Source: an optimization exercise on an open RTL-to-GDS flow (aim: small area and a short achievable clock period). Production flows keep margins and buffers that such runs may drop.
Where RTL was checked, it was by simulation tests only, not by an equivalence proof against the original.
The series may have gaps, and a smaller design here may also do less where the tests do not look.
Only the layout flow was run in runs 2, 3, 5, 6 and 12 to 14; the RTL was not checked for function there.

==> flow/config.mk <==
export PLATFORM = sky130hd
export DESIGN_NAME = tanh9slices
export DESIGN_NICKNAME = tanh9slices
export VERILOG_FILES = /design/flow/design.v
export SDC_FILE = /design/flow/constraint.sdc
export NUM_CORES = 4
export LEC_CHECK = 0
export CAP_MARGIN = 20
export CORE_MARGIN = 2
export CORE_UTILIZATION = 40
export SLEW_MARGIN = 20
==> flow/run.sh <==
#!/bin/bash
# synth_recipe.tcl (not shown) runs the flow's synth.tcl, then flattens the netlist and writes it again
# the make line also repeats each setting of config.mk as NAME=value (left out here)
make -C /OpenROAD-flow-scripts/flow DESIGN_CONFIG=/design/flow/config.mk WORK_HOME=/design/flow/orfs CLKGATE_MAP_FILE= SYNTH_SCRIPT=/design/flow/synth_recipe.tcl finish
==> flow/design.v <==
`timescale 1ns / 1ps
module tanh9slices (
    input wire clk,
    input wire rst_n,
    input wire signed [15:0] x0_in,  
    input wire signed [15:0] x1_in,  
    input wire valid_in,
    output reg signed [15:0] y0_out,  
    output reg signed [15:0] y1_out,  
    output reg valid_out
);
    localparam signed [15:0] BP_0 = -16'sd6144;  
    localparam signed [15:0] BP_1 = -16'sd4779;  
    localparam signed [15:0] BP_2 = -16'sd3413;  
    localparam signed [15:0] BP_3 = -16'sd2048;  
    localparam signed [15:0] BP_4 = -16'sd683;  
    localparam signed [15:0] BP_5 = 16'sd683;  
    localparam signed [15:0] BP_6 = 16'sd2048;  
    localparam signed [15:0] BP_7 = 16'sd3413;  
    localparam signed [15:0] BP_8 = 16'sd4779;  
    localparam signed [15:0] BP_9 = 16'sd6144;  
    localparam signed [15:0] M_0 = 16'sd42;  
    localparam signed [15:0] M_1 = 16'sd154;  
    localparam signed [15:0] M_2 = 16'sd521;  
    localparam signed [15:0] M_3 = 16'sd1352;  
    localparam signed [15:0] M_4 = 16'sd1975;  
    localparam signed [15:0] M_5 = 16'sd1352;  
    localparam signed [15:0] M_6 = 16'sd521;  
    localparam signed [15:0] M_7 = 16'sd154;  
    localparam signed [15:0] M_8 = 16'sd42;  
    localparam signed [15:0] C_0 = -16'sd1912;  
    localparam signed [15:0] C_1 = -16'sd1650;  
    localparam signed [15:0] C_2 = -16'sd1039;  
    localparam signed [15:0] C_3 = -16'sd208;  
    localparam signed [15:0] C_4 = 16'sd0;  
    localparam signed [15:0] C_5 = 16'sd208;  
    localparam signed [15:0] C_6 = 16'sd1039;  
    localparam signed [15:0] C_7 = 16'sd1650;  
    localparam signed [15:0] C_8 = 16'sd1912;  
    localparam signed [15:0] SAT_LOW  = -16'sd2038;  
    localparam signed [15:0] SAT_HIGH = 16'sd2038;  
    reg s1_valid;
    reg signed [15:0] s1_x0, s1_x1;
    reg signed [15:0] s1_m0, s1_c0;
    reg signed [15:0] s1_m1, s1_c1;
    reg s1_sat_low0, s1_sat_high0;
    reg s1_sat_low1, s1_sat_high1;
    always @(posedge clk or negedge rst_n) begin
        if (!rst_n) begin
            s1_valid <= 0;
            s1_x0 <= 0; s1_x1 <= 0;
            s1_m0 <= 0; s1_c0 <= 0; s1_sat_low0 <= 0; s1_sat_high0 <= 0;
            s1_m1 <= 0; s1_c1 <= 0; s1_sat_low1 <= 0; s1_sat_high1 <= 0;
        end else begin
            s1_valid <= valid_in;
            s1_x0 <= x0_in;
            s1_x1 <= x1_in;
            if (x0_in < BP_0) begin
                s1_sat_low0 <= 1; s1_sat_high0 <= 0;  
                s1_m0 <= 0; s1_c0 <= 0;               
            end else if (x0_in >= BP_9) begin
                s1_sat_low0 <= 0; s1_sat_high0 <= 1;  
                s1_m0 <= 0; s1_c0 <= 0;               
            end else begin
                s1_sat_low0 <= 0; s1_sat_high0 <= 0;
                if (x0_in < BP_1) begin              
                    s1_m0 <= M_0; s1_c0 <= C_0;
                end else if (x0_in < BP_2) begin     
                    s1_m0 <= M_1; s1_c0 <= C_1;
                end else if (x0_in < BP_3) begin                        
                    s1_m0 <= M_2; s1_c0 <= C_2;
                end else if (x0_in < BP_4) begin
                    s1_m0 <= M_3; s1_c0 <= C_3;
                end else if (x0_in < BP_5) begin
                    s1_m0 <= M_4; s1_c0 <= C_4;
                end else if (x0_in < BP_6) begin
                    s1_m0 <= M_5; s1_c0 <= C_5;
                end else if (x0_in < BP_7) begin
                    s1_m0 <= M_6; s1_c0 <= C_6;
                end else if (x0_in < BP_8) begin
                    s1_m0 <= M_7; s1_c0 <= C_7;
                end else begin
                    s1_m0 <= M_8 ; s1_c0 <= C_8;
                end
            end
            if (x1_in < BP_0) begin
                s1_sat_low1 <= 1; s1_sat_high1 <= 0;
                s1_m1 <= 0; s1_c1 <= 0;
            end else if (x1_in >= BP_9) begin
                s1_sat_low1 <= 0; s1_sat_high1 <= 1;
                s1_m1 <= 0; s1_c1 <= 0;
            end else begin
                s1_sat_low1 <= 0; s1_sat_high1 <= 0;
                if (x1_in < BP_1) begin
                    s1_m1 <= M_0; s1_c1 <= C_0;
                end else if (x1_in < BP_2) begin
                    s1_m1 <= M_1; s1_c1 <= C_1;
                end else if (x1_in < BP_3) begin
                    s1_m1 <= M_2; s1_c1 <= C_2;
                end else if (x1_in < BP_4) begin
                    s1_m1 <= M_3; s1_c1 <= C_3;
                end else if (x1_in < BP_5) begin
                    s1_m1 <= M_4; s1_c1 <= C_4;
                end else if (x1_in < BP_6) begin
                    s1_m1 <= M_5; s1_c1 <= C_5;
                end else if (x1_in < BP_7) begin
                    s1_m1 <= M_6; s1_c1 <= C_6;
                end else if (x1_in < BP_8) begin
                    s1_m1 <= M_7; s1_c1 <= C_7;
                end else begin
                    s1_m1 <= M_8; s1_c1 <= C_8;
                end
            end
        end
    end
    reg s2_valid;
    reg signed [15:0] s2_y0, s2_y1;
    reg s2_sat_low0, s2_sat_high0;
    reg s2_sat_low1, s2_sat_high1;
    reg signed [31:0] mult_res0, mult_res1;
    always @(posedge clk or negedge rst_n) begin
        if (!rst_n) begin
            s2_valid <= 0;
            s2_y0 <= 0; s2_y1 <= 0;
            s2_sat_low0 <= 0; s2_sat_high0 <= 0;
            s2_sat_low1 <= 0; s2_sat_high1 <= 0;
        end else begin
            s2_valid <= s1_valid;
            s2_sat_low0 <= s1_sat_low0; s2_sat_high0 <= s1_sat_high0;
            s2_sat_low1 <= s1_sat_low1; s2_sat_high1 <= s1_sat_high1;
            mult_res0 = s1_m0 * s1_x0;
            s2_y0 <= (mult_res0 >>> 11) + s1_c0;
            mult_res1 = s1_m1 * s1_x1;
            s2_y1 <= (mult_res1 >>> 11) + s1_c1;
        end
    end
    always @(posedge clk or negedge rst_n) begin
        if (!rst_n) begin
            valid_out <= 0;
            y0_out <= 0; y1_out <= 0;
        end else begin
            valid_out <= s2_valid;
            if (s2_sat_low0)       y0_out <= SAT_LOW;
            else if (s2_sat_high0) y0_out <= SAT_HIGH;
            else                   y0_out <= s2_y0;
            if (s2_sat_low1)       y1_out <= SAT_LOW;
            else if (s2_sat_high1) y1_out <= SAT_HIGH;
            else                   y1_out <= s2_y1;
        end
    end
endmodule
==> flow/constraint.sdc <==
create_clock -name core_clock -period 8.0 [get_ports {clk}]
set_input_delay 1.6000 -clock core_clock [delete_from_list [all_inputs] [get_ports {clk}]]
set_output_delay 1.6000 -clock core_clock [all_outputs]
set_load 0.01 [all_outputs]
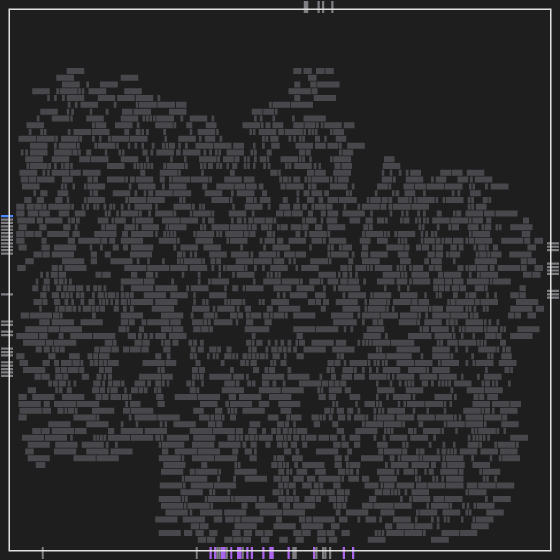
**Above:** run 1 (pin map).
Pins as bars across the die edge, other pins in gray.
legend:
  `clk`:
    color: blue
    pins: 1
    direction: input
    edge: west
  `y0_out`:
    color: purple
    pins: 16
    direction: output
    edge: south
all pins by edge: 28 south, 25 west, 10 east, 5 north

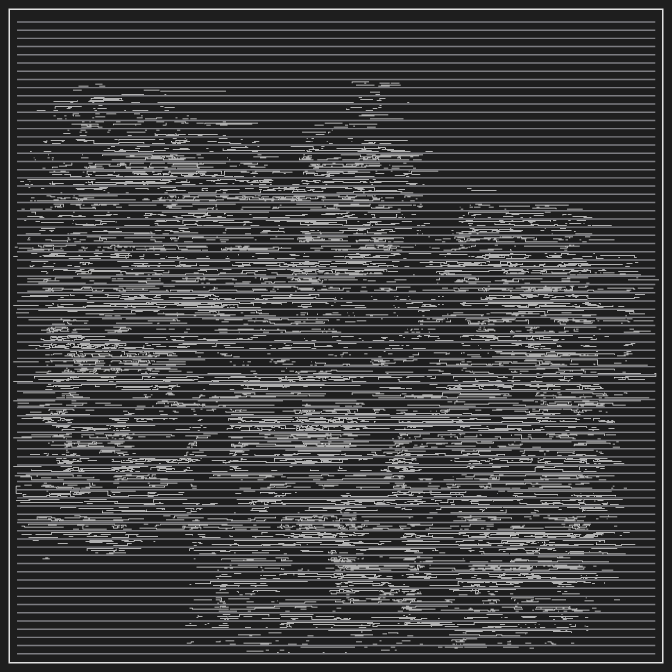
**Above:** run 1 (signal wires on met1).
Supply wires on this layer in gray.
nets with wire on the layer: 2264
share of all routed wire: 44%
longest straight run: 64.9 microns

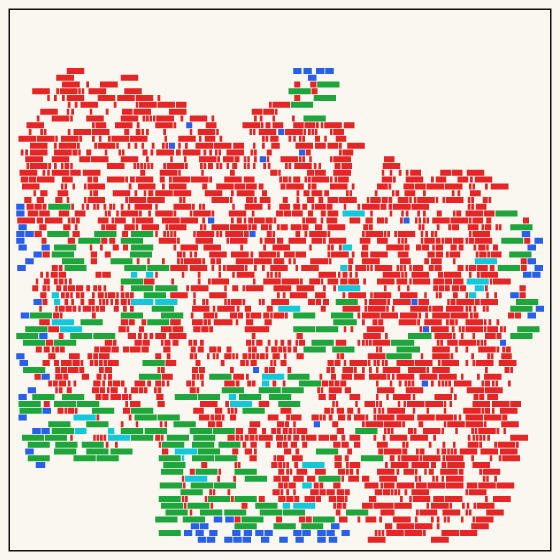
**Above:** run 1 (placed cells, one color a class).
legend:
  clock drivers and dummy loads:
    color: cyan
    cells: 32
  flip-flops:
    color: green
    cells: 145
  all other logic:
    color: red
    cells: 1678
  other buffers and delay cells:
    color: blue
    cells: 81

==> impl_metrics.tcl, run 1 <==
set metrics [dict create \
    holdPathEnd "s2_sat_low1$_DFF_PN0_" \
    ys_seq_elements 145 \
    dr_wl_met2_mm 20.95 \
    syn_inst 1870 \
    wl_per_cell_microns 16.83 \
    n_fill_cell 4279 \
    diodes 0 \
    hold_slack_ns 0.3514 \
    whs_path_depth 0 \
    worstHoldPathType "reg -> reg" \
    synth-async-reset-ratio_pct 100.0 \
    yosysSeqAreaShare_pct 20.16 \
    rsz0062_at_grt "no" \
    path_clk_slew_ns 0.07 \
    slew_headroom_pct 38.32 \
    dpl_cell_area_sq_um 19340 \
    status "no timing/DRC/antenna violations" \
    grtUsageMet3_pct 3.326 \
    via_per_inst 4.974 \
    ioPinCount 68 \
    critPathMaxFanout 20 \
    tap_cells 592 \
    buffer_area_share_pct 3.902 \
    layout.cells.non_filler 2528 \
    synth.area.mux_share_pct 0 \
    vias 12574 \
    multi_input_gates 1236 \
    inv_count 442 \
    maxCapViolCount 0 \
    drv_slew 0 \
    cp.depth 27 \
    synth_top_cell_area_share_pct 33.37 \
    insertion_delay_ns 0.45 \
    htreeDepth 4 \
    syn_nets 2363 \
    clock_cell_area_share_pct 2.815 \
    synth_xor_xnor_area_share_pct 4.247 \
    io_buffers 67 \
    ys_types 71 \
    crit_arrival_ns 7.89 \
]
## Run 2: files that changed since run 1, shown whole
==> flow/design.v <==
`timescale 1ns / 1ps
module tanh9_lane (
    input  wire        clk,
    input  wire [15:0] x,
    output wire [15:0] y
);
    wire        s_in = x[15];
    wire [14:0] ua   = x[14:0] ^ {15{s_in}};
    wire sat_in = (ua >= 15'd6144);
    wire lt683  = (ua[12:0] < 13'd683);
    wire lt2048 = (ua[12:0] < 13'd2048);
    wire lt3413 = (ua[12:0] < 13'd3413);
    wire lt4096 = (ua[12:0] < 13'd4096);
    wire lt4779 = (ua[12:0] < 13'd4779);
    wire [6:0] g_in;
    assign g_in[0] = ~sat_in & lt683;                 
    assign g_in[1] = ~sat_in & lt2048 & ~lt683;       
    assign g_in[2] = ~sat_in & lt3413 & ~lt2048;      
    assign g_in[3] = ~sat_in & lt4096 & ~lt3413;      
    assign g_in[4] = ~sat_in & lt4779 & ~lt4096;      
    assign g_in[5] = ~sat_in & ~lt4779;               
    assign g_in[6] = sat_in;
    reg        s1_s;
    reg [10:0] s1_u;
    reg [6:0]  s1_g;
    always @(posedge clk) begin
        s1_s <= s_in; s1_u <= ua[10:0]; s1_g <= g_in;
    end
    wire        s = s1_s;
    wire [10:0] u = s1_u;
    wire [6:0]  g = s1_g;
    wire gs1 = g[1] | g[3] | g[4] | g[5];
    wire p2 = g[0] | (gs1 & s) | (g[2] & u[0]);
    wire p3 = (g[0] & ~u[0]);
    wire gs4 = g[0] | g[1];
    wire gs5 = g[3] | g[4] | g[5];
    wire p6 = (gs4 & s) | (gs5 & u[0]) | (g[2] & u[1]);
    wire p7 = (g[0] & ~u[1]);
    wire p8 = (gs4 & s) | (gs5 & u[1]) | (g[2] & u[2]);
    wire p9 = (g[0] & ~u[2]);
    wire gs10 = g[1] | g[2] | g[3] | g[4] | g[5];
    wire p11 = g[0] | (gs10 & u[0]);
    wire gs12 = g[2] | g[3] | g[4] | g[5];
    wire p13 = (gs12 & s) | (g[0] & ~u[0]);
    wire p14 = (gs5 & u[2]) | (g[2] & u[3]) | (g[0] & ~u[3]);
    wire p15 = (g[0] & s) | (gs10 & u[1]);
    wire p16 = (g[0] & ~u[1]) | (gs5 & u[3]) | (g[2] & u[4]);
    wire gs17 = g[3] | g[4];
    wire p18 = (gs17 & s) | (g[0] & ~u[4]);
    wire p19 = (gs17 & u[0]);
    wire p20 = (g[0] & s) | (gs10 & u[2]);
    wire p21 = (g[0] & ~u[2]) | (gs5 & u[4]) | (g[2] & u[5]);
    wire p22 = (g[5] & s) | (gs17 & u[1]) | (g[0] & ~u[5]);
    wire p23 = (g[5] & u[0]);
    wire p24 = g[0] | (gs10 & u[3]);
    wire p25 = (g[1] & s) | (g[0] & ~u[0]) | (gs5 & u[5]) | (g[2] & u[6]);
    wire p26 = (g[1] & u[0]) | (g[5] & u[1]) | (gs17 & u[2]) | (g[0] & ~u[3]);
    wire p27 = (g[0] & ~u[6]);
    wire p28 = (g[0] & s) | (gs10 & u[4]);
    wire p29 = (g[1] & u[1]) | (g[0] & ~u[1]) | (gs5 & u[6]) | (g[2] & u[7]);
    wire p30 = (gs17 & s) | (g[5] & u[2]) | (g[0] & ~u[4]);
    wire p31 = (gs17 & u[0]) | (g[0] & ~u[7]);
    wire p32 = (gs17 & u[3]);
    wire p33 = (g[0] & s) | (gs10 & u[5]);
    wire p34 = (g[1] & s) | (g[0] & ~u[2]) | (gs5 & u[7]) | (g[2] & u[8]);
    wire p35 = (g[1] & u[0]) | (gs17 & u[1]) | (g[5] & u[3]) | (g[0] & ~u[5]);
    wire p36 = (g[1] & u[2]) | (gs17 & u[4]) | (g[0] & ~u[8]);
    wire p37 = (g[0] & s) | (gs10 & u[6]);
    wire p38 = (g[2] & s) | (g[1] & u[1]) | (g[0] & ~u[3]) | (gs5 & u[8]);
    wire p39 = (g[2] & u[0]) | (gs17 & u[2]) | (g[1] & u[3]) | (g[5] & u[4]) | (g[0] & ~u[6]);
    wire p40 = (gs17 & u[5]) | (g[2] & u[9]) | (g[0] & ~u[9]);
    wire p41 = (g[0] & ~s) | (gs10 & u[7]);
    wire p42 = (g[1] & s) | (g[2] & u[1]) | (g[0] & ~u[4]) | (gs5 & u[9]);
    wire p43 = (g[1] & u[0]) | (g[2] & u[10]) | (gs17 & u[3]) | (g[5] & u[5]) | (g[0] & ~u[7]);
    wire p44 = (g[1] & u[2]) | (gs17 & u[6]);
    wire p45 = (g[1] & u[4]);
    wire p46 = (g[6] & s) | (g[0] & ~s) | (gs10 & u[8]);
    wire gs47 = g[3] | g[5];
    wire p48 = (g[0] & u[0]) | (g[1] & u[1]) | (gs47 & u[10]) | (g[2] & u[2]) | (g[4] & u[4]);
    wire p49 = (g[1] & u[3]) | (g[0] & ~u[5]) | (g[5] & u[6]) | (gs17 & u[7]);
    wire p50 = (g[3] & u[4]) | (g[1] & u[5]) | (g[0] & ~u[8]);
    wire gs51 = g[0] | g[6];
    wire p52 = (gs51 & ~s) | (gs10 & u[9]);
    wire p53 = (g[0] & u[1]) | (g[1] & u[2]) | (g[2] & u[3]) | (gs17 & u[5]) | (g[5] & u[7]);
    wire p54 = (g[1] & u[4]) | (g[0] & ~u[6]) | (gs17 & u[8]);
    wire p55 = g[4] | (g[1] & u[6]) | (g[0] & ~u[9]);
    wire gs56 = g[3] | g[4] | g[5] | g[6];
    wire gs57 = g[1] | g[2];
    wire p58 = gs56 | (g[0] & s) | (gs57 & u[10]);
    wire p59 = (gs47 & u[10]) | (g[0] & u[2]) | (g[1] & u[3]) | (g[2] & u[4]) | (g[4] & u[6]);
    wire p60 = (g[1] & u[5]) | (g[0] & ~u[7]) | (g[5] & u[8]) | (gs17 & u[9]);
    wire p61 = (g[3] & u[6]) | (g[1] & u[7]);
    wire gs62 = g[0] | g[2] | g[3] | g[5];
    wire p63 = gs62 | (g[1] & u[4]) | (g[4] & u[7]);
    wire p64 = (g[3] & u[10]) | (g[0] & u[3]) | (g[2] & u[5]) | (g[1] & u[6]) | (g[5] & u[9]);
    wire p65 = (g[3] & u[7]) | (g[1] & u[8]) | (g[0] & ~u[8]);
    wire gs66 = g[0] | g[1] | g[2] | g[6];
    wire p67 = gs66 | (g[5] & u[10]) | (gs17 & u[8]);
    wire p68 = (g[0] & u[4]) | (g[1] & u[5]) | (g[2] & u[6]);
    wire p69 = (g[1] & u[7]) | (g[0] & ~u[9]);
    wire p70 = (g[1] & u[9]);
    wire gs71 = g[4] | g[6];
    wire p72 = gs71 | (g[1] & u[10]) | (g[0] & u[5]) | (g[2] & u[7]) | (g[3] & u[9]);
    wire p73 = (g[1] & u[6]) | (g[4] & u[9]);
    wire p74 = (g[1] & u[8]);
    wire gs75 = g[0] | g[1] | g[5] | g[6];
    wire p76 = gs75 | (g[3] & u[10]) | (g[2] & u[8]);
    wire p77 = (g[0] & u[6]) | (g[1] & u[7]);
    wire p78 = (g[1] & u[9]);
    wire gs79 = g[0] | g[1] | g[4] | g[5] | g[6];
    wire p80 = gs79 | (g[2] & u[9]);
    wire p81 = (g[1] & u[10]) | (g[0] & u[7]);
    wire p82 = (g[1] & u[8]);
    wire gs83 = g[0] | g[3] | g[4] | g[5] | g[6];
    wire p84 = gs83 | (g[2] & u[10]) | (g[1] & u[9]);
    wire p85 = (g[0] & u[8]);
    wire gs86 = g[0] | g[2] | g[3] | g[4] | g[5] | g[6];
    wire p87 = gs86 | (g[1] & u[10]);
    wire p88 = (g[0] & u[9]);
    wire p89 = gs86;
    wire s90 = p28 ^ p29;
    wire c91 = p28 & p29;
    wire s92 = p33 ^ p34;
    wire c93 = p33 & p34;
    wire s94 = p37 ^ p38;
    wire c95 = p37 & p38;
    wire s96 = p41 ^ p42 ^ p43;
    wire c97 = (p41 & p42) | (p41 & p43) | (p42 & p43);
    wire s98 = p46 ^ p48;
    wire c99 = p46 & p48;
    wire s100 = p52 ^ p53;
    wire c101 = p52 & p53;
    wire s102 = p58 ^ p59;
    wire c103 = p58 & p59;
    wire s104 = p15 ^ p16;
    wire c105 = p15 & p16;
    wire s106 = p20 ^ p21 ^ p22;
    wire c107 = (p20 & p21) | (p20 & p22) | (p21 & p22);
    wire s108 = p24 ^ p25 ^ p26;
    wire c109 = (p24 & p25) | (p24 & p26) | (p25 & p26);
    wire s110 = p30 ^ p31 ^ p32;
    wire c111 = (p30 & p31) | (p30 & p32) | (p31 & p32);
    wire s112 = p35 ^ p36 ^ c91;
    wire c113 = (p35 & p36) | (p35 & c91) | (p36 & c91);
    wire s114 = p39 ^ p40 ^ c93;
    wire c115 = (p39 & p40) | (p39 & c93) | (p40 & c93);
    wire s116 = p44 ^ p45 ^ c95;
    wire c117 = (p44 & p45) | (p44 & c95) | (p45 & c95);
    wire s118 = p49 ^ p50 ^ c97;
    wire c119 = (p49 & p50) | (p49 & c97) | (p50 & c97);
    wire s120 = p54 ^ p55 ^ c99;
    wire c121 = (p54 & p55) | (p54 & c99) | (p55 & c99);
    wire s122 = p60 ^ p61 ^ c101;
    wire c123 = (p60 & p61) | (p60 & c101) | (p61 & c101);
    wire s124 = p63 ^ p64 ^ p65;
    wire c125 = (p63 & p64) | (p63 & p65) | (p64 & p65);
    wire s126 = p67 ^ p68 ^ p69;
    wire c127 = (p67 & p68) | (p67 & p69) | (p68 & p69);
    wire s128 = p72 ^ p73;
    wire c129 = p72 & p73;
    wire s130 = p76 ^ p77;
    wire c131 = p76 & p77;
    wire s132 = p80 ^ p81;
    wire c133 = p80 & p81;
    wire s134 = p11 ^ p13;
    wire c135 = p11 & p13;
    wire s136 = p18 ^ p19 ^ s104;
    wire c137 = (p18 & p19) | (p18 & s104) | (p19 & s104);
    wire s138 = p23 ^ c105 ^ s106;
    wire c139 = (p23 & c105) | (p23 & s106) | (c105 & s106);
    wire s140 = p27 ^ c107 ^ s108;
    wire c141 = (p27 & c107) | (p27 & s108) | (c107 & s108);
    wire s142 = s90 ^ c109 ^ s110;
    wire c143 = (s90 & c109) | (s90 & s110) | (c109 & s110);
    wire s144 = s92 ^ c111 ^ s112;
    wire c145 = (s92 & c111) | (s92 & s112) | (c111 & s112);
    wire s146 = s94 ^ c113 ^ s114;
    wire c147 = (s94 & c113) | (s94 & s114) | (c113 & s114);
    wire s148 = s96 ^ c115 ^ s116;
    wire c149 = (s96 & c115) | (s96 & s116) | (c115 & s116);
    wire s150 = s98 ^ c117 ^ s118;
    wire c151 = (s98 & c117) | (s98 & s118) | (c117 & s118);
    wire s152 = s100 ^ c119 ^ s120;
    wire c153 = (s100 & c119) | (s100 & s120) | (c119 & s120);
    wire s154 = s102 ^ c121 ^ s122;
    wire c155 = (s102 & c121) | (s102 & s122) | (c121 & s122);
    wire s156 = c103 ^ c123 ^ s124;
    wire c157 = (c103 & c123) | (c103 & s124) | (c123 & s124);
    wire s158 = p70 ^ c125 ^ s126;
    wire c159 = (p70 & c125) | (p70 & s126) | (c125 & s126);
    wire s160 = p74 ^ c127 ^ s128;
    wire c161 = (p74 & c127) | (p74 & s128) | (c127 & s128);
    wire s162 = p78 ^ c129 ^ s130;
    wire c163 = (p78 & c129) | (p78 & s130) | (c129 & s130);
    wire s164 = p82 ^ c131 ^ s132;
    wire c165 = (p82 & c131) | (p82 & s132) | (c131 & s132);
    wire s166 = p84 ^ p85 ^ c133;
    wire c167 = (p84 & p85) | (p84 & c133) | (p85 & c133);
    wire s168 = p87 ^ p88;
    wire c169 = p87 & p88;
    wire [21:0] ra = {p89, c167, c165, c163, c161, c159, c157, c155, c153, c151, c149, c147, c145, c143, c141, c139, c137, c135, p14, p8, p6, p2};
    wire [21:0] rb = {c169, s168, s166, s164, s162, s160, s158, s156, s154, s152, s150, s148, s146, s144, s142, s140, s138, s136, s134, p9, p7, p3};
    wire [11:0] lo = {1'b0, ra[10:0]} + {1'b0, rb[10:0]};
    reg        s2_s, s2_c;
    reg [10:0] s2_a, s2_b;
    always @(posedge clk) begin
        s2_s <= s; s2_c <= lo[11]; s2_a <= ra[21:11]; s2_b <= rb[21:11];
    end
    wire [10:0] r = s2_a + s2_b + {10'd0, s2_c};
    reg        s3_s;
    reg [10:0] s3_y;
    always @(posedge clk) begin
        s3_s <= s2_s; s3_y <= r ^ {11{s2_s}};
    end
    assign y = {{5{s3_s}}, s3_y};
endmodule
module tanh9slices (
    input wire clk,
    input wire rst_n,
    input wire signed [15:0] x0_in,
    input wire signed [15:0] x1_in,
    input wire valid_in,
    output wire signed [15:0] y0_out,
    output wire signed [15:0] y1_out,
    output reg valid_out
);
    reg v1, v2;
    always @(posedge clk or negedge rst_n) begin
        if (!rst_n) begin
            v1 <= 1'b0; v2 <= 1'b0; valid_out <= 1'b0;
        end else begin
            v1 <= valid_in; v2 <= v1; valid_out <= v2;
        end
    end
    tanh9_lane lane0 (.clk(clk), .x(x0_in), .y(y0_out));
    tanh9_lane lane1 (.clk(clk), .x(x1_in), .y(y1_out));
endmodule
==> flow/config.mk <==
export PLATFORM = sky130hd
export DESIGN_NAME = tanh9slices
export DESIGN_NICKNAME = tanh9slices
export VERILOG_FILES = /design/flow/design.v
export SDC_FILE = /design/flow/constraint.sdc
export NUM_CORES = 4
export LEC_CHECK = 0
export CAP_MARGIN = 20
export CORE_MARGIN = 2
export CORE_UTILIZATION = 40
export SETUP_SLACK_MARGIN = 5
export SLEW_MARGIN = 20
==> impl_metrics.tcl, run 2 <==
set metrics [dict create \
    ys_types 63 \
    final_common_cell "nand2_1" \
    vias 6756 \
    via_per_inst 5.370 \
    layout.cells.non_filler 1258 \
    worstHoldPathType "reg -> reg" \
    dominant_cells "multi-input combinational cells" \
    path_clk_slew_ns 0.06 \
    diodes 0 \
    cts_buffer_depth 2 \
    hold_slack_ns 0.3520 \
    drv_slew 0 \
    tap_cells 270 \
    dieHeight_microns 147.9 \
    grtUsageMet3_pct 3.642 \
    cp.depth 12 \
    yosysSeqAreaShare_pct 27.48 \
    io_buffers 67 \
    final_area_sq_um 9981 \
    wl_per_cell_microns 15.09 \
    ys_seq_elements 113 \
    synth_top_cell_area_share_pct 26.58 \
    slew_headroom_pct 53.32 \
    multi_input_gates 672 \
    ioPinCount 68 \
    core_sq_um 20300 \
    syn_nets 1100 \
    worstReg2RegEnd "lane1.s2_c$_DFF_P_" \
    inv_count 84 \
    synth_area_leaders "dfxtp_1 (27%), fa_1 (14%), ha_1 (9.4%)" \
    syn_inst 943 \
    synth-async-reset-ratio_pct 2.655 \
    synth_xor_xnor_area_share_pct 6.342 \
    n_fill_cell 1952 \
    holdPathEnd "v2$_DFF_PN0_" \
    met3WireLength_mm 1.639 \
    dr_wl_met2_mm 7.961 \
    drc 0 \
    dpl_cell_area_sq_um 9010 \
    rsz0062_at_grt "yes" \
    whs_path_depth 0 \
    status "no timing/DRC/antenna violations" \
    htreeDepth 4 \
    synth.area.mux_share_pct 0 \
    routed_wl_mm 18.98 \
    buffer_area_share_pct 8.600 \
    critPathMaxFanout 7 \
    crit_arrival_ns 3.34 \
    insertion_delay_ns 0.42 \
    drtIter0Drc 645 \
]
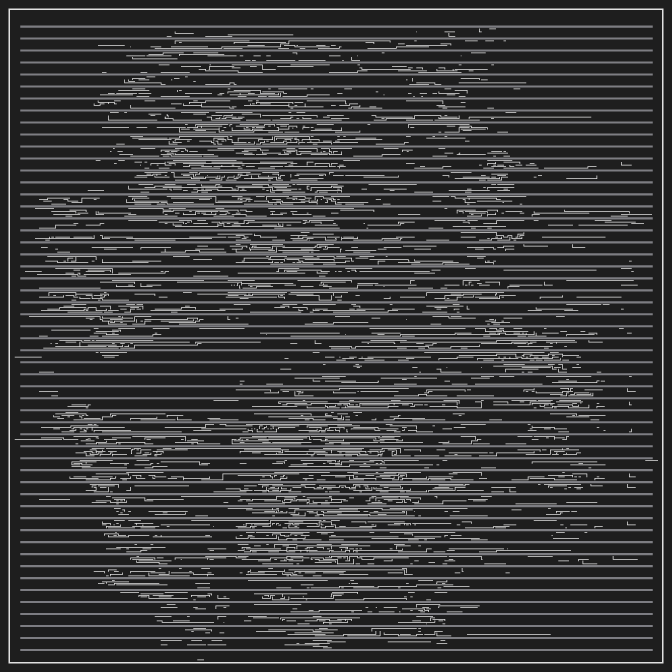
**Above:** run 2 (signal wires on met1).
Supply wires on this layer in gray.
nets with wire on the layer: 1024
share of all routed wire: 47%
longest straight run: 27.6 microns
wire length on this layer: 9010 microns

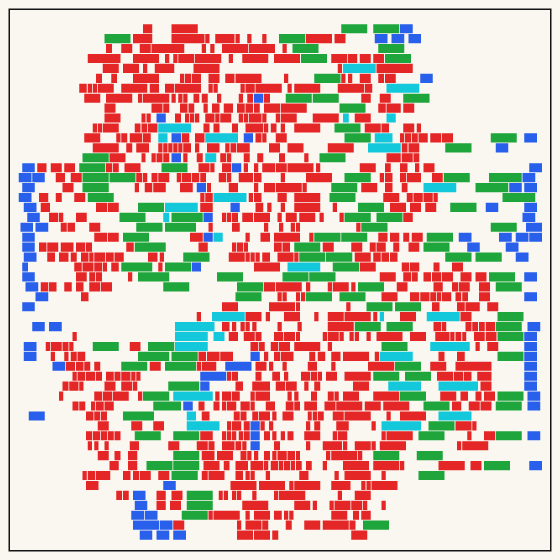
**Above:** run 2 (placed cells, one color a class).
legend:
  clock drivers and dummy loads:
    color: cyan
    cells: 32
  other buffers and delay cells:
    color: blue
    cells: 87
  all other logic:
    color: red
    cells: 756
  flip-flops:
    color: green
    cells: 113

--- run 3 (diff from run 2) ---
--- a/flow/config.mk
+++ b/flow/config.mk
@@ -9,4 +9,3 @@
 export CORE_MARGIN = 2
 export CORE_UTILIZATION = 40
-export SETUP_SLACK_MARGIN = 5
 export SLEW_MARGIN = 20
==> impl_metrics.tcl, run 3 <==
set metrics [dict create \
    status "no timing/DRC/antenna violations" \
    synth.area.mux_share_pct 0 \
    synth_area_leaders "dfxtp_1 (27%), fa_1 (14%), ha_1 (9.4%)" \
    met3WireLength_mm 1.293 \
    drv_slew 0 \
    final_common_cell "dfxtp_1" \
    wl_per_cell_microns 14.82 \
    whs_path_depth 0 \
    multi_input_gates 670 \
    crit_start "lane1.s1_g[5]$_DFF_P_" \
    io_buffers 67 \
    layout.cells.non_filler 1239 \
    dr_wl_met2_mm 7.824 \
    grt_max_degree 34 \
    insertion_delay_ns 0.42 \
    inv_count 84 \
    ioPinCount 68 \
    hold_slack_ns 0.3500 \
    yosysSeqAreaShare_pct 27.48 \
    tap_cells 270 \
    met1_length_mm 8.992 \
    via_per_inst 5.282 \
    vias 6544 \
    worstHoldPathType "reg -> reg" \
    ys_types 63 \
    crit_arrival_ns 4.00 \
    syn2layout_area_growth_pct 15.04 \
    htreeDepth 4 \
    synth_xor_xnor_area_share_pct 6.342 \
    cts_buffer_depth 2 \
    ys_seq_elements 113 \
    routed_wl_mm 18.37 \
    buffer_area_share_pct 7.272 \
    diodes 0 \
    holdPathEnd "v2$_DFF_PN0_" \
    maxCapViolCount 0 \
    critPathMaxFanout 16 \
    cp.depth 10 \
    setup_violations 0 \
    drc 0 \
    dpl_cell_area_sq_um 8974 \
    syn_inst 943 \
    synth-async-reset-ratio_pct 2.655 \
    cts_buffers 17 \
    n_fill_cell 1959 \
    path_clk_slew_ns 0.06 \
    busiest_layer "met2" \
    dominant_cells "multi-input combinational cells" \
    grtUsageMet3_pct 3.858 \
    dieHeight_microns 147.9 \
    synth_top_cell_area_share_pct 26.58 \
    cp_top_family "adder cells" \
    min_period_ns 3.694 \
    worstReg2RegEnd "lane1.s2_c$_DFF_P_" \
]
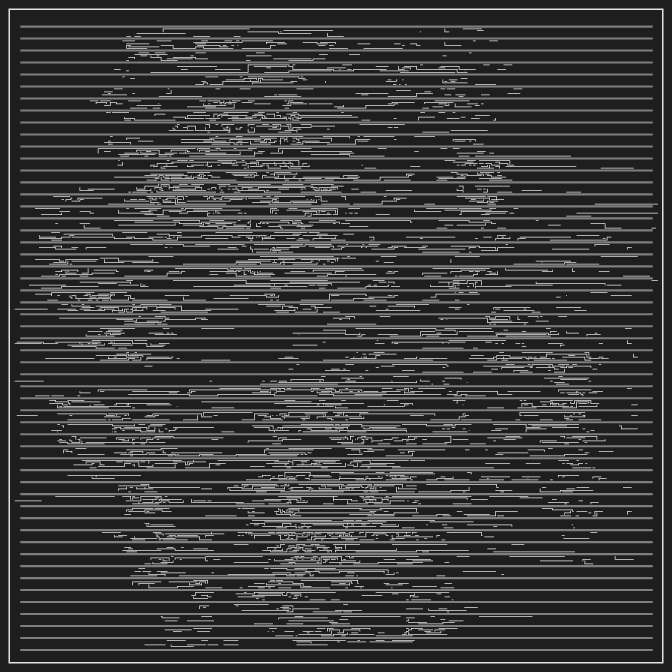
**Above:** run 3 (signal wires on met1).
Supply wires on this layer in gray.
longest straight run: 31.3 microns
wire length on this layer: 8990 microns
nets with wire on the layer: 1023
share of all routed wire: 49%

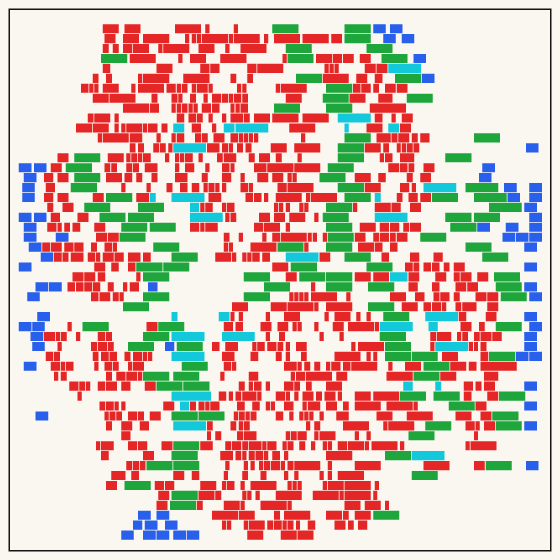
**Above:** run 3 (placed cells, one color a class).
final instance area: 9532 sq um
core area: 20300 sq um
number of cell rows: 52
Post-Route Utilization: 46.96%

==> run 4: a larger rewrite; changed files in full <==
==> flow/design.v <==
`timescale 1ns / 1ps
module tanh9_lane (
    input  wire        clk,
    input  wire [15:0] x,
    output wire [15:0] y
);
    wire        s_in = x[15];
    wire [14:0] ua   = x[14:0] ^ {15{s_in}};
    wire        sat_in = (ua >= 15'd6144);
    wire lt683  = (ua[12:0] < 13'd683);
    wire lt2048 = (ua[12:0] < 13'd2048);
    wire lt3413 = (ua[12:0] < 13'd3413);
    wire lt4096 = (ua[12:0] < 13'd4096);
    wire lt4779 = (ua[12:0] < 13'd4779);
    wire [6:0] g_in;
    assign g_in[0] = ~sat_in & lt683;
    assign g_in[1] = ~sat_in & lt2048 & ~lt683;
    assign g_in[2] = ~sat_in & lt3413 & ~lt2048;
    assign g_in[3] = ~sat_in & lt4096 & ~lt3413;
    assign g_in[4] = ~sat_in & lt4779 & ~lt4096;
    assign g_in[5] = ~sat_in & ~lt4779;
    assign g_in[6] = sat_in;
    reg        s1_s;
    reg [10:0] s1_u;
    reg [6:0]  s1_g;
    always @(posedge clk) begin
        s1_s <= s_in; s1_u <= ua[10:0]; s1_g <= g_in;
    end
    wire        s = s1_s;
    wire [10:0] u = s1_u;
    wire [6:0]  g = s1_g;
    wire p1 = (g[0] & ~u[0]) | (g[2] & u[0]);
    wire gs2 = g[1] | g[3] | g[4] | g[5];
    wire k3 = g[0] | (gs2 & s);
    wire gs4 = g[3] | g[4] | g[5];
    wire p5 = (gs4 & u[0]) | (g[0] & ~u[1]) | (g[2] & u[1]);
    wire gs6 = g[0] | g[1];
    wire k7 = (gs6 & s);
    wire p8 = (gs4 & u[1]) | (g[0] & ~u[2]) | (g[2] & u[2]);
    wire k9 = (gs6 & s);
    wire gs10 = g[1] | g[2] | g[3] | g[4] | g[5];
    wire p11 = (gs10 & u[0]) | (g[0] & ~u[0]);
    wire p12 = (gs4 & u[2]) | (g[0] & ~u[3]) | (g[2] & u[3]);
    wire gs13 = g[2] | g[3] | g[4] | g[5];
    wire k14 = g[0] | (gs13 & s);
    wire p15 = (gs10 & u[1]) | (g[0] & ~u[1]);
    wire p16 = (gs4 & u[3]) | (g[0] & ~u[4]) | (g[2] & u[4]);
    wire gs17 = g[3] | g[4];
    wire p18 = (gs17 & u[0]);
    wire gs19 = g[0] | g[3] | g[4];
    wire k20 = (gs19 & s);
    wire p21 = (gs10 & u[2]) | (g[0] & ~u[5]);
    wire p22 = (gs4 & u[4]) | (g[0] & ~u[2]) | (g[2] & u[5]);
    wire p23 = (gs17 & u[1]) | (g[5] & u[0]);
    wire gs24 = g[0] | g[5];
    wire k25 = (gs24 & s);
    wire p26 = (gs10 & u[3]) | (g[0] & ~u[0]);
    wire p27 = (gs4 & u[5]) | (g[0] & ~u[3]) | (g[1] & u[0]) | (g[2] & u[6]);
    wire p28 = (gs17 & u[2]) | (g[0] & ~u[6]) | (g[5] & u[1]);
    wire k29 = g[0] | (g[1] & s);
    wire p30 = (gs10 & u[4]) | (g[0] & ~u[1]);
    wire p31 = (gs4 & u[6]) | (g[0] & ~u[4]) | (g[1] & u[1]) | (g[2] & u[7]);
    wire p32 = (gs17 & u[3]) | (g[0] & ~u[7]) | (g[5] & u[2]);
    wire p33 = (gs17 & u[0]);
    wire k34 = (gs19 & s);
    wire p35 = (gs10 & u[5]) | (g[0] & ~u[5]);
    wire p36 = (gs4 & u[7]) | (g[0] & ~u[2]) | (g[1] & u[2]) | (g[2] & u[8]);
    wire p37 = (gs17 & u[1]) | (g[0] & ~u[8]) | (g[1] & u[0]) | (g[5] & u[3]);
    wire p38 = (gs17 & u[4]);
    wire k39 = (gs6 & s);
    wire p40 = (gs10 & u[6]) | (g[0] & ~u[3]);
    wire p41 = (gs4 & u[8]) | (g[0] & ~u[6]) | (g[1] & u[1]) | (g[2] & u[9]);
    wire p42 = (gs17 & u[5]) | (g[0] & ~u[9]) | (g[1] & u[3]) | (g[2] & u[0]) | (g[5] & u[4]);
    wire p43 = (gs17 & u[2]);
    wire gs44 = g[0] | g[2];
    wire k45 = (gs44 & s);
    wire p46 = (gs10 & u[7]) | (g[0] & ~u[4]);
    wire p47 = (gs4 & u[9]) | (g[0] & ~u[7]) | (g[1] & u[4]) | (g[2] & u[1]);
    wire p48 = (gs17 & u[6]) | (g[1] & u[2]) | (g[2] & u[10]) | (g[5] & u[5]);
    wire p49 = (gs17 & u[3]) | (g[1] & u[0]);
    wire k50 = (g[0] & ~s) | (g[1] & s);
    wire p51 = (gs10 & u[8]) | (g[0] & ~u[8]);
    wire p52 = (gs17 & u[4]) | (g[5] & u[10]) | (g[0] & ~u[5]) | (g[1] & u[1]) | (g[2] & u[2]);
    wire p53 = (gs17 & u[7]) | (g[0] & u[0]) | (g[1] & u[5]) | (g[5] & u[6]);
    wire p54 = (g[1] & u[3]) | (g[3] & u[10]);
    wire k55 = (g[0] & ~s) | (g[6] & s);
    wire p56 = (gs10 & u[9]) | (g[0] & u[1]);
    wire p57 = (gs17 & u[5]) | (g[0] & ~u[6]) | (g[1] & u[4]) | (g[2] & u[3]) | (g[5] & u[7]);
    wire p58 = (gs17 & u[8]) | (g[0] & ~u[9]) | (g[1] & u[2]);
    wire p59 = (g[1] & u[6]);
    wire gs60 = g[0] | g[6];
    wire k61 = (gs60 & ~s) | g[4];
    wire gs62 = g[1] | g[2] | g[3] | g[5];
    wire p63 = (gs62 & u[10]) | (g[4] & u[9]) | (g[0] & u[2]);
    wire p64 = (gs17 & u[6]) | (g[0] & ~u[7]) | (g[1] & u[7]) | (g[2] & u[4]) | (g[5] & u[8]);
    wire p65 = (g[1] & u[5]) | (g[3] & u[9]);
    wire p66 = (g[1] & u[3]);
    wire gs67 = g[3] | g[4] | g[5] | g[6];
    wire k68 = (g[0] & s) | gs67;
    wire p69 = (gs17 & u[7]) | (g[0] & ~u[8]) | (g[1] & u[4]) | (g[2] & u[5]) | (g[5] & u[9]);
    wire p70 = (g[0] & u[3]) | (g[1] & u[8]) | (g[3] & u[10]);
    wire p71 = (g[1] & u[6]);
    wire gs72 = g[0] | g[2] | g[3] | g[5];
    wire k73 = gs72;
    wire p74 = (gs17 & u[8]) | (g[0] & ~u[9]) | (g[1] & u[9]) | (g[2] & u[6]) | (g[5] & u[10]);
    wire p75 = (g[0] & u[4]) | (g[1] & u[7]);
    wire p76 = (g[1] & u[5]);
    wire gs77 = g[0] | g[1] | g[2] | g[6];
    wire k78 = gs77;
    wire p79 = (gs17 & u[9]) | (g[0] & u[5]) | (g[1] & u[10]) | (g[2] & u[7]);
    wire p80 = (g[1] & u[8]);
    wire p81 = (g[1] & u[6]);
    wire gs82 = g[4] | g[6];
    wire k83 = gs82;
    wire p84 = (g[0] & u[6]) | (g[1] & u[9]) | (g[2] & u[8]) | (g[3] & u[10]);
    wire p85 = (g[1] & u[7]);
    wire gs86 = g[0] | g[1] | g[5] | g[6];
    wire k87 = gs86;
    wire p88 = (g[0] & u[7]) | (g[1] & u[10]) | (g[2] & u[9]);
    wire p89 = (g[1] & u[8]);
    wire gs90 = g[0] | g[1] | g[4] | g[5] | g[6];
    wire k91 = gs90;
    wire p92 = (g[0] & u[8]) | (g[1] & u[9]) | (g[2] & u[10]);
    wire gs93 = g[0] | g[3] | g[4] | g[5] | g[6];
    wire k94 = gs93;
    wire p95 = (g[0] & u[9]) | (g[1] & u[10]);
    wire gs96 = g[0] | g[2] | g[3] | g[4] | g[5] | g[6];
    wire k97 = gs96;
    wire k98 = gs96;
    wire s99 = p30 ^ p31;
    wire c100 = p30 & p31;
    wire s101 = p35 ^ p36 ^ p37;
    wire c102 = (p35 & p36) | (p35 & p37) | (p36 & p37);
    wire s103 = p40 ^ p41 ^ p42;
    wire c104 = (p40 & p41) | (p40 & p42) | (p41 & p42);
    wire s105 = p46 ^ p47 ^ p48;
    wire c106 = (p46 & p47) | (p46 & p48) | (p47 & p48);
    wire s107 = p51 ^ p52 ^ p53;
    wire c108 = (p51 & p52) | (p51 & p53) | (p52 & p53);
    wire s109 = p56 ^ p57 ^ p58;
    wire c110 = (p56 & p57) | (p56 & p58) | (p57 & p58);
    wire s111 = p63 ^ p64 ^ p65;
    wire c112 = (p63 & p64) | (p63 & p65) | (p64 & p65);
    wire s113 = p69 ^ p70;
    wire c114 = p69 & p70;
    wire s115 = p74 ^ p75;
    wire c116 = p74 & p75;
    wire s117 = p79 ^ p80;
    wire c118 = p79 & p80;
    wire s119 = p15 ^ p16;
    wire c120 = p15 & p16;
    wire s121 = p21 ^ p22 ^ p23;
    wire c122 = (p21 & p22) | (p21 & p23) | (p22 & p23);
    wire s123 = p26 ^ p27 ^ p28;
    wire c124 = (p26 & p27) | (p26 & p28) | (p27 & p28);
    wire s125 = p32 ^ p33 ^ k34;
    wire c126 = (p32 & p33) | (p32 & k34) | (p33 & k34);
    wire s127 = p38 ^ k39 ^ s101;
    wire c128 = (p38 & k39) | (p38 & s101) | (k39 & s101);
    wire s129 = p43 ^ k45 ^ s103;
    wire c130 = (p43 & k45) | (p43 & s103) | (k45 & s103);
    wire s131 = p49 ^ k50 ^ s105;
    wire c132 = (p49 & k50) | (p49 & s105) | (k50 & s105);
    wire s133 = p54 ^ k55 ^ s107;
    wire c134 = (p54 & k55) | (p54 & s107) | (k55 & s107);
    wire s135 = p59 ^ k61 ^ s109;
    wire c136 = (p59 & k61) | (p59 & s109) | (k61 & s109);
    wire s137 = p66 ^ k68 ^ s111;
    wire c138 = (p66 & k68) | (p66 & s111) | (k68 & s111);
    wire s139 = p71 ^ k73 ^ s113;
    wire c140 = (p71 & k73) | (p71 & s113) | (k73 & s113);
    wire s141 = p76 ^ k78 ^ s115;
    wire c142 = (p76 & k78) | (p76 & s115) | (k78 & s115);
    wire s143 = p81 ^ k83 ^ s117;
    wire c144 = (p81 & k83) | (p81 & s117) | (k83 & s117);
    wire s145 = p84 ^ p85 ^ k87;
    wire c146 = (p84 & p85) | (p84 & k87) | (p85 & k87);
    wire s147 = p88 ^ p89;
    wire c148 = p88 & p89;
    wire s149 = p11 ^ p12;
    wire c150 = p11 & p12;
    wire s151 = p18 ^ k20 ^ s119;
    wire c152 = (p18 & k20) | (p18 & s119) | (k20 & s119);
    wire s153 = k25 ^ s121 ^ c120;
    wire c154 = (k25 & s121) | (k25 & c120) | (s121 & c120);
    wire s155 = k29 ^ s123 ^ c122;
    wire c156 = (k29 & s123) | (k29 & c122) | (s123 & c122);
    wire s157 = s99 ^ s125 ^ c124;
    wire c158 = (s99 & s125) | (s99 & c124) | (s125 & c124);
    wire s159 = c100 ^ s127 ^ c126;
    wire c160 = (c100 & s127) | (c100 & c126) | (s127 & c126);
    wire s161 = c102 ^ s129 ^ c128;
    wire c162 = (c102 & s129) | (c102 & c128) | (s129 & c128);
    wire s163 = c104 ^ s131 ^ c130;
    wire c164 = (c104 & s131) | (c104 & c130) | (s131 & c130);
    wire s165 = c106 ^ s133 ^ c132;
    wire c166 = (c106 & s133) | (c106 & c132) | (s133 & c132);
    wire s167 = c108 ^ s135 ^ c134;
    wire c168 = (c108 & s135) | (c108 & c134) | (s135 & c134);
    wire s169 = c110 ^ s137 ^ c136;
    wire c170 = (c110 & s137) | (c110 & c136) | (s137 & c136);
    wire s171 = c112 ^ s139 ^ c138;
    wire c172 = (c112 & s139) | (c112 & c138) | (s139 & c138);
    wire s173 = c114 ^ s141 ^ c140;
    wire c174 = (c114 & s141) | (c114 & c140) | (s141 & c140);
    wire s175 = c116 ^ s143 ^ c142;
    wire c176 = (c116 & s143) | (c116 & c142) | (s143 & c142);
    wire s177 = c118 ^ s145 ^ c144;
    wire c178 = (c118 & s145) | (c118 & c144) | (s145 & c144);
    wire s179 = k91 ^ s147 ^ c146;
    wire c180 = (k91 & s147) | (k91 & c146) | (s147 & c146);
    wire s181 = p92 ^ k94 ^ c148;
    wire c182 = (p92 & k94) | (p92 & c148) | (k94 & c148);
    wire s183 = p95 ^ k97;
    wire c184 = p95 & k97;
    wire [21:0] ra = {k98, s183, s181, s179, s177, s175, s173, s171, s169, s167, s165, s163, s161, s159, s157, s155, s153, s151, k14, p8, p5, p1};
    wire [21:0] rb = {c184, c182, c180, c178, c176, c174, c172, c170, c168, c166, c164, c162, c160, c158, c156, c154, c152, c150, s149, k9, k7, k3};
    wire [21:0] sum = ra + rb;
    reg        s2_s;
    reg [10:0] s2_r;
    always @(posedge clk) begin
        s2_s <= s; s2_r <= sum[21:11];
    end
    reg        s3_s;
    reg [10:0] s3_y;
    always @(posedge clk) begin
        s3_s <= s2_s; s3_y <= s2_r ^ {11{s2_s}};
    end
    assign y = {{5{s3_s}}, s3_y};
endmodule
module tanh9slices (
    input wire clk,
    input wire rst_n,
    input wire signed [15:0] x0_in,
    input wire signed [15:0] x1_in,
    input wire valid_in,
    output wire signed [15:0] y0_out,
    output wire signed [15:0] y1_out,
    output reg valid_out
);
    reg v1, v2;
    always @(posedge clk or negedge rst_n) begin
        if (!rst_n) begin
            v1 <= 1'b0; v2 <= 1'b0; valid_out <= 1'b0;
        end else begin
            v1 <= valid_in; v2 <= v1; valid_out <= v2;
        end
    end
    tanh9_lane lane0 (.clk(clk), .x(x0_in), .y(y0_out));
    tanh9_lane lane1 (.clk(clk), .x(x1_in), .y(y1_out));
endmodule
==> impl_metrics.tcl, run 4 <==
set metrics [dict create \
    wl_per_cell_microns 14.68 \
    grtUsageMet3_pct 2.797 \
    htreeDepth 3 \
    holdPathEnd "valid_out$_DFF_PN0_" \
    status "no timing/DRC/antenna violations" \
    busiest_layer "met1" \
    crit_arrival_ns 5.56 \
    worstHoldPathType "reg -> reg" \
    buffer_area_share_pct 7.770 \
    dominant_cells "multi-input combinational cells" \
    met1_length_mm 9.169 \
    setup_violations 0 \
    drc 0 \
    maxCapViolCount 0 \
    syn_inst 905 \
    diodes 0 \
    dpl_cell_area_sq_um 8636 \
    worstReg2RegEnd "lane0.s2_r[8]$_DFF_P_" \
    dieHeight_microns 144.9 \
    ioPinCount 68 \
    grt_max_degree 28 \
    vias 6290 \
    rows 51 \
    final_area_sq_um 8921 \
    cp.depth 17 \
    n_fill_cell 1904 \
    yosysSeqAreaShare_pct 22.63 \
    syn2layout_area_growth_pct 12.35 \
]
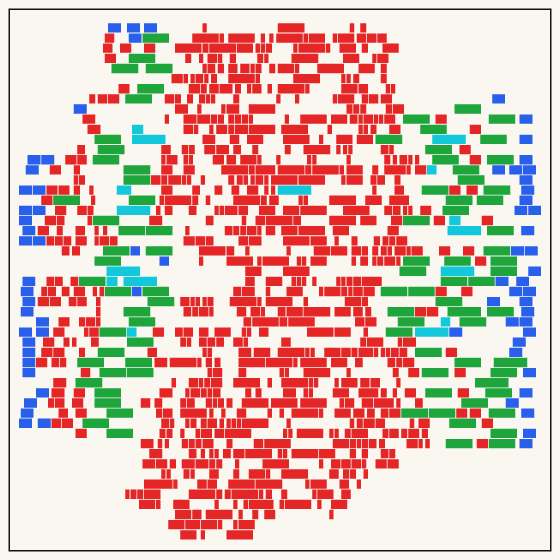
**Above:** run 4 (placed cells, one color a class).
legend:
  other buffers and delay cells:
    color: blue
    cells: 70
  clock drivers and dummy loads:
    color: cyan
    cells: 16
  flip-flops:
    color: green
    cells: 89
  all other logic:
    color: red
    cells: 745

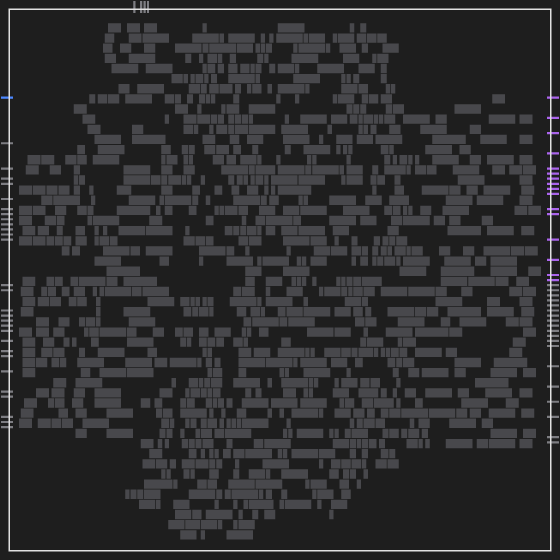
**Above:** run 4 (pin map).
Pins as bars across the die edge, other pins in gray.
legend:
  `y0_out`:
    color: purple
    pins: 16
    direction: output
    edge: east
  `clk`:
    color: blue
    pins: 1
    direction: input
    edge: west
all pins by edge: 35 east, 29 west, 4 north

--- run 5 (changed files replaced; the others as in run 4) ---
removed: flow/run.sh
==> flow/design.v <==
`timescale 1ns / 1ps
module tanh9_lane (
    input  wire        clk,
    input  wire [15:0] x,
    output wire [15:0] y
);
    wire        s_in = x[15];
    wire [14:0] ua   = x[14:0] ^ {15{s_in}};
    wire sat_in = ua[14] | ua[13] | (ua[12] & ua[11]);
    wire lo683  = (ua[10:0] < 11'd683);
    wire hi1365 = (~ua[10:0] < 11'd683);
    reg        s1_s, s1_sat, s1_h;
    reg [10:0] s1_u;
    reg        gA, gB, gC, gD, gE;
    always @(posedge clk) begin
        s1_s   <= s_in;
        s1_sat <= sat_in;
        s1_u   <= ua[10:0];
        s1_h   <= ua[12];
        gA <= ~ua[12] & ~ua[11] &  lo683;     
        gB <= ~ua[12] & ~ua[11] & ~lo683;     
        gC <= ~ua[12] &  ua[11] & ~hi1365;    
        gD <= (~ua[12] & ua[11] & hi1365) | (ua[12] & ~ua[11] & lo683);   
        gE <=  ua[12] & ~ua[11] & ~lo683;     
    end
    wire        s = s1_s;
    wire [10:0] u = s1_u;
    wire gD1 = gD & ~s1_h;
    wire gD2 = gD & s1_h;
    wire gs1 = gB | gD | gE;
    wire p2 = gA | (gs1 & s) | (gC & u[0]);
    wire p3 = (gA & ~u[0]);
    wire gs4 = gA | gB;
    wire gs5 = gD | gE;
    wire p6 = (gs4 & s) | (gs5 & u[0]) | (gC & u[1]);
    wire p7 = (gA & ~u[1]);
    wire p8 = (gs4 & s) | (gs5 & u[1]) | (gC & u[2]);
    wire p9 = (gA & ~u[2]);
    wire p10 = gA | (~(gA) & u[0]);
    wire gs11 = gC | gD | gE;
    wire p12 = (gs11 & s) | (gA & ~u[0]);
    wire p13 = (gs5 & u[2]) | (gC & u[3]) | (gA & ~u[3]);
    wire p14 = (gA & s) | (~(gA) & u[1]);
    wire p15 = (gA & ~u[1]) | (gs5 & u[3]) | (gC & u[4]);
    wire p16 = (gD & s) | (gA & ~u[4]);
    wire p17 = (gD & u[0]);
    wire p18 = (gA & s) | (~(gA) & u[2]);
    wire p19 = (gA & ~u[2]) | (gs5 & u[4]) | (gC & u[5]);
    wire p20 = (gE & s) | (gD & u[1]) | (gA & ~u[5]);
    wire p21 = (gE & u[0]);
    wire p22 = gA | (~(gA) & u[3]);
    wire p23 = (gB & s) | (gA & ~u[0]) | (gs5 & u[5]) | (gC & u[6]);
    wire p24 = (gB & u[0]) | (gE & u[1]) | (gD & u[2]) | (gA & ~u[3]);
    wire p25 = (gA & ~u[6]);
    wire p26 = (gA & s) | (~(gA) & u[4]);
    wire p27 = (gB & u[1]) | (gA & ~u[1]) | (gs5 & u[6]) | (gC & u[7]);
    wire p28 = (gD & s) | (gE & u[2]) | (gA & ~u[4]);
    wire p29 = (gD & u[0]) | (gA & ~u[7]);
    wire p30 = (gD & u[3]);
    wire p31 = (gA & s) | (~(gA) & u[5]);
    wire p32 = (gB & s) | (gA & ~u[2]) | (gs5 & u[7]) | (gC & u[8]);
    wire p33 = (gB & u[0]) | (gD & u[1]) | (gE & u[3]) | (gA & ~u[5]);
    wire p34 = (gB & u[2]) | (gD & u[4]) | (gA & ~u[8]);
    wire p35 = (gA & s) | (~(gA) & u[6]);
    wire p36 = (gC & s) | (gB & u[1]) | (gA & ~u[3]) | (gs5 & u[8]);
    wire p37 = (gC & u[0]) | (gD & u[2]) | (gB & u[3]) | (gE & u[4]) | (gA & ~u[6]);
    wire p38 = (gD & u[5]) | (gC & u[9]) | (gA & ~u[9]);
    wire p39 = (gA & ~s) | (~(gA) & u[7]);
    wire p40 = (gB & s) | (gC & u[1]) | (gA & ~u[4]) | (gs5 & u[9]);
    wire p41 = (gB & u[0]) | (gC & u[10]) | (gD & u[3]) | (gE & u[5]) | (gA & ~u[7]);
    wire p42 = (gB & u[2]) | (gD & u[6]);
    wire p43 = (gB & u[4]);
    wire p44 = (gA & ~s) | (~(gA) & u[8]);
    wire p45 = (gA & u[0]) | (gB & u[1]) | (gs5 & u[10]) | (gC & u[2]);
    wire p46 = (gB & u[3]) | (gD & u[4]) | (gA & ~u[5]) | (gE & u[6]);
    wire p47 = (gB & u[5]) | (gD & u[7]) | (gA & ~u[8]);
    wire p48 = (gA & ~s) | (~(gA) & u[9]);
    wire p49 = (gA & u[1]) | (gB & u[2]) | (gC & u[3]) | (gD & u[5]) | (gE & u[7]);
    wire p50 = (gB & u[4]) | (gA & ~u[6]) | (gD & u[8]);
    wire p51 = gD2 | (gB & u[6]) | (gA & ~u[9]);
    wire p52 = (gA & s) | (~(gA) & u[10]);
    wire p53 = gs5 | (gA & u[2]) | (gB & u[3]) | (gC & u[4]);
    wire p54 = (gB & u[5]) | (gD & u[6]) | (gA & ~u[7]) | (gE & u[8]);
    wire p55 = (gB & u[7]) | (gD & u[9]);
    wire gs56 = gA | gC | gE | gD1;
    wire p57 = gs56 | (gD2 & u[10]) | (gB & u[4]);
    wire p58 = (gA & u[3]) | (gC & u[5]) | (gB & u[6]) | (gD & u[7]) | (gE & u[9]);
    wire p59 = (gD1 & u[10]) | (gB & u[8]) | (gA & ~u[8]);
    wire gs60 = gA | gB | gC;
    wire p61 = gs60 | (gE & u[10]) | (gD & u[8]);
    wire p62 = (gA & u[4]) | (gB & u[5]) | (gC & u[6]);
    wire p63 = (gB & u[7]) | (gA & ~u[9]);
    wire p64 = (gB & u[9]);
    wire p65 = (gB & u[10]) | (gA & u[5]) | (gC & u[7]) | (gD & u[9]);
    wire p66 = gD2 | (gB & u[6]);
    wire p67 = (gB & u[8]);
    wire gs68 = gA | gB | gE;
    wire p69 = gs68 | (gD & u[10]) | (gC & u[8]);
    wire p70 = (gA & u[6]) | (gB & u[7]);
    wire p71 = (gB & u[9]);
    wire gs72 = gA | gB | gE | gD2;
    wire p73 = gs72 | (gC & u[9]);
    wire p74 = (gB & u[10]) | (gA & u[7]);
    wire p75 = (gB & u[8]);
    wire gs76 = gA | gD | gE;
    wire p77 = gs76 | (gC & u[10]) | (gB & u[9]);
    wire p78 = (gA & u[8]);
    wire p79 = ~(gB) | (gB & u[10]);
    wire p80 = (gA & u[9]);
    wire p81 = ~(gB);
    wire p82 = (gA & u[10]);
    wire s83 = p26 ^ p27;
    wire c84 = p26 & p27;
    wire s85 = p31 ^ p32;
    wire c86 = p31 & p32;
    wire s87 = p35 ^ p36;
    wire c88 = p35 & p36;
    wire s89 = p39 ^ p40 ^ p41;
    wire c90 = (p39 & p40) | (p39 & p41) | (p40 & p41);
    wire s91 = p44 ^ p45;
    wire c92 = p44 & p45;
    wire s93 = p48 ^ p49;
    wire c94 = p48 & p49;
    wire s95 = p52 ^ p53;
    wire c96 = p52 & p53;
    wire s97 = p14 ^ p15;
    wire c98 = p14 & p15;
    wire s99 = p18 ^ p19 ^ p20;
    wire c100 = (p18 & p19) | (p18 & p20) | (p19 & p20);
    wire s101 = p22 ^ p23 ^ p24;
    wire c102 = (p22 & p23) | (p22 & p24) | (p23 & p24);
    wire s103 = p28 ^ p29 ^ p30;
    wire c104 = (p28 & p29) | (p28 & p30) | (p29 & p30);
    wire s105 = p33 ^ p34 ^ c84;
    wire c106 = (p33 & p34) | (p33 & c84) | (p34 & c84);
    wire s107 = p37 ^ p38 ^ c86;
    wire c108 = (p37 & p38) | (p37 & c86) | (p38 & c86);
    wire s109 = p42 ^ p43 ^ c88;
    wire c110 = (p42 & p43) | (p42 & c88) | (p43 & c88);
    wire s111 = p46 ^ p47 ^ c90;
    wire c112 = (p46 & p47) | (p46 & c90) | (p47 & c90);
    wire s113 = p50 ^ p51 ^ c92;
    wire c114 = (p50 & p51) | (p50 & c92) | (p51 & c92);
    wire s115 = p54 ^ p55 ^ c94;
    wire c116 = (p54 & p55) | (p54 & c94) | (p55 & c94);
    wire s117 = p57 ^ p58 ^ p59;
    wire c118 = (p57 & p58) | (p57 & p59) | (p58 & p59);
    wire s119 = p61 ^ p62 ^ p63;
    wire c120 = (p61 & p62) | (p61 & p63) | (p62 & p63);
    wire s121 = p65 ^ p66;
    wire c122 = p65 & p66;
    wire s123 = p69 ^ p70;
    wire c124 = p69 & p70;
    wire s125 = p73 ^ p74;
    wire c126 = p73 & p74;
    wire s127 = p10 ^ p12;
    wire c128 = p10 & p12;
    wire s129 = p16 ^ p17 ^ s97;
    wire c130 = (p16 & p17) | (p16 & s97) | (p17 & s97);
    wire s131 = p21 ^ c98 ^ s99;
    wire c132 = (p21 & c98) | (p21 & s99) | (c98 & s99);
    wire s133 = p25 ^ c100 ^ s101;
    wire c134 = (p25 & c100) | (p25 & s101) | (c100 & s101);
    wire s135 = s83 ^ c102 ^ s103;
    wire c136 = (s83 & c102) | (s83 & s103) | (c102 & s103);
    wire s137 = s85 ^ c104 ^ s105;
    wire c138 = (s85 & c104) | (s85 & s105) | (c104 & s105);
    wire s139 = s87 ^ c106 ^ s107;
    wire c140 = (s87 & c106) | (s87 & s107) | (c106 & s107);
    wire s141 = s89 ^ c108 ^ s109;
    wire c142 = (s89 & c108) | (s89 & s109) | (c108 & s109);
    wire s143 = s91 ^ c110 ^ s111;
    wire c144 = (s91 & c110) | (s91 & s111) | (c110 & s111);
    wire s145 = s93 ^ c112 ^ s113;
    wire c146 = (s93 & c112) | (s93 & s113) | (c112 & s113);
    wire s147 = s95 ^ c114 ^ s115;
    wire c148 = (s95 & c114) | (s95 & s115) | (c114 & s115);
    wire s149 = c96 ^ c116 ^ s117;
    wire c150 = (c96 & c116) | (c96 & s117) | (c116 & s117);
    wire s151 = p64 ^ c118 ^ s119;
    wire c152 = (p64 & c118) | (p64 & s119) | (c118 & s119);
    wire s153 = p67 ^ c120 ^ s121;
    wire c154 = (p67 & c120) | (p67 & s121) | (c120 & s121);
    wire s155 = p71 ^ c122 ^ s123;
    wire c156 = (p71 & c122) | (p71 & s123) | (c122 & s123);
    wire s157 = p75 ^ c124 ^ s125;
    wire c158 = (p75 & c124) | (p75 & s125) | (c124 & s125);
    wire s159 = p77 ^ p78 ^ c126;
    wire c160 = (p77 & p78) | (p77 & c126) | (p78 & c126);
    wire s161 = p79 ^ p80;
    wire c162 = p79 & p80;
    wire s163 = p81 ^ p82;
    wire [21:0] ra = {c162, c160, c158, c156, c154, c152, c150, c148, c146, c144, c142, c140, c138, c136, c134, c132, c130, c128, p13, p8, p6, p2};
    wire [21:0] rb = {s163, s161, s159, s157, s155, s153, s151, s149, s147, s145, s143, s141, s139, s137, s135, s133, s131, s129, s127, p9, p7, p3};
    wire [11:0] lo = {1'b0, ra[10:0]} + {1'b0, rb[10:0]};
    reg        s2_s, s2_sat, s2_c;
    reg [10:0] s2_a, s2_b;
    always @(posedge clk) begin
        s2_s <= s; s2_sat <= s1_sat; s2_c <= lo[11]; s2_a <= ra[21:11]; s2_b <= rb[21:11];
    end
    wire [10:0] r = s2_a + s2_b + {10'd0, s2_c};
    reg        s3_s;
    reg [10:0] s3_y;
    always @(posedge clk) begin
        s3_s <= s2_s;
        s3_y <= s2_sat ? (s2_s ? 11'h00A : 11'h7F6) : (r ^ {11{s2_s}});
    end
    assign y = {{5{s3_s}}, s3_y};
endmodule
module tanh9slices (
    input wire clk,
    input wire rst_n,
    input wire signed [15:0] x0_in,
    input wire signed [15:0] x1_in,
    input wire valid_in,
    output wire signed [15:0] y0_out,
    output wire signed [15:0] y1_out,
    output reg valid_out
);
    reg v1, v2;
    always @(posedge clk or negedge rst_n) begin
        if (!rst_n) begin
            v1 <= 1'b0; v2 <= 1'b0; valid_out <= 1'b0;
        end else begin
            v1 <= valid_in; v2 <= v1; valid_out <= v2;
        end
    end
    tanh9_lane lane0 (.clk(clk), .x(x0_in), .y(y0_out));
    tanh9_lane lane1 (.clk(clk), .x(x1_in), .y(y1_out));
endmodule
==> flow/flow/run.sh <==
#!/bin/bash
set -euo pipefail
MARGIN=$(cat flow/margin.txt)
bash standard.sh SETUP_SLACK_MARGIN=$MARGIN finish > flow_make.log 2>&1
==> flow/flow/margin.txt <==
5.6
==> flow/standard.sh <==
#!/bin/bash
# synth_recipe.tcl (not shown) runs the flow's synth.tcl, then flattens the netlist and writes it again
# the make line also repeats each setting of config.mk as NAME=value (left out here)
make -C /OpenROAD-flow-scripts/flow DESIGN_CONFIG=/design/flow/config.mk WORK_HOME=/design/flow/orfs CLKGATE_MAP_FILE= SYNTH_SCRIPT=/design/flow/synth_recipe.tcl "${@:-finish}"
==> impl_metrics.tcl, run 5 <==
set metrics [dict create \
    dominant_cells "multi-input combinational cells" \
    syn2layout_area_growth_pct 21.21 \
    clock_buffers 24 \
    grt_pass1_wl_mm 31.21 \
    grtUsageMet3_pct 4.591 \
    cp.depth 11 \
    track_usage_pct 17.86 \
    dr_wl_met2_mm 7.722 \
    ys_top_cells_by_count "nand2_1 (120), dfxtp_1 (112), inv_1 (100)" \
    diodes 0 \
    dieHeight_microns 145.3 \
    grt_max_degree 32 \
    crit_arrival_ns 3.24 \
    tap_cells 265 \
    cts_buffer_depth 2 \
    worstReg2RegEnd "lane0.s2_c$_DFF_P_" \
    maxCapViolCount 0 \
    setup_violations 0 \
    wl_per_cell_microns 14.78 \
    fmax_mhz 339.0 \
    critPathMaxFanout 6 \
    vias 6492 \
    whs_path_depth 0 \
    buffer_area_share_pct 7.681 \
    met1_length_mm 8.944 \
    synth_top_area_cell "dfxtp_1" \
    ioPinCount 68 \
    yosys_warnings 2 \
    routed_wl_mm 18.47 \
    busiest_layer "met1" \
    worst_r2r_path_depth 11 \
    status "no timing/DRC/antenna violations" \
    syn_inst 926 \
    core_sq_um 19530 \
    syn_nets 1081 \
    final_area_sq_um 9676 \
    yosysSeqAreaShare_pct 29.03 \
    worst_setup_path_start_kind "flop" \
    drc 0 \
    clock-sinks 115 \
    n_fill_cell 1874 \
    worstHoldPathType "reg -> reg" \
    critPathBufInv 2 \
    htreeDepth 4 \
    dpl_cell_area_sq_um 8745 \
    holdPathEnd "valid_out$_DFF_PN0_" \
]
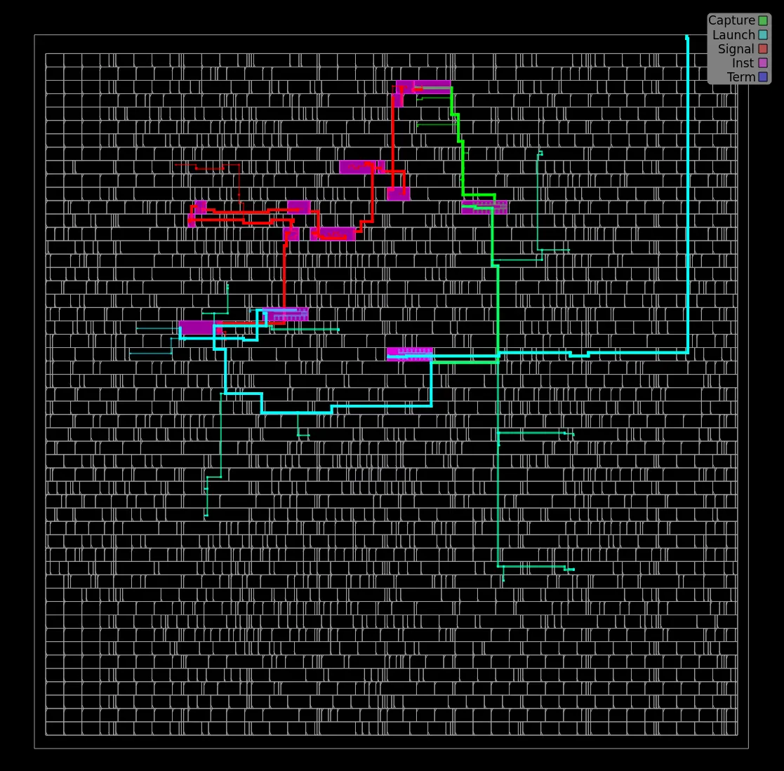
**Above:** run 5 (critical path on the layout).
Post-Route Utilization: 49.55%
Non-Filler Instances: 1249
Final WS setup: 5.050 ns

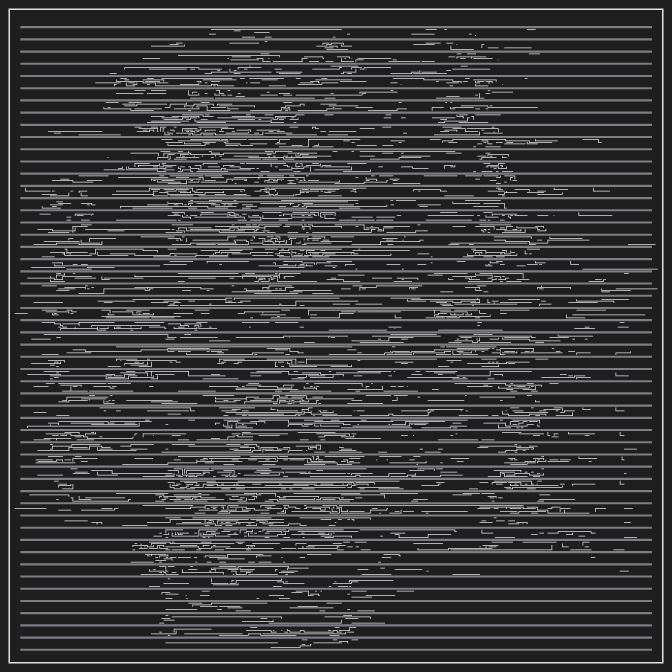
**Above:** run 5 (signal wires on met1).
Supply wires on this layer in gray.
longest straight run: 52.4 microns
nets with wire on the layer: 1025

--- run 6 (diff from run 5) ---
==> flow/run.sh (new file) <==
#!/bin/bash
# synth_recipe.tcl (not shown) runs the flow's synth.tcl, then flattens the netlist and writes it again
# the make line also repeats each setting of config.mk as NAME=value (left out here)
make -C /OpenROAD-flow-scripts/flow DESIGN_CONFIG=/design/flow/config.mk WORK_HOME=/design/flow/orfs CLKGATE_MAP_FILE= SYNTH_SCRIPT=/design/flow/synth_recipe.tcl finish
--- a/flow/config.mk
+++ b/flow/config.mk
@@ -9,3 +9,4 @@
 export CORE_MARGIN = 2
 export CORE_UTILIZATION = 40
+export SETUP_SLACK_MARGIN = 5
 export SLEW_MARGIN = 20
removed: flow/flow/run.sh
removed: flow/flow/margin.txt
removed: flow/standard.sh
==> impl_metrics.tcl, run 6 <==
set metrics [dict create \
    routed_wl_mm 17.53 \
    core_sq_um 19530 \
    dr_wl_met2_mm 6.880 \
    htreeDepth 4 \
    whs_path_depth 0 \
    wl_per_cell_microns 13.94 \
    yosys_warnings 2 \
    synth_top_area_cell "dfxtp_1" \
    worstHoldPathType "reg -> reg" \
    vias 6348 \
    n_fill_cell 1910 \
    status "no timing/DRC/antenna violations" \
    cp.depth 13 \
    met1_length_mm 8.887 \
    grtUsageMet3_pct 3.711 \
    grt_max_degree 32 \
    crit_arrival_ns 3.34 \
    critPathMaxFanout 6 \
    dominant_cells "multi-input combinational cells" \
    grt_pass1_wl_mm 30.16 \
    worst_r2r_path_depth 13 \
    fin_util_pct 49.44 \
    clock-sinks 115 \
    holdPathEnd "v2$_DFF_PN0_" \
    worst_setup_path_start_kind "flop" \
    worstReg2RegEnd "lane0.s2_c$_DFF_P_" \
    dpl_cell_area_sq_um 8738 \
    ys_top_cells_by_count "nand2_1 (120), dfxtp_1 (112), inv_1 (100)" \
    tap_cells 265 \
]
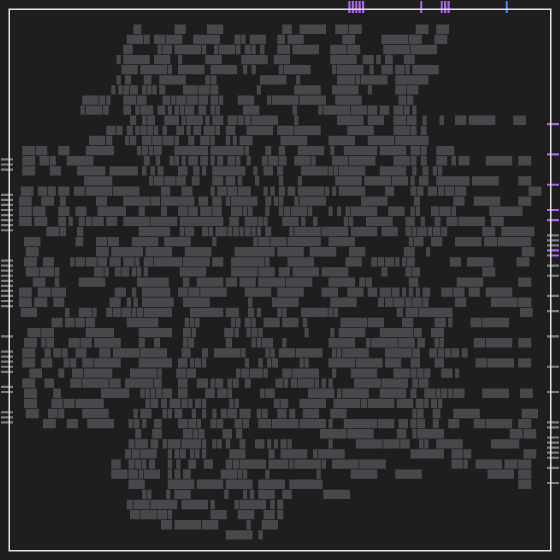
**Above:** run 6 (pin map).
Pins as bars across the die edge, other pins in gray.
die span in x: 145.3 microns
port bufs: 67
DIE HEIGHT: 145.3 microns

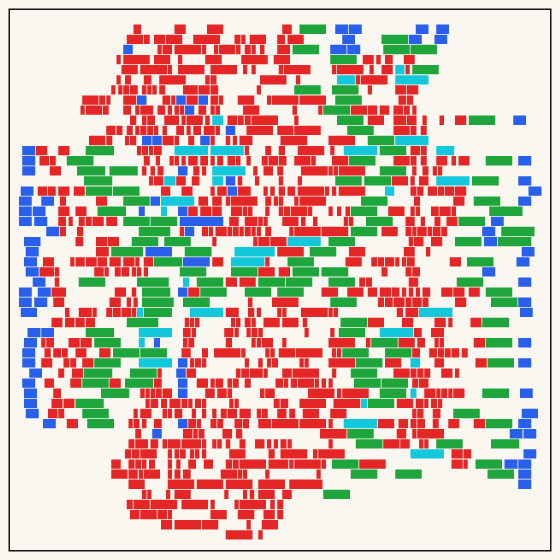
**Above:** run 6 (placed cells, one color a class).
legend:
  flip-flops:
    color: green
    cells: 115
  all other logic:
    color: red
    cells: 752
  clock drivers and dummy loads:
    color: cyan
    cells: 32
  other buffers and delay cells:
    color: blue
    cells: 94

--- run 7 (diff from run 6) ---
--- a/flow/design.v
+++ b/flow/design.v
@@ -193,11 +193,12 @@
     wire [21:0] ra = {c162, c160, c158, c156, c154, c152, c150, c148, c146, c144, c142, c140, c138, c136, c134, c132, c130, c128, p13, p8, p6, p2};
     wire [21:0] rb = {s163, s161, s159, s157, s155, s153, s151, s149, s147, s145, s143, s141, s139, s137, s135, s133, s131, s129, s127, p9, p7, p3};
-    wire [11:0] lo = {1'b0, ra[10:0]} + {1'b0, rb[10:0]};
+    wire [4:0] lo = {1'b0, ra[3:0]} + {1'b0, rb[3:0]};
     reg        s2_s, s2_sat, s2_c;
-    reg [10:0] s2_a, s2_b;
+    reg [21:4] s2_a, s2_b;
     always @(posedge clk) begin
-        s2_s <= s; s2_sat <= s1_sat; s2_c <= lo[11]; s2_a <= ra[21:11]; s2_b <= rb[21:11];
-    end
-    wire [10:0] r = s2_a + s2_b + {10'd0, s2_c};
+        s2_s <= s; s2_sat <= s1_sat; s2_c <= lo[4]; s2_a <= ra[21:4]; s2_b <= rb[21:4];
+    end
+    wire [21:4] sum = s2_a + s2_b + {17'd0, s2_c};
+    wire [10:0] r = sum[21:11];
     reg        s3_s;
     reg [10:0] s3_y;
==> flow/flow/run.sh (new file) <==
#!/bin/bash
set -euo pipefail
mapfile -t KNOBS < <(grep -v '^\s*$' flow/knobs.txt)
bash standard.sh "${KNOBS[@]}" finish > flow_make.log 2>&1
==> flow/flow/knobs.txt (new file) <==
SETUP_SLACK_MARGIN=5.6
CTS_BUF_LIST=sky130_fd_sc_hd__clkbuf_8
BUFFER_PORTS_ARGS=-buffer_cell sky130_fd_sc_hd__buf_2
==> flow/standard.sh (new file) <==
#!/bin/bash
# synth_recipe.tcl (not shown) runs the flow's synth.tcl, then flattens the netlist and writes it again
# the make line also repeats each setting of config.mk as NAME=value (left out here)
make -C /OpenROAD-flow-scripts/flow DESIGN_CONFIG=/design/flow/config.mk WORK_HOME=/design/flow/orfs CLKGATE_MAP_FILE= SYNTH_SCRIPT=/design/flow/synth_recipe.tcl "${@:-finish}"
--- a/flow/config.mk
+++ b/flow/config.mk
@@ -9,4 +9,3 @@
 export CORE_MARGIN = 2
 export CORE_UTILIZATION = 40
-export SETUP_SLACK_MARGIN = 5
 export SLEW_MARGIN = 20
removed: flow/run.sh
==> impl_metrics.tcl, run 7 <==
set metrics [dict create \
    status "no timing/DRC/antenna violations" \
    dr_wl_met2_mm 8.610 \
    dpl_cell_area_sq_um 9331 \
    worstReg2RegEnd "lane1.s2_b[9]$_DFF_P_" \
    ys_top_cells_by_count "dfxtp_1 (140), nand2_1 (140), inv_1 (74)" \
    worst_r2r_path_depth 6 \
    wl_per_cell_microns 14.59 \
    n_fill_cell 2190 \
    clock-sinks 143 \
    dieHeight_microns 153.8 \
    die_w_microns 153.8 \
    dominant_cells "multi-input combinational cells" \
    holdPathEnd "lane1.s2_sat$_DFF_P_" \
    tap_cells 280 \
    grtUsageMet3_pct 3.213 \
    synth_top_area_cell "dfxtp_1" \
    routed_wl_mm 19.48 \
    whs_path_depth 0 \
    critPathMaxFanout 5 \
    htreeDepth 4 \
    cp.depth 1 \
    worstHoldPathType "reg -> reg" \
    crit_arrival_ns 0.92 \
    core_sq_um 21890 \
    io_buffers 67 \
]
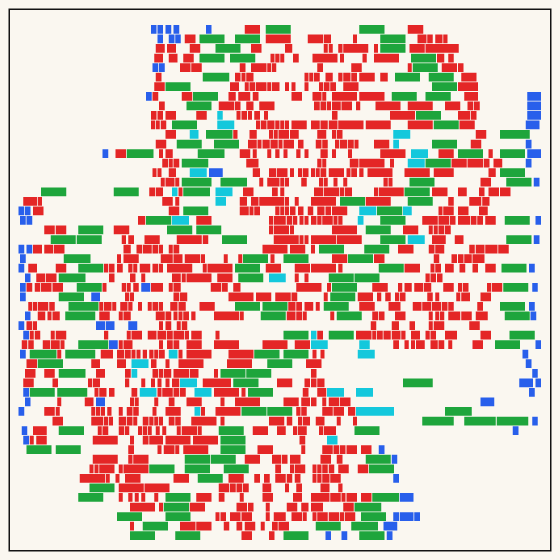
**Above:** run 7 (placed cells, one color a class).
legend:
  flip-flops:
    color: green
    cells: 143
  all other logic:
    color: red
    cells: 805
  clock drivers and dummy loads:
    color: cyan
    cells: 32
  other buffers and delay cells:
    color: blue
    cells: 75

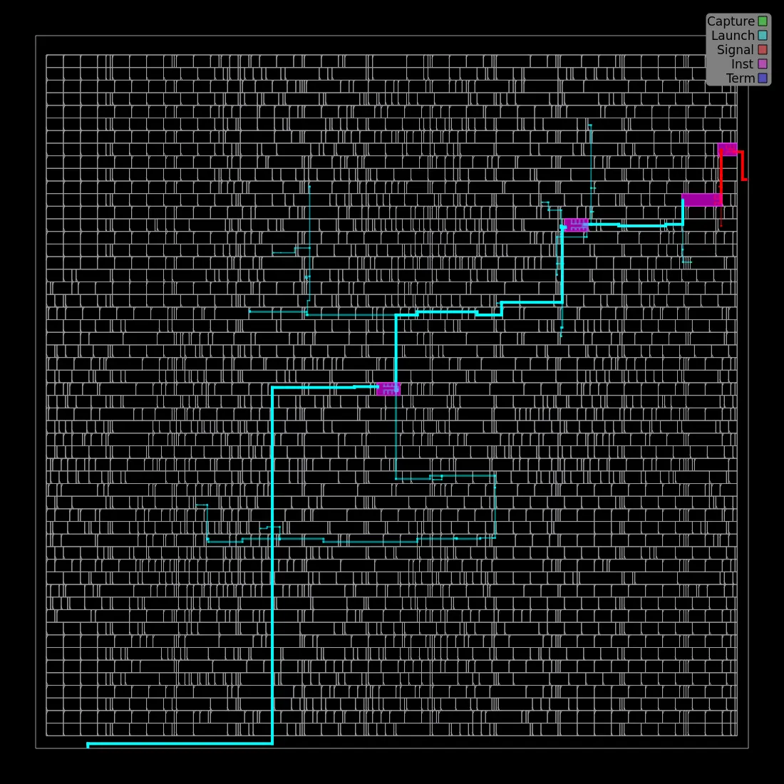
**Above:** run 7 (critical path on the layout).
Setup TNS Final: 0 ns
Non-Filler Instances: 1335
Post-Route Utilization: 45.20%
Final WS setup: 5.478 ns

--- run 8 (diff from run 7) ---
==> flow/flow/knobs.txt (replaced) <==
SETUP_SLACK_MARGIN=5.6
CTS_BUF_LIST=sky130_fd_sc_hd__clkbuf_8
CTS_CLUSTER_SIZE=20
BUFFER_PORTS_ARGS=-buffer_cell sky130_fd_sc_hd__buf_2
==> impl_metrics.tcl, run 8 <==
set metrics [dict create \
    drc 0 \
    htreeDepth 4 \
    synth_area_leaders "dfxtp_1 (31%), fa_1 (12%), ha_1 (8.9%)" \
    maxCapViolCount 0 \
    n_fill_cell 2190 \
    fin_util_pct 45.20 \
    tns_ns 0 \
    hold_slack_ns 0.3336 \
    io_buffers 67 \
    cp-end-kind "primary output" \
    synth_top_area_cell "dfxtp_1" \
    clock-sinks 143 \
    clock_skew_ns 0.01576 \
    worstHoldPathType "reg -> reg" \
    min_period_ns 2.522 \
    syn_inst 1023 \
    dr_wl_met2_mm 8.610 \
    r2r_start "lane1.gE$_DFF_P_" \
    worstReg2RegEnd "lane1.s2_b[9]$_DFF_P_" \
    dieHeight_microns 153.8 \
    critPathMaxFanout 5 \
    holdPathEnd "lane1.s2_sat$_DFF_P_" \
    met1_length_mm 9.424 \
    worst_r2r_path_depth 6 \
    tap_cells 280 \
    die_area_sq_um 23640 \
    dpl_cell_area_sq_um 9331 \
    inv_count 75 \
    root_buffer "clkbuf_8" \
    final_common_cell "nand2_1" \
    synth_top_cell_area_share_pct 31.24 \
    syn_nets 1176 \
    yosysSeqAreaShare_pct 32.08 \
    via_per_inst 5.208 \
    cp.depth 1 \
    core_sq_um 21890 \
    layout.cells.non_filler 1335 \
    dominant_cells "multi-input combinational cells" \
    cts_buffers 17 \
    status "no timing/DRC/antenna violations" \
    fmax_mhz 396.6 \
    grt_use_met2_pct 25.54 \
    wl_per_cell_microns 14.59 \
    post_cts_buffers 4 \
    whs_path_depth 0 \
    ys_types 74 \
    grtUsageMet3_pct 3.213 \
    synth_fa_ha_area_share_pct 20.98 \
    fin_ws_ns 5.478 \
    ys_top_cells_by_count "dfxtp_1 (140), nand2_1 (140), inv_1 (74)" \
    yosys_warnings 2 \
    die_w_microns 153.8 \
    crit_arrival_ns 0.92 \
]
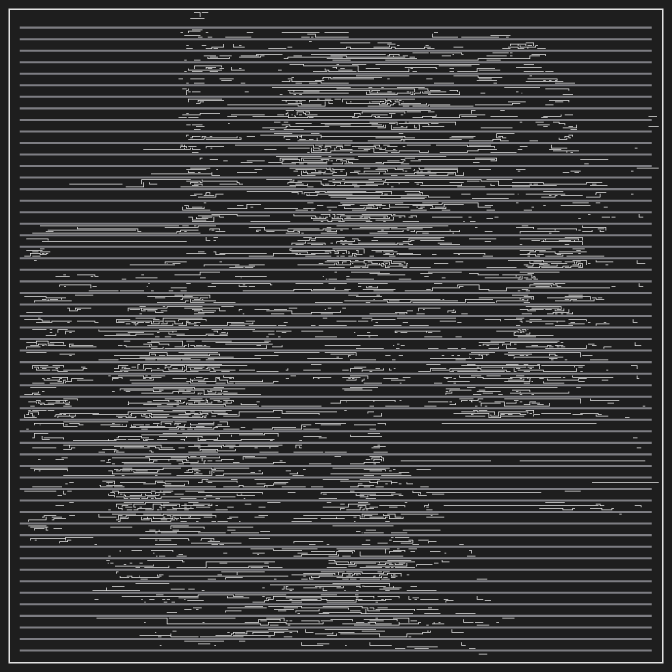
**Above:** run 8 (signal wires on met1).
Supply wires on this layer in gray.
via count: 6953
Total Wirelength: 19.48 mm
met1 Use GR: 24.33%

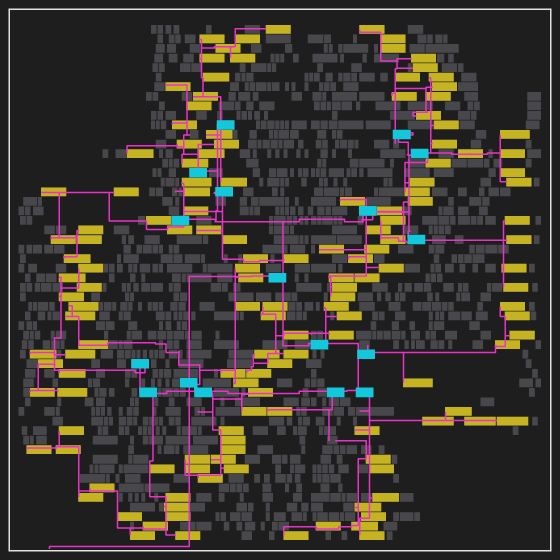
**Above:** run 8 (clock network drawn from the DEF).
legend:
  cells driving clock nets:
    color: cyan
    count: 17
  clock wires:
    color: magenta
    length: 1800 microns
  flip-flops:
    color: yellow
    count: 143
routed clock nets: 18
flops lie: widely spread

--- run 9 (diff from run 8) ---
==> flow/flow/knobs.txt (replaced) <==
SETUP_SLACK_MARGIN=5.6
CTS_BUF_LIST=sky130_fd_sc_hd__clkbuf_8
BUFFER_PORTS_ARGS=-buffer_cell sky130_fd_sc_hd__buf_2
CORE_UTILIZATION=65
PLACE_DENSITY=0.75
==> impl_metrics.tcl, run 9 <==
set metrics [dict create \
    holdPathEnd "v2$_DFF_PN0_" \
    worstHoldPathType "reg -> reg" \
    tap_cells 176 \
    final_common_cell "nand2_1" \
    ys_top_cells_by_count "dfxtp_1 (140), nand2_1 (140), inv_1 (74)" \
    synth_fa_ha_area_share_pct 20.98 \
    status "no timing/DRC/antenna violations" \
    whs_path_depth 0 \
    synth_area_leaders "dfxtp_1 (31%), fa_1 (12%), ha_1 (8.9%)" \
    syn_nets 1176 \
    worst_r2r_path_depth 6 \
    met1_length_mm 9.286 \
    cp-end-kind "primary output" \
    die_area_sq_um 14760 \
    yosys_warnings 2 \
    root_buffer "clkbuf_8" \
    grtUsageMet3_pct 5.592 \
    critPathMaxFanout 5 \
    cts_buffers 17 \
    grt_use_met2_pct 39.92 \
    crit_arrival_ns 0.95 \
    synth_top_cell_area_share_pct 31.24 \
    tns_ns 0 \
    fin_ws_ns 5.451 \
    yosysSeqAreaShare_pct 32.08 \
    ys_types 74 \
    layout.cells.non_filler 1234 \
]
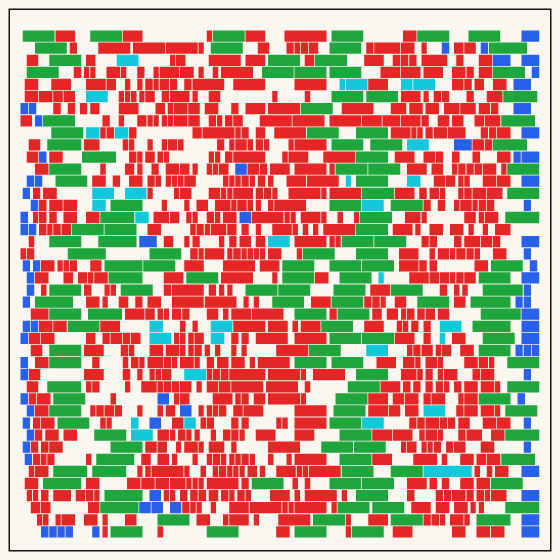
**Above:** run 9 (placed cells, one color a class).
core area: 13350 sq um
Seq area share: 29.85%
final instance area: 9833 sq um
number of cell rows: 42
Post-Route Utilization: 73.67%

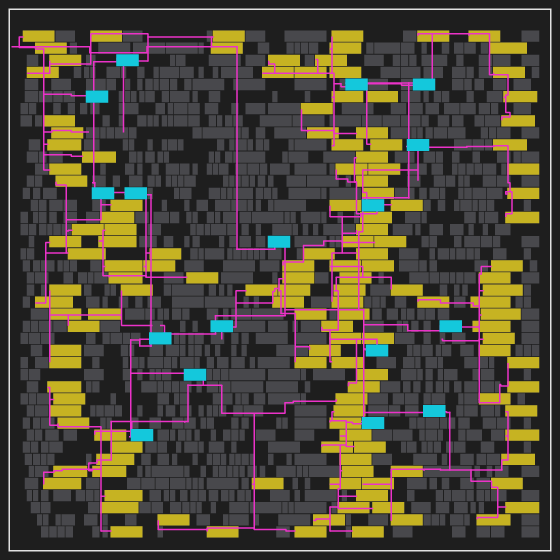
**Above:** run 9 (clock network drawn from the DEF).
Clk Latency, worst-skew pair: 0.47 ns
Setup Skew: 0.02296 ns

--- run 10 (diff from run 9) ---
==> flow/flow/knobs.txt (replaced) <==
SETUP_SLACK_MARGIN=5.6
CTS_BUF_LIST=sky130_fd_sc_hd__clkbuf_16
CTS_CLUSTER_SIZE=30
CTS_CLUSTER_DIAMETER=100
BUFFER_PORTS_ARGS=-buffer_cell sky130_fd_sc_hd__buf_2
==> impl_metrics.tcl, run 10 <==
set metrics [dict create \
    seqCellArea_sq_um 2925 \
    antenna_found_initial 0 \
    whs_path_depth 0 \
    fin_ws_ns 5.501 \
    r2r_start "lane0.gD$_DFF_P_" \
    root_buffer "clkbuf_16" \
    min_period_ns 2.499 \
    drtAntennaViolNets 0 \
    clock_cell_area_share_pct 5.356 \
    met3WireLength_mm 1.225 \
    start_util_pct 40.98 \
    final_common_cell "nand2_1" \
    cts_buffers 17 \
    layout.cells.non_filler 1335 \
    clock_skew_ns 0.008287 \
    insertion_delay_ns 0.41 \
    via_per_inst 5.240 \
    crit_arrival_ns 0.90 \
    clock_buffers 18 \
    crit_chain "buf_2" \
    worstReg2RegEnd "lane0.s2_b[11]$_DFF_P_" \
    grt_use_met2_pct 26.05 \
    tap_cells 280 \
    yosysSeqAreaShare_pct 32.08 \
    drc 0 \
    cp-end-kind "primary output" \
    dominant_cells "multi-input combinational cells" \
    ys_top_cells_by_count "dfxtp_1 (140), nand2_1 (140), inv_1 (74)" \
    worstSetupPathType "reg -> out" \
    holdPathEnd "lane1.s2_sat$_DFF_P_" \
    grtUsageMet3_pct 2.959 \
    worstHoldPathType "reg -> reg" \
    worst_r2r_path_depth 7 \
    critPathMaxFanout 5 \
    grt_remaining_overflow 0 \
    ys_seq_elements 143 \
    status "no timing/DRC/antenna violations" \
    synth_area_leaders "dfxtp_1 (31%), fa_1 (12%), ha_1 (8.9%)" \
    fin_nets 1195 \
    maxCapViolCount 0 \
    syn_nets 1176 \
    crit_start "lane0.s3_s$_DFF_P_" \
    met1_length_mm 9.568 \
    tns_ns 0 \
    seq_share_pct 29.12 \
    core_sq_um 21890 \
    synth_top_cell_area_share_pct 31.24 \
    final_cell_mix "nand2_1 (140), dfxtp_1 (118), inv_1 (74)" \
    yosys_warnings 2 \
    rows 54 \
    ys_types 74 \
    synth_fa_ha_area_share_pct 20.98 \
    final_area_sq_um 10040 \
    fin_util_pct 45.88 \
    die_area_sq_um 23640 \
]
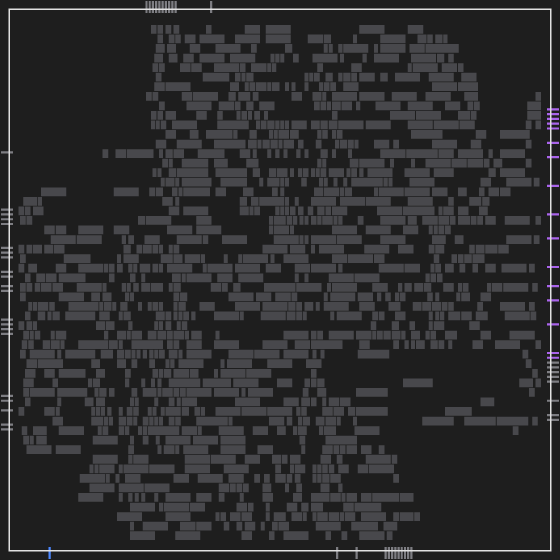
**Above:** run 10 (pin map).
Pins as bars across the die edge, other pins in gray.
DIE HEIGHT: 153.8 microns
die span in x: 153.8 microns

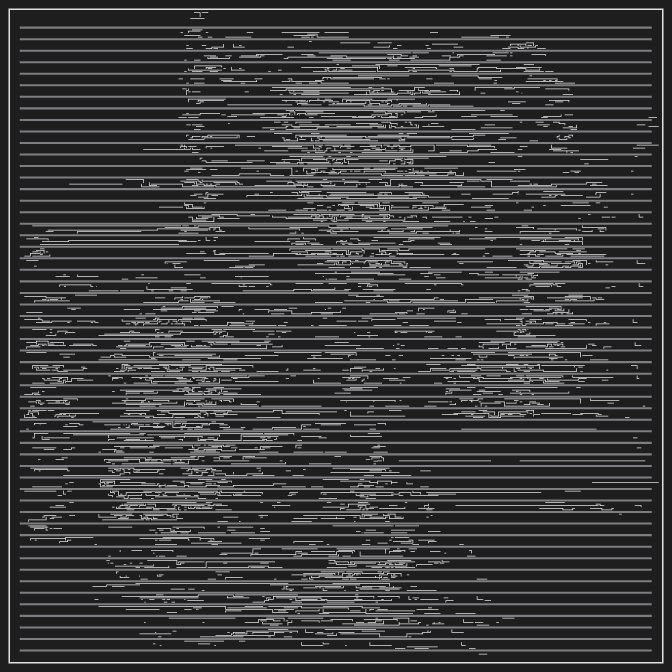
**Above:** run 10 (signal wires on met1).
Supply wires on this layer in gray.
via count: 6996
Total Wirelength: 19.72 mm
met1 Use GR: 24.45%

--- run 11 (diff from run 10) ---
==> flow/flow/run.sh (replaced) <==
#!/bin/bash
set -euo pipefail
MARGIN=$(cat flow/margin.txt)
bash standard.sh SETUP_SLACK_MARGIN=$MARGIN finish > flow_make.log 2>&1
==> flow/flow/margin.txt (new file) <==
5.6
removed: flow/flow/knobs.txt
==> impl_metrics.tcl, run 11 <==
set metrics [dict create \
    drtAntennaViolNets 0 \
    tap_cells 280 \
    worstReg2RegEnd "lane1.s2_b[11]$_DFF_P_" \
    met1_length_mm 9.254 \
    layout.cells.non_filler 1333 \
    fin_ws_ns 5.488 \
    ys_seq_elements 143 \
    status "no timing/DRC/antenna violations" \
    min_period_ns 2.512 \
    die_area_sq_um 23640 \
    syn_nets 1176 \
    dominant_cells "multi-input combinational cells" \
    synth_fa_ha_area_share_pct 20.98 \
    ys_types 74 \
    grt_remaining_overflow 0 \
    clock_skew_ns 0.01160 \
    yosysSeqAreaShare_pct 32.08 \
    synth_area_leaders "dfxtp_1 (31%), fa_1 (12%), ha_1 (8.9%)" \
    worst_setup_path_start_kind "flop" \
    r2r_start "lane1.gD$_DFF_P_" \
    via_per_inst 5.229 \
    start_util_pct 40.98 \
    holdPathEnd "lane1.s2_sat$_DFF_P_" \
    final_common_cell "nand2_1" \
    met3WireLength_mm 1.009 \
    grtUsageMet3_pct 3.185 \
    root_buffer "clkbuf_16" \
    ys_top_cells_by_count "dfxtp_1 (140), nand2_1 (140), inv_1 (74)" \
    worstHoldPathType "reg -> reg" \
    insertion_delay_ns 0.42 \
    antenna_found_initial 0 \
    grt_use_met2_pct 26.07 \
    synth_top_cell_area_share_pct 31.24 \
    clock_buffers 17 \
    worstSetupPathType "reg -> out" \
    cp-end-kind "primary output" \
    final_cell_mix "nand2_1 (140), dfxtp_1 (118), inv_1 (73)" \
    dieHeight_microns 153.8 \
    tns_ns 0 \
    seq_share_pct 28.24 \
    crit_start "lane1.s3_s$_DFF_P_" \
    yosys_warnings 2 \
    fin_nets 1193 \
    die_w_microns 153.8 \
    crit_arrival_ns 0.91 \
]
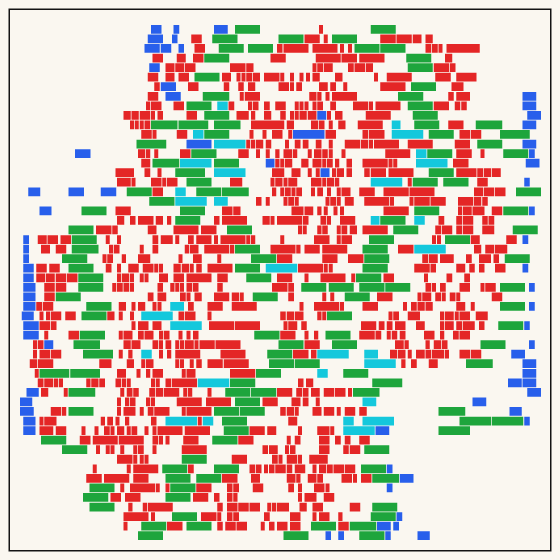
**Above:** run 11 (placed cells, one color a class).
core area: 21890 sq um
Post-Route Utilization: 47.33%
number of cell rows: 54
final instance area: 10360 sq um

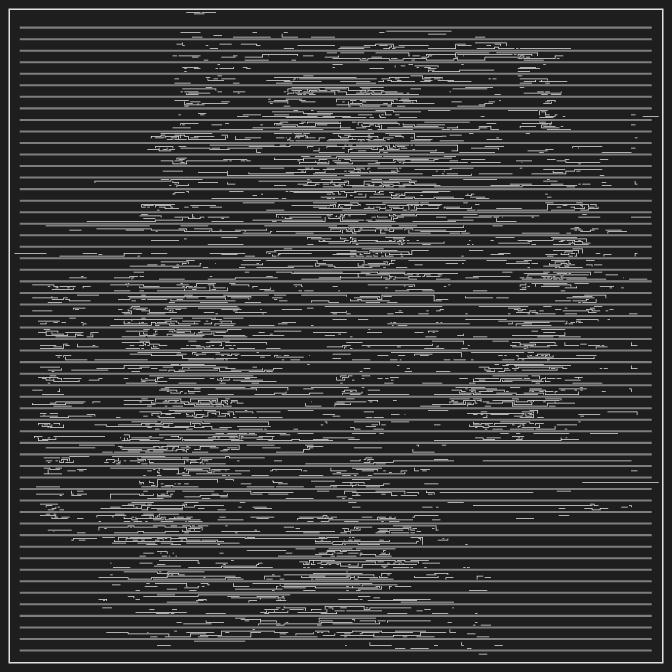
**Above:** run 11 (signal wires on met1).
Supply wires on this layer in gray.
Total Wirelength: 19.45 mm
met1 Use GR: 22.45%
via count: 6970

--- run 12 (diff from run 11) ---
--- a/flow/design.v
+++ b/flow/design.v
@@ -8,6 +8,8 @@
     wire [14:0] ua   = x[14:0] ^ {15{s_in}};
     wire sat_in = ua[14] | ua[13] | (ua[12] & ua[11]);
-    wire lo683  = (ua[10:0] < 11'd683);
-    wire hi1365 = (~ua[10:0] < 11'd683);
+    wire c1 = (~x[9] & ~x[10]) | (~x[7] & ~x[10] & x[9] & ~x[8]) | (~x[5] & ~x[10] & x[9] & ~x[8] & x[7] & ~x[6]) | (~x[3] & ~x[10] & x[9] & ~x[8] & x[7] & ~x[6] & x[5] & ~x[4]) | (~x[1] & ~x[10] & x[9] & ~x[8] & x[7] & ~x[6] & x[5] & ~x[4] & x[3] & ~x[2]) | (~x[0] & ~x[10] & x[9] & ~x[8] & x[7] & ~x[6] & x[5] & ~x[4] & x[3] & ~x[2] & x[1]);
+    wire c2 = ~((~x[10]) | (~x[8] & x[10] & ~x[9]) | (~x[6] & x[10] & ~x[9] & x[8] & ~x[7]) | (~x[4] & x[10] & ~x[9] & x[8] & ~x[7] & x[6] & ~x[5]) | (~x[2] & x[10] & ~x[9] & x[8] & ~x[7] & x[6] & ~x[5] & x[4] & ~x[3]) | (~x[0] & x[10] & ~x[9] & x[8] & ~x[7] & x[6] & ~x[5] & x[4] & ~x[3] & x[2] & ~x[1]));
+    wire lo683  = s_in ? c2 : c1;
+    wire hi1365 = s_in ? c1 : c2;
     reg        s1_s, s1_sat, s1_h;
     reg [10:0] s1_u;
==> impl_metrics.tcl, run 12 <==
set metrics [dict create \
    status "no timing/DRC/antenna violations" \
    grt_use_met2_pct 22.74 \
    holdPathEnd "v2$_DFF_PN0_" \
    min_period_ns 2.694 \
    antenna_found_initial 0 \
    n_fill_cell 2066 \
    tns_ns 0 \
    cp.depth 10 \
    crit_arrival_ns 3.01 \
    synth-compound-area-share_pct 16.02 \
    synth_fa_ha_area_share_pct 21.26 \
    ys_types 57 \
    synth_area_leaders "dfxtp_1 (32%), fa_1 (12%), ha_1 (9.0%)" \
    buffer_area_share_pct 6.879 \
    grtUsageMet3_pct 3.299 \
    layout.cells.non_filler 1308 \
    synth_ff_type "dfxtp_1" \
    final_area_sq_um 10350 \
    routed_wl_mm 19.10 \
    drtAntennaViolNets 0 \
    grt_remaining_overflow 0 \
    dieHeight_microns 152.7 \
    worstReg2RegEnd "lane1.s2_b[11]$_DFF_P_" \
    dominant_cells "multi-input combinational cells" \
    seq_share_pct 28.02 \
    fin_nets 1168 \
    fin_util_pct 47.57 \
    ys_seq_elements 143 \
    yosysSeqAreaShare_pct 32.52 \
    cts_buffers 17 \
    met3WireLength_mm 1.051 \
    seqCellArea_sq_um 2900 \
    crit_start "x1_in[0]" \
    met1_usage_pct 25.27 \
    rows 54 \
    die_w_microns 152.7 \
    cp-end-kind "flop" \
    met1_length_mm 10.00 \
    final_common_cell "dfxtp_1" \
    slew_headroom_pct 51.55 \
    worstHoldPathType "reg -> reg" \
    r2r_start "lane1.gC$_DFF_P_" \
    syn_nets 1147 \
    yosys_warnings 2 \
    worstSetupPathType "in -> reg" \
    start_util_pct 40.68 \
    clock_buffers 18 \
    ys_top_cells_by_count "dfxtp_1 (140), nand2_1 (119), inv_1 (83)" \
    clock_skew_ns 0.01622 \
    worst_setup_path_start_kind "input port" \
    clock_cell_area_share_pct 5.525 \
    synth_top_cell_area_share_pct 31.67 \
    slowest_stage "a211oi_2" \
]
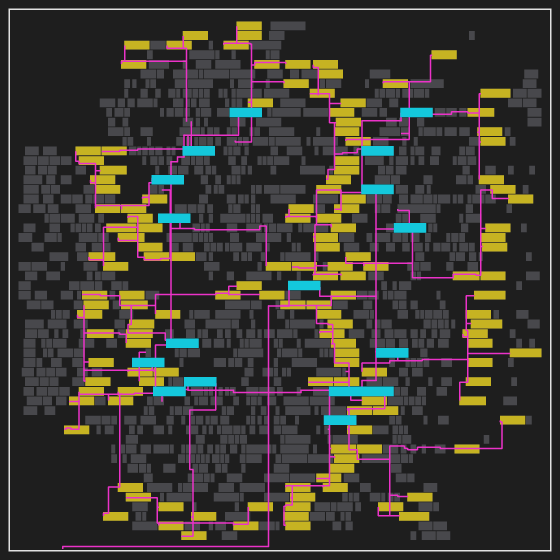
**Above:** run 12 (clock network drawn from the DEF).
Clk Latency, worst-skew pair: 0.42 ns

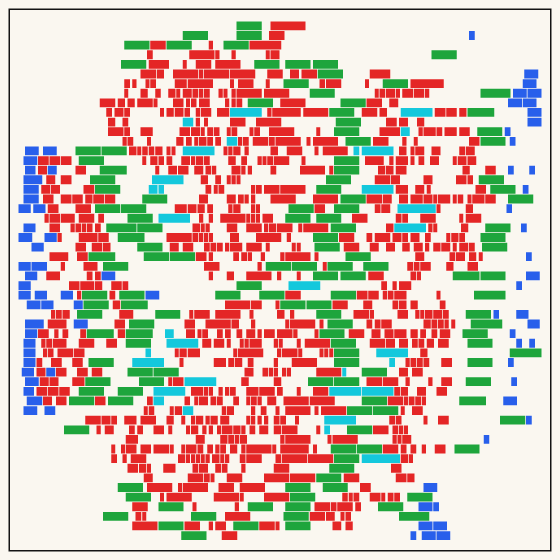
**Above:** run 12 (placed cells, one color a class).
legend:
  flip-flops:
    color: green
    cells: 143
  clock drivers and dummy loads:
    color: cyan
    cells: 32
  all other logic:
    color: red
    cells: 776
  other buffers and delay cells:
    color: blue
    cells: 77

==> run 13: a larger rewrite; changed files in full <==
removed: flow/flow/margin.txt
==> flow/design.v <==
`timescale 1ns / 1ps
module tanh9_lane (
    input  wire        clk,
    input  wire [15:0] x,
    output wire [15:0] y
);
    wire        s_in = x[15];
    wire [14:0] ua   = x[14:0] ^ {15{s_in}};
    wire sat_in = ua[14] | ua[13] | (ua[12] & ua[11]);
    wire lo683  = (ua[10:0] < 11'd683);
    wire hi1365 = (~ua[10:0] < 11'd683);
    reg        s1_s, s1_sat, s1_h;
    reg [10:0] s1_u;
    reg        gA, gB, gC, gD, gE;
    always @(posedge clk) begin
        s1_s   <= s_in;
        s1_sat <= sat_in;
        s1_u   <= ua[10:0];
        s1_h   <= ua[12];
        gA <= ~ua[12] & ~ua[11] &  lo683;     
        gB <= ~ua[12] & ~ua[11] & ~lo683;     
        gC <= ~ua[12] &  ua[11] & ~hi1365;    
        gD <= (~ua[12] & ua[11] & hi1365) | (ua[12] & ~ua[11] & lo683);   
        gE <=  ua[12] & ~ua[11] & ~lo683;     
    end
    wire        s = s1_s;
    wire [10:0] u = s1_u;
    wire gD1 = gD & ~s1_h;
    wire gD2 = gD & s1_h;
    wire gs1 = gB | gD | gE;
    wire p2 = gA | (gs1 & s) | (gC & u[0]);
    wire p3 = (gA & ~u[0]);
    wire gs4 = gA | gB;
    wire gs5 = gD | gE;
    wire p6 = (gs4 & s) | (gs5 & u[0]) | (gC & u[1]);
    wire p7 = (gA & ~u[1]);
    wire p8 = (gs4 & s) | (gs5 & u[1]) | (gC & u[2]);
    wire p9 = (gA & ~u[2]);
    wire p10 = gA | (~(gA) & u[0]);
    wire gs11 = gC | gD | gE;
    wire p12 = (gs11 & s) | (gA & ~u[0]);
    wire p13 = (gs5 & u[2]) | (gC & u[3]) | (gA & ~u[3]);
    wire p14 = (gA & s) | (~(gA) & u[1]);
    wire p15 = (gA & ~u[1]) | (gs5 & u[3]) | (gC & u[4]);
    wire p16 = (gD & s) | (gA & ~u[4]);
    wire p17 = (gD & u[0]);
    wire p18 = (gA & s) | (~(gA) & u[2]);
    wire p19 = (gA & ~u[2]) | (gs5 & u[4]) | (gC & u[5]);
    wire p20 = (gE & s) | (gD & u[1]) | (gA & ~u[5]);
    wire p21 = (gE & u[0]);
    wire p22 = gA | (~(gA) & u[3]);
    wire p23 = (gB & s) | (gA & ~u[0]) | (gs5 & u[5]) | (gC & u[6]);
    wire p24 = (gB & u[0]) | (gE & u[1]) | (gD & u[2]) | (gA & ~u[3]);
    wire p25 = (gA & ~u[6]);
    wire p26 = (gA & s) | (~(gA) & u[4]);
    wire p27 = (gB & u[1]) | (gA & ~u[1]) | (gs5 & u[6]) | (gC & u[7]);
    wire p28 = (gD & s) | (gE & u[2]) | (gA & ~u[4]);
    wire p29 = (gD & u[0]) | (gA & ~u[7]);
    wire p30 = (gD & u[3]);
    wire p31 = (gA & s) | (~(gA) & u[5]);
    wire p32 = (gB & s) | (gA & ~u[2]) | (gs5 & u[7]) | (gC & u[8]);
    wire p33 = (gB & u[0]) | (gD & u[1]) | (gE & u[3]) | (gA & ~u[5]);
    wire p34 = (gB & u[2]) | (gD & u[4]) | (gA & ~u[8]);
    wire p35 = (gA & s) | (~(gA) & u[6]);
    wire p36 = (gC & s) | (gB & u[1]) | (gA & ~u[3]) | (gs5 & u[8]);
    wire p37 = (gC & u[0]) | (gD & u[2]) | (gB & u[3]) | (gE & u[4]) | (gA & ~u[6]);
    wire p38 = (gD & u[5]) | (gC & u[9]) | (gA & ~u[9]);
    wire p39 = (gA & ~s) | (~(gA) & u[7]);
    wire p40 = (gB & s) | (gC & u[1]) | (gA & ~u[4]) | (gs5 & u[9]);
    wire p41 = (gB & u[0]) | (gC & u[10]) | (gD & u[3]) | (gE & u[5]) | (gA & ~u[7]);
    wire p42 = (gB & u[2]) | (gD & u[6]);
    wire p43 = (gB & u[4]);
    wire p44 = (gA & ~s) | (~(gA) & u[8]);
    wire p45 = (gA & u[0]) | (gB & u[1]) | (gE & u[10]) | (gC & u[2]) | (gD & u[4]);
    wire p46 = (gB & u[3]) | (gA & ~u[5]) | (gE & u[6]) | (gD & u[7]);
    wire p47 = gD1 | (gB & u[5]) | (gA & ~u[8]);
    wire p48 = (gA & ~s) | (~(gA) & u[9]);
    wire p49 = (gA & u[1]) | (gB & u[2]) | (gC & u[3]) | (gD & u[5]) | (gE & u[7]);
    wire p50 = (gB & u[4]) | (gA & ~u[6]) | (gD & u[8]);
    wire p51 = gD2 | (gB & u[6]) | (gA & ~u[9]);
    wire gs52 = gB | gC | gE;
    wire p53 = gD2 | (gA & s) | (gs52 & u[10]) | (gD1 & u[6]);
    wire p54 = gE | (gA & u[2]) | (gB & u[3]) | (gC & u[4]) | (gD & u[9]);
    wire p55 = (gB & u[5]) | (gD2 & u[6]) | (gA & ~u[7]) | (gE & u[8]);
    wire p56 = (gB & u[7]);
    wire gs57 = gA | gC | gE | gD1;
    wire p58 = gs57 | (gB & u[4]) | (gD2 & u[7]);
    wire p59 = (gA & u[3]) | (gC & u[5]) | (gB & u[6]) | (gD1 & u[7]) | (gE & u[9]);
    wire p60 = (gB & u[8]) | (gA & ~u[8]);
    wire gs61 = gA | gB | gC | gD1;
    wire p62 = gs61 | (gE & u[10]) | (gD2 & u[8]);
    wire p63 = (gA & u[4]) | (gB & u[5]) | (gC & u[6]) | (gD1 & u[8]);
    wire p64 = (gB & u[7]) | (gA & ~u[9]);
    wire p65 = (gB & u[9]);
    wire p66 = (gB & u[10]) | (gA & u[5]) | (gC & u[7]) | (gD & u[9]);
    wire p67 = gD2 | (gB & u[6]);
    wire p68 = (gB & u[8]);
    wire gs69 = gA | gB | gE | gD1;
    wire p70 = gs69 | (gC & u[8]);
    wire p71 = (gA & u[6]) | (gB & u[7]);
    wire p72 = (gB & u[9]);
    wire gs73 = gA | gB | gE | gD2;
    wire p74 = gs73 | (gC & u[9]);
    wire p75 = (gB & u[10]) | (gA & u[7]);
    wire p76 = (gB & u[8]);
    wire gs77 = gA | gD | gE;
    wire p78 = gs77 | (gC & u[10]) | (gB & u[9]);
    wire p79 = (gA & u[8]);
    wire p80 = ~(gB) | (gB & u[10]);
    wire p81 = (gA & u[9]);
    wire p82 = ~(gB);
    wire s83 = p26 ^ p27;
    wire c84 = p26 & p27;
    wire s85 = p31 ^ p32;
    wire c86 = p31 & p32;
    wire s87 = p35 ^ p36;
    wire c88 = p35 & p36;
    wire s89 = p39 ^ p40 ^ p41;
    wire c90 = (p39 & p40) | (p39 & p41) | (p40 & p41);
    wire s91 = p44 ^ p45;
    wire c92 = p44 & p45;
    wire s93 = p48 ^ p49;
    wire c94 = p48 & p49;
    wire s95 = p53 ^ p54;
    wire c96 = p53 & p54;
    wire s97 = p14 ^ p15;
    wire c98 = p14 & p15;
    wire s99 = p18 ^ p19 ^ p20;
    wire c100 = (p18 & p19) | (p18 & p20) | (p19 & p20);
    wire s101 = p22 ^ p23 ^ p24;
    wire c102 = (p22 & p23) | (p22 & p24) | (p23 & p24);
    wire s103 = p28 ^ p29 ^ p30;
    wire c104 = (p28 & p29) | (p28 & p30) | (p29 & p30);
    wire s105 = p33 ^ p34 ^ c84;
    wire c106 = (p33 & p34) | (p33 & c84) | (p34 & c84);
    wire s107 = p37 ^ p38 ^ c86;
    wire c108 = (p37 & p38) | (p37 & c86) | (p38 & c86);
    wire s109 = p42 ^ p43 ^ c88;
    wire c110 = (p42 & p43) | (p42 & c88) | (p43 & c88);
    wire s111 = p46 ^ p47 ^ c90;
    wire c112 = (p46 & p47) | (p46 & c90) | (p47 & c90);
    wire s113 = p50 ^ p51 ^ c92;
    wire c114 = (p50 & p51) | (p50 & c92) | (p51 & c92);
    wire s115 = p55 ^ p56 ^ c94;
    wire c116 = (p55 & p56) | (p55 & c94) | (p56 & c94);
    wire s117 = p58 ^ p59 ^ p60;
    wire c118 = (p58 & p59) | (p58 & p60) | (p59 & p60);
    wire s119 = p62 ^ p63 ^ p64;
    wire c120 = (p62 & p63) | (p62 & p64) | (p63 & p64);
    wire s121 = p66 ^ p67;
    wire c122 = p66 & p67;
    wire s123 = p70 ^ p71;
    wire c124 = p70 & p71;
    wire s125 = p74 ^ p75;
    wire c126 = p74 & p75;
    wire s127 = p10 ^ p12;
    wire c128 = p10 & p12;
    wire s129 = p16 ^ p17 ^ s97;
    wire c130 = (p16 & p17) | (p16 & s97) | (p17 & s97);
    wire s131 = p21 ^ c98 ^ s99;
    wire c132 = (p21 & c98) | (p21 & s99) | (c98 & s99);
    wire s133 = p25 ^ c100 ^ s101;
    wire c134 = (p25 & c100) | (p25 & s101) | (c100 & s101);
    wire s135 = s83 ^ c102 ^ s103;
    wire c136 = (s83 & c102) | (s83 & s103) | (c102 & s103);
    wire s137 = s85 ^ c104 ^ s105;
    wire c138 = (s85 & c104) | (s85 & s105) | (c104 & s105);
    wire s139 = s87 ^ c106 ^ s107;
    wire c140 = (s87 & c106) | (s87 & s107) | (c106 & s107);
    wire s141 = s89 ^ c108 ^ s109;
    wire c142 = (s89 & c108) | (s89 & s109) | (c108 & s109);
    wire s143 = s91 ^ c110 ^ s111;
    wire c144 = (s91 & c110) | (s91 & s111) | (c110 & s111);
    wire s145 = s93 ^ c112 ^ s113;
    wire c146 = (s93 & c112) | (s93 & s113) | (c112 & s113);
    wire s147 = s95 ^ c114 ^ s115;
    wire c148 = (s95 & c114) | (s95 & s115) | (c114 & s115);
    wire s149 = c96 ^ c116 ^ s117;
    wire c150 = (c96 & c116) | (c96 & s117) | (c116 & s117);
    wire s151 = p65 ^ c118 ^ s119;
    wire c152 = (p65 & c118) | (p65 & s119) | (c118 & s119);
    wire s153 = p68 ^ c120 ^ s121;
    wire c154 = (p68 & c120) | (p68 & s121) | (c120 & s121);
    wire s155 = p72 ^ c122 ^ s123;
    wire c156 = (p72 & c122) | (p72 & s123) | (c122 & s123);
    wire s157 = p76 ^ c124 ^ s125;
    wire c158 = (p76 & c124) | (p76 & s125) | (c124 & s125);
    wire s159 = p78 ^ p79 ^ c126;
    wire c160 = (p78 & p79) | (p78 & c126) | (p79 & c126);
    wire s161 = p80 ^ p81;
    wire c162 = p80 & p81;
    wire [21:0] ra = {p82, c160, c158, c156, c154, c152, c150, c148, c146, c144, c142, c140, c138, c136, c134, c132, c130, c128, p13, p8, p6, p2};
    wire [21:0] rb = {c162, s161, s159, s157, s155, s153, s151, s149, s147, s145, s143, s141, s139, s137, s135, s133, s131, s129, s127, p9, p7, p3};
    wire [4:0] lo = {1'b0, ra[3:0]} + {1'b0, rb[3:0]};
    reg        s2_s, s2_sat, s2_c;
    reg [21:4] s2_a, s2_b;
    always @(posedge clk) begin
        s2_s <= s; s2_sat <= s1_sat; s2_c <= lo[4]; s2_a <= ra[21:4]; s2_b <= rb[21:4];
    end
    wire [21:4] sum = s2_a + s2_b + {17'd0, s2_c};
    wire [10:0] r = sum[21:11];
    reg        s3_s;
    reg [10:0] s3_y;
    always @(posedge clk) begin
        s3_s <= s2_s;
        s3_y <= s2_sat ? (s2_s ? 11'h00A : 11'h7F6) : (r ^ {11{s2_s}});
    end
    assign y = {{5{s3_s}}, s3_y};
endmodule
module tanh9slices (
    input wire clk,
    input wire rst_n,
    input wire signed [15:0] x0_in,
    input wire signed [15:0] x1_in,
    input wire valid_in,
    output wire signed [15:0] y0_out,
    output wire signed [15:0] y1_out,
    output reg valid_out
);
    reg v1, v2;
    always @(posedge clk or negedge rst_n) begin
        if (!rst_n) begin
            v1 <= 1'b0; v2 <= 1'b0; valid_out <= 1'b0;
        end else begin
            v1 <= valid_in; v2 <= v1; valid_out <= v2;
        end
    end
    tanh9_lane lane0 (.clk(clk), .x(x0_in), .y(y0_out));
    tanh9_lane lane1 (.clk(clk), .x(x1_in), .y(y1_out));
endmodule
==> flow/flow/run.sh <==
#!/bin/bash
set -euo pipefail
mapfile -t KNOBS < <(grep -v '^\s*$' flow/knobs.txt)
bash standard.sh "${KNOBS[@]}" finish > flow_make.log 2>&1
==> flow/flow/knobs.txt <==
SETUP_SLACK_MARGIN=5.6
CTS_BUF_LIST=sky130_fd_sc_hd__clkbuf_8
BUFFER_PORTS_ARGS=-buffer_cell sky130_fd_sc_hd__buf_2
==> impl_metrics.tcl, run 13 <==
set metrics [dict create \
    clock_skew_ns 0.008087 \
    place.gp.congestion 0.9043 \
    synth_area_leaders "dfxtp_1 (32%), fa_1 (12%), ha_1 (9.0%)" \
    grt_remaining_overflow 0 \
    synth_fa_ha_area_share_pct 21.15 \
    worstHoldPathType "reg -> reg" \
    cp.depth 1 \
    routed_wl_mm 20.63 \
    final_cell_mix "nand2_1 (133), dfxtp_1 (118), inv_1 (84)" \
    slowest_stage "dfxtp_4" \
    busiest_layer "met1" \
    met3WireLength_mm 1.338 \
    rows 54 \
    synth_top_cell_area_share_pct 31.50 \
    final_area_sq_um 10130 \
    worstSetupPathType "reg -> out" \
    synth_ff_type "dfxtp_1" \
    worstReg2RegEnd "lane1.s2_b[11]$_DFF_P_" \
    cts_buffers 17 \
    ys_types 63 \
    yosysSeqAreaShare_pct 32.35 \
    seq_share_pct 28.92 \
    grtUsageMet3_pct 3.317 \
    synth_area_per_cell_sq_um 8.705 \
    crit_arrival_ns 0.95 \
    holdPathEnd "v2$_DFF_PN0_" \
    start_util_pct 40.76 \
    status "no timing/DRC/antenna violations" \
    met1_usage_pct 27.71 \
    syn_nets 1175 \
    buffer_area_share_pct 6.630 \
    dr.max_layer_used "met4" \
    drtAntennaViolNets 0 \
    syn2layout_area_growth_pct 13.91 \
    final_common_cell "nand2_1" \
    grt_use_met2_pct 24.02 \
    antenna_found_initial 1 \
    dieHeight_microns 153.1 \
    fin_nets 1216 \
    seqCellArea_sq_um 2930 \
    synth-compound-area-share_pct 15.84 \
    crit_start "lane1.s3_s$_DFF_P_" \
    rsz0062_at_grt "yes" \
    n_fill_cell 2144 \
    clock_buffers 17 \
    clock_cell_area_share_pct 3.568 \
    slew_headroom_pct 57.60 \
    worst_setup_path_start_kind "flop" \
    ys_seq_elements 143 \
]
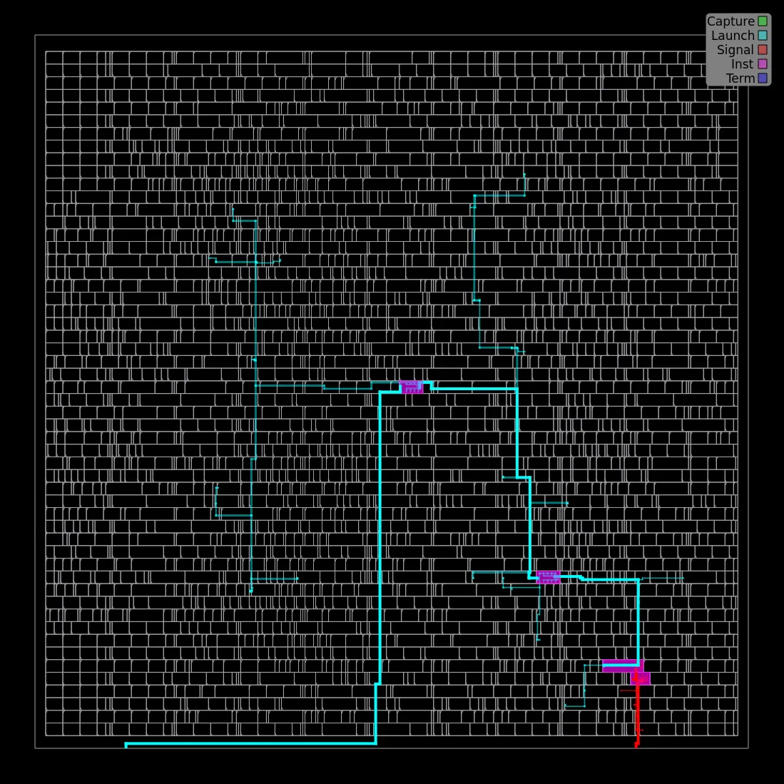
**Above:** run 13 (critical path on the layout).
Non-Filler Instances: 1356
Post-Route Utilization: 46.43%
Final WS setup: 5.455 ns
clock period minus worst slack: 2.545 ns

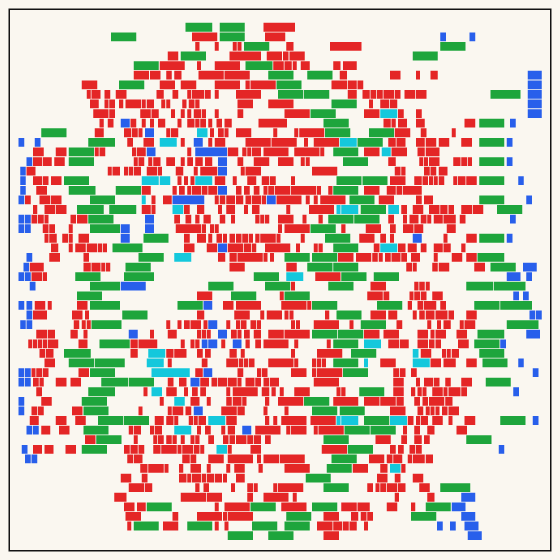
**Above:** run 13 (placed cells, one color a class).
legend:
  other buffers and delay cells:
    color: blue
    cells: 95
  all other logic:
    color: red
    cells: 806
  clock drivers and dummy loads:
    color: cyan
    cells: 32
  flip-flops:
    color: green
    cells: 143

--- run 14: outline of the changes from run 13 ---
flow/design.v: 230 -> 210 lines; modules unchanged: 1
  tanh9_lane: edited, 208 -> 188 lines
==> impl_metrics.tcl, run 14 <==
set metrics [dict create \
    status "no timing/DRC/antenna violations" \
    dr.max_layer_used "met4" \
    drtAntennaViolNets 0 \
    ys_seq_elements 127 \
    place.gp.congestion 0.9426 \
    n_fill_cell 1733 \
    grtUsageMet3_pct 3.802 \
    syn_nets 986 \
    rsz0062_at_grt "yes" \
    worstSetupPathType "in -> reg" \
    seqCellArea_sq_um 2628 \
    crit_arrival_ns 2.90 \
    grt_use_met2_pct 25.91 \
    busiest_layer "met1" \
    grt_remaining_overflow 0 \
    layout.cells.non_filler 1157 \
    synth_fa_ha_area_share_pct 22.47 \
    seq_share_pct 28.12 \
    start_util_pct 40.85 \
    ys_types 62 \
    crit_start "x1_in[4]" \
    fin_ws_ns 5.428 \
    holdPathEnd "lane0.s2_sat$_DFF_P_" \
    synth_top_cell_area_share_pct 32.49 \
    cp.depth 8 \
    synth_ff_type "dfxtp_1" \
    final_cell_mix "nand2_1 (98), dfxtp_1 (96), inv_1 (59)" \
    slew_headroom_pct 64.83 \
]
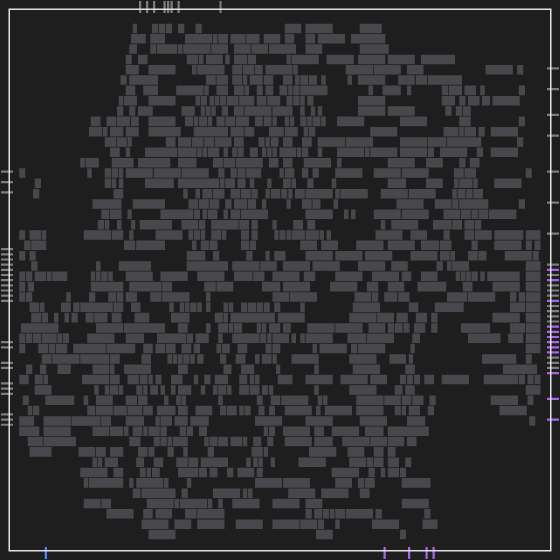
**Above:** run 14 (pin map).
Pins as bars across the die edge, other pins in gray.
DIE HEIGHT: 142.2 microns
die span in x: 142.2 microns

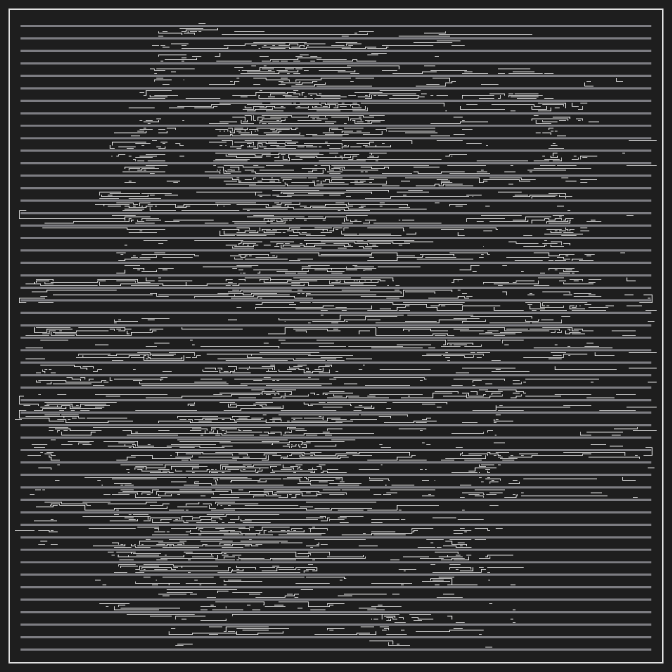
**Above:** run 14 (signal wires on met1).
Supply wires on this layer in gray.
via count: 6188
met1 Use GR: 27.43%

--- run 15 (diff from run 14) ---
--- a/flow/design.v
+++ b/flow/design.v
@@ -172,11 +172,11 @@
     wire [21:0] ra = {c141, c139, c137, c135, c133, c131, c129, c127, c125, c123, c121, c119, c117, c115, c113, c111, c109, c107, p8, p5, p4, p1};
     wire [21:0] rb = {s142, s140, s138, s136, s134, s132, s130, s128, s126, s124, s122, s120, s118, s116, s114, s112, s110, s108, s106, 1'b0, 1'b0, p2};
-    wire [8:0] lo = {1'b0, ra[7:0]} + {1'b0, rb[7:0]};
+    wire [6:0] lo = {1'b0, ra[5:0]} + {1'b0, rb[5:0]};
     reg        s2_s, s2_sat, s2_c;
-    reg [21:8] s2_a, s2_b;
+    reg [21:6] s2_a, s2_b;
     always @(posedge clk) begin
-        s2_s <= s; s2_sat <= s1_sat; s2_c <= lo[8]; s2_a <= ra[21:8]; s2_b <= rb[21:8];
-    end
-    wire [21:8] sum = s2_a + s2_b + {13'd0, s2_c};
+        s2_s <= s; s2_sat <= s1_sat; s2_c <= lo[6]; s2_a <= ra[21:6]; s2_b <= rb[21:6];
+    end
+    wire [21:6] sum = s2_a + s2_b + {15'd0, s2_c};
     wire [10:0] r = sum[21:11];
     reg        s3_s;
==> flow/flow/knobs.txt (replaced) <==
SETUP_SLACK_MARGIN=5.45
CTS_BUF_LIST=sky130_fd_sc_hd__clkbuf_8
BUFFER_PORTS_ARGS=-buffer_cell sky130_fd_sc_hd__buf_2
==> impl_metrics.tcl, run 15 <==
set metrics [dict create \
    status "no timing/DRC/antenna violations" \
    buffers 77 \
    worstHoldPathType "reg -> reg" \
    grtUsageMet3_pct 3.580 \
    synth_ff_type "dfxtp_1" \
    synth_edf_count 0 \
    die_w_microns 147.7 \
    crit_arrival_ns 0.93 \
    layout.cells.non_filler 1213 \
    crit_chain "buf_2" \
    seq_cells 135 \
    worstSetupPathType "reg -> out" \
    crit_start "lane0.s3_s$_DFF_P_" \
    n_fill_cell 1947 \
    multi_input_comb_area_sq_um 4972 \
    grt_use_met2_pct 26.14 \
    seq_share_pct 29.82 \
    drtAntennaViolNets 0 \
    slew_headroom_pct 48.77 \
    min_from "v1$_DFF_PN0_" \
    r2r_start "lane1.gA$_DFF_P_" \
    grt_remaining_overflow 0 \
    multi_input_area_share_pct 54.21 \
    rsz0062_at_grt "yes" \
    clock_buffers 18 \
    cp.depth 1 \
    dominant_cells "multi-input combinational cells" \
    post-synth-top-count-cell "dfxtp_1" \
    whs_path_depth 0 \
    syn_nets 1041 \
    busiest_layer "met2" \
    seqCellArea_sq_um 2735 \
    fin_ws_ns 5.468 \
    dieHeight_microns 147.7 \
    place.gp.congestion 0.9146 \
    start_util_pct 40.82 \
    ys_types 85 \
    worst_r2r_path_depth 8 \
    holdPathEnd "v2$_DFF_PN0_" \
    synth-async-reset-ratio_pct 2.222 \
    multi_input_gates 627 \
    dp_cells 1173 \
    final_cell_mix "dfxtp_1 (124), nand2_1 (98), inv_1 (74)" \
    dr.max_layer_used "met4" \
]
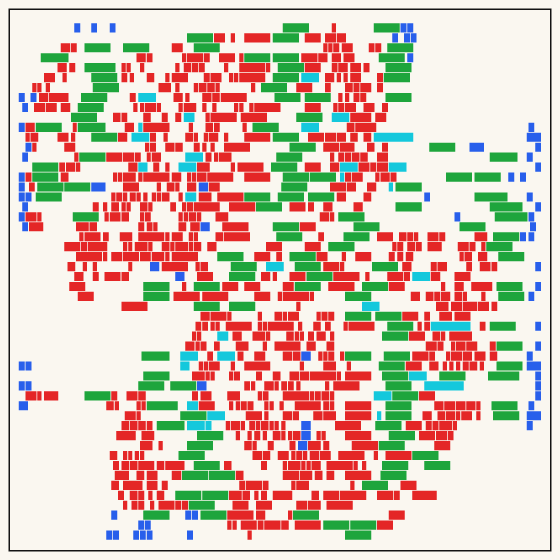
**Above:** run 15 (placed cells, one color a class).
legend:
  all other logic:
    color: red
    cells: 699
  other buffers and delay cells:
    color: blue
    cells: 77
  clock drivers and dummy loads:
    color: cyan
    cells: 32
  flip-flops:
    color: green
    cells: 135

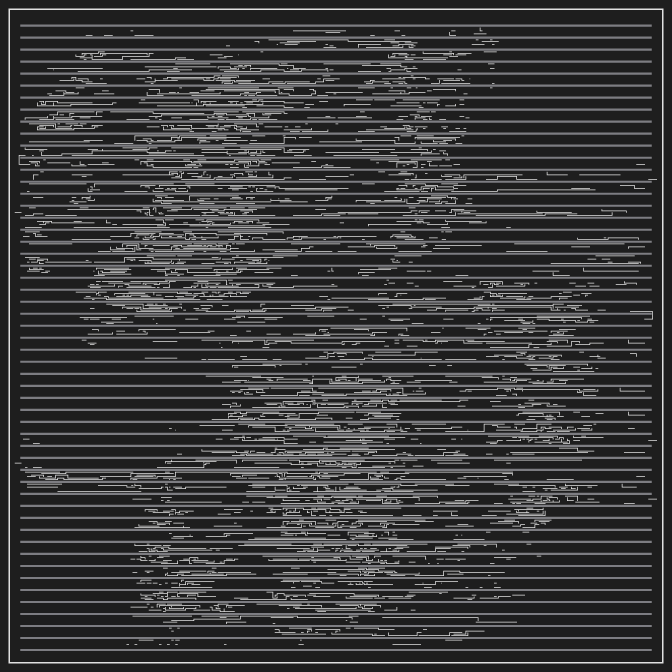
**Above:** run 15 (signal wires on met1).
Supply wires on this layer in gray.
Total Wirelength: 18.11 mm
met1 Use GR: 25.07%
via count: 6407

-- port drivers added, routing unchanged --
How much do the figures lean on ideal ports? The routed layouts below were timed once more, with nothing changed but the port constraints. Step 1, drivers: a clkbuf_16 drives clk and a buf_2 each remaining input, both assumed. Step 2 also shifts input and output timing later by t, the mid clock arrival at the registers, as if the neighbouring blocks saw the same clock. a / b / c = no drivers / after step 1 / after step 2; a / b = the first two.
run | t (ns) | setup WS [ns] | worst setup path after step 2 | latest minus earliest clock arrival (ns) | pins driven straight from the clock port
run 1 | 0.495 | 0.430 / 0.430 / 0.430 | register to register | 0.015 / 0.015 | 1
run 2 | 0.459 | 4.968 / 4.968 / 4.655 | input to register | 0.006 / 0.005 | 1
run 3 | 0.457 | 4.306 / 4.306 / 4.192 | input to register | 0.007 / 0.007 | 1
run 4 | 0.378 | 2.691 / 2.691 / 2.691 | register to register | 0.007 / 0.007 | 1
run 5 | 0.444 | 5.050 / 5.050 / 5.050 | register to register | 0.010 / 0.010 | 1
run 6 | 0.452 | 4.971 / 4.971 / 4.763 | input to register | 0.013 / 0.013 | 1
run 7 | 0.472 | 5.478 / 5.438 / 5.272 | input to register | 0.018 / 0.018 | 1
run 8 | 0.472 | 5.478 / 5.438 / 5.272 | input to register | 0.018 / 0.018 | 1
run 9 | 0.493 | 5.451 / 5.413 / 5.216 | input to register | 0.024 / 0.024 | 1
run 10 | 0.452 | 5.501 / 5.460 / 5.285 | input to register | 0.009 / 0.009 | 1
run 11 | 0.458 | 5.488 / 5.446 / 5.211 | input to register | 0.013 / 0.013 | 1
run 12 | 0.457 | 5.306 / 5.306 / 4.849 | input to register | 0.016 / 0.016 | 1
run 13 | 0.482 | 5.455 / 5.417 / 5.205 | input to register | 0.008 / 0.008 | 1
run 14 | 0.463 | 5.428 / 5.420 / 4.957 | input to register | 0.018 / 0.018 | 1
run 15 | 0.476 | 5.468 / 5.429 / 5.056 | input to register | 0.018 / 0.018 | 1
After both steps setup and hold are still met in every run listed. For run 14, which loses most, drivers alone change the setup slack by -0.008 ns; drivers and shift together by -0.471 ns.
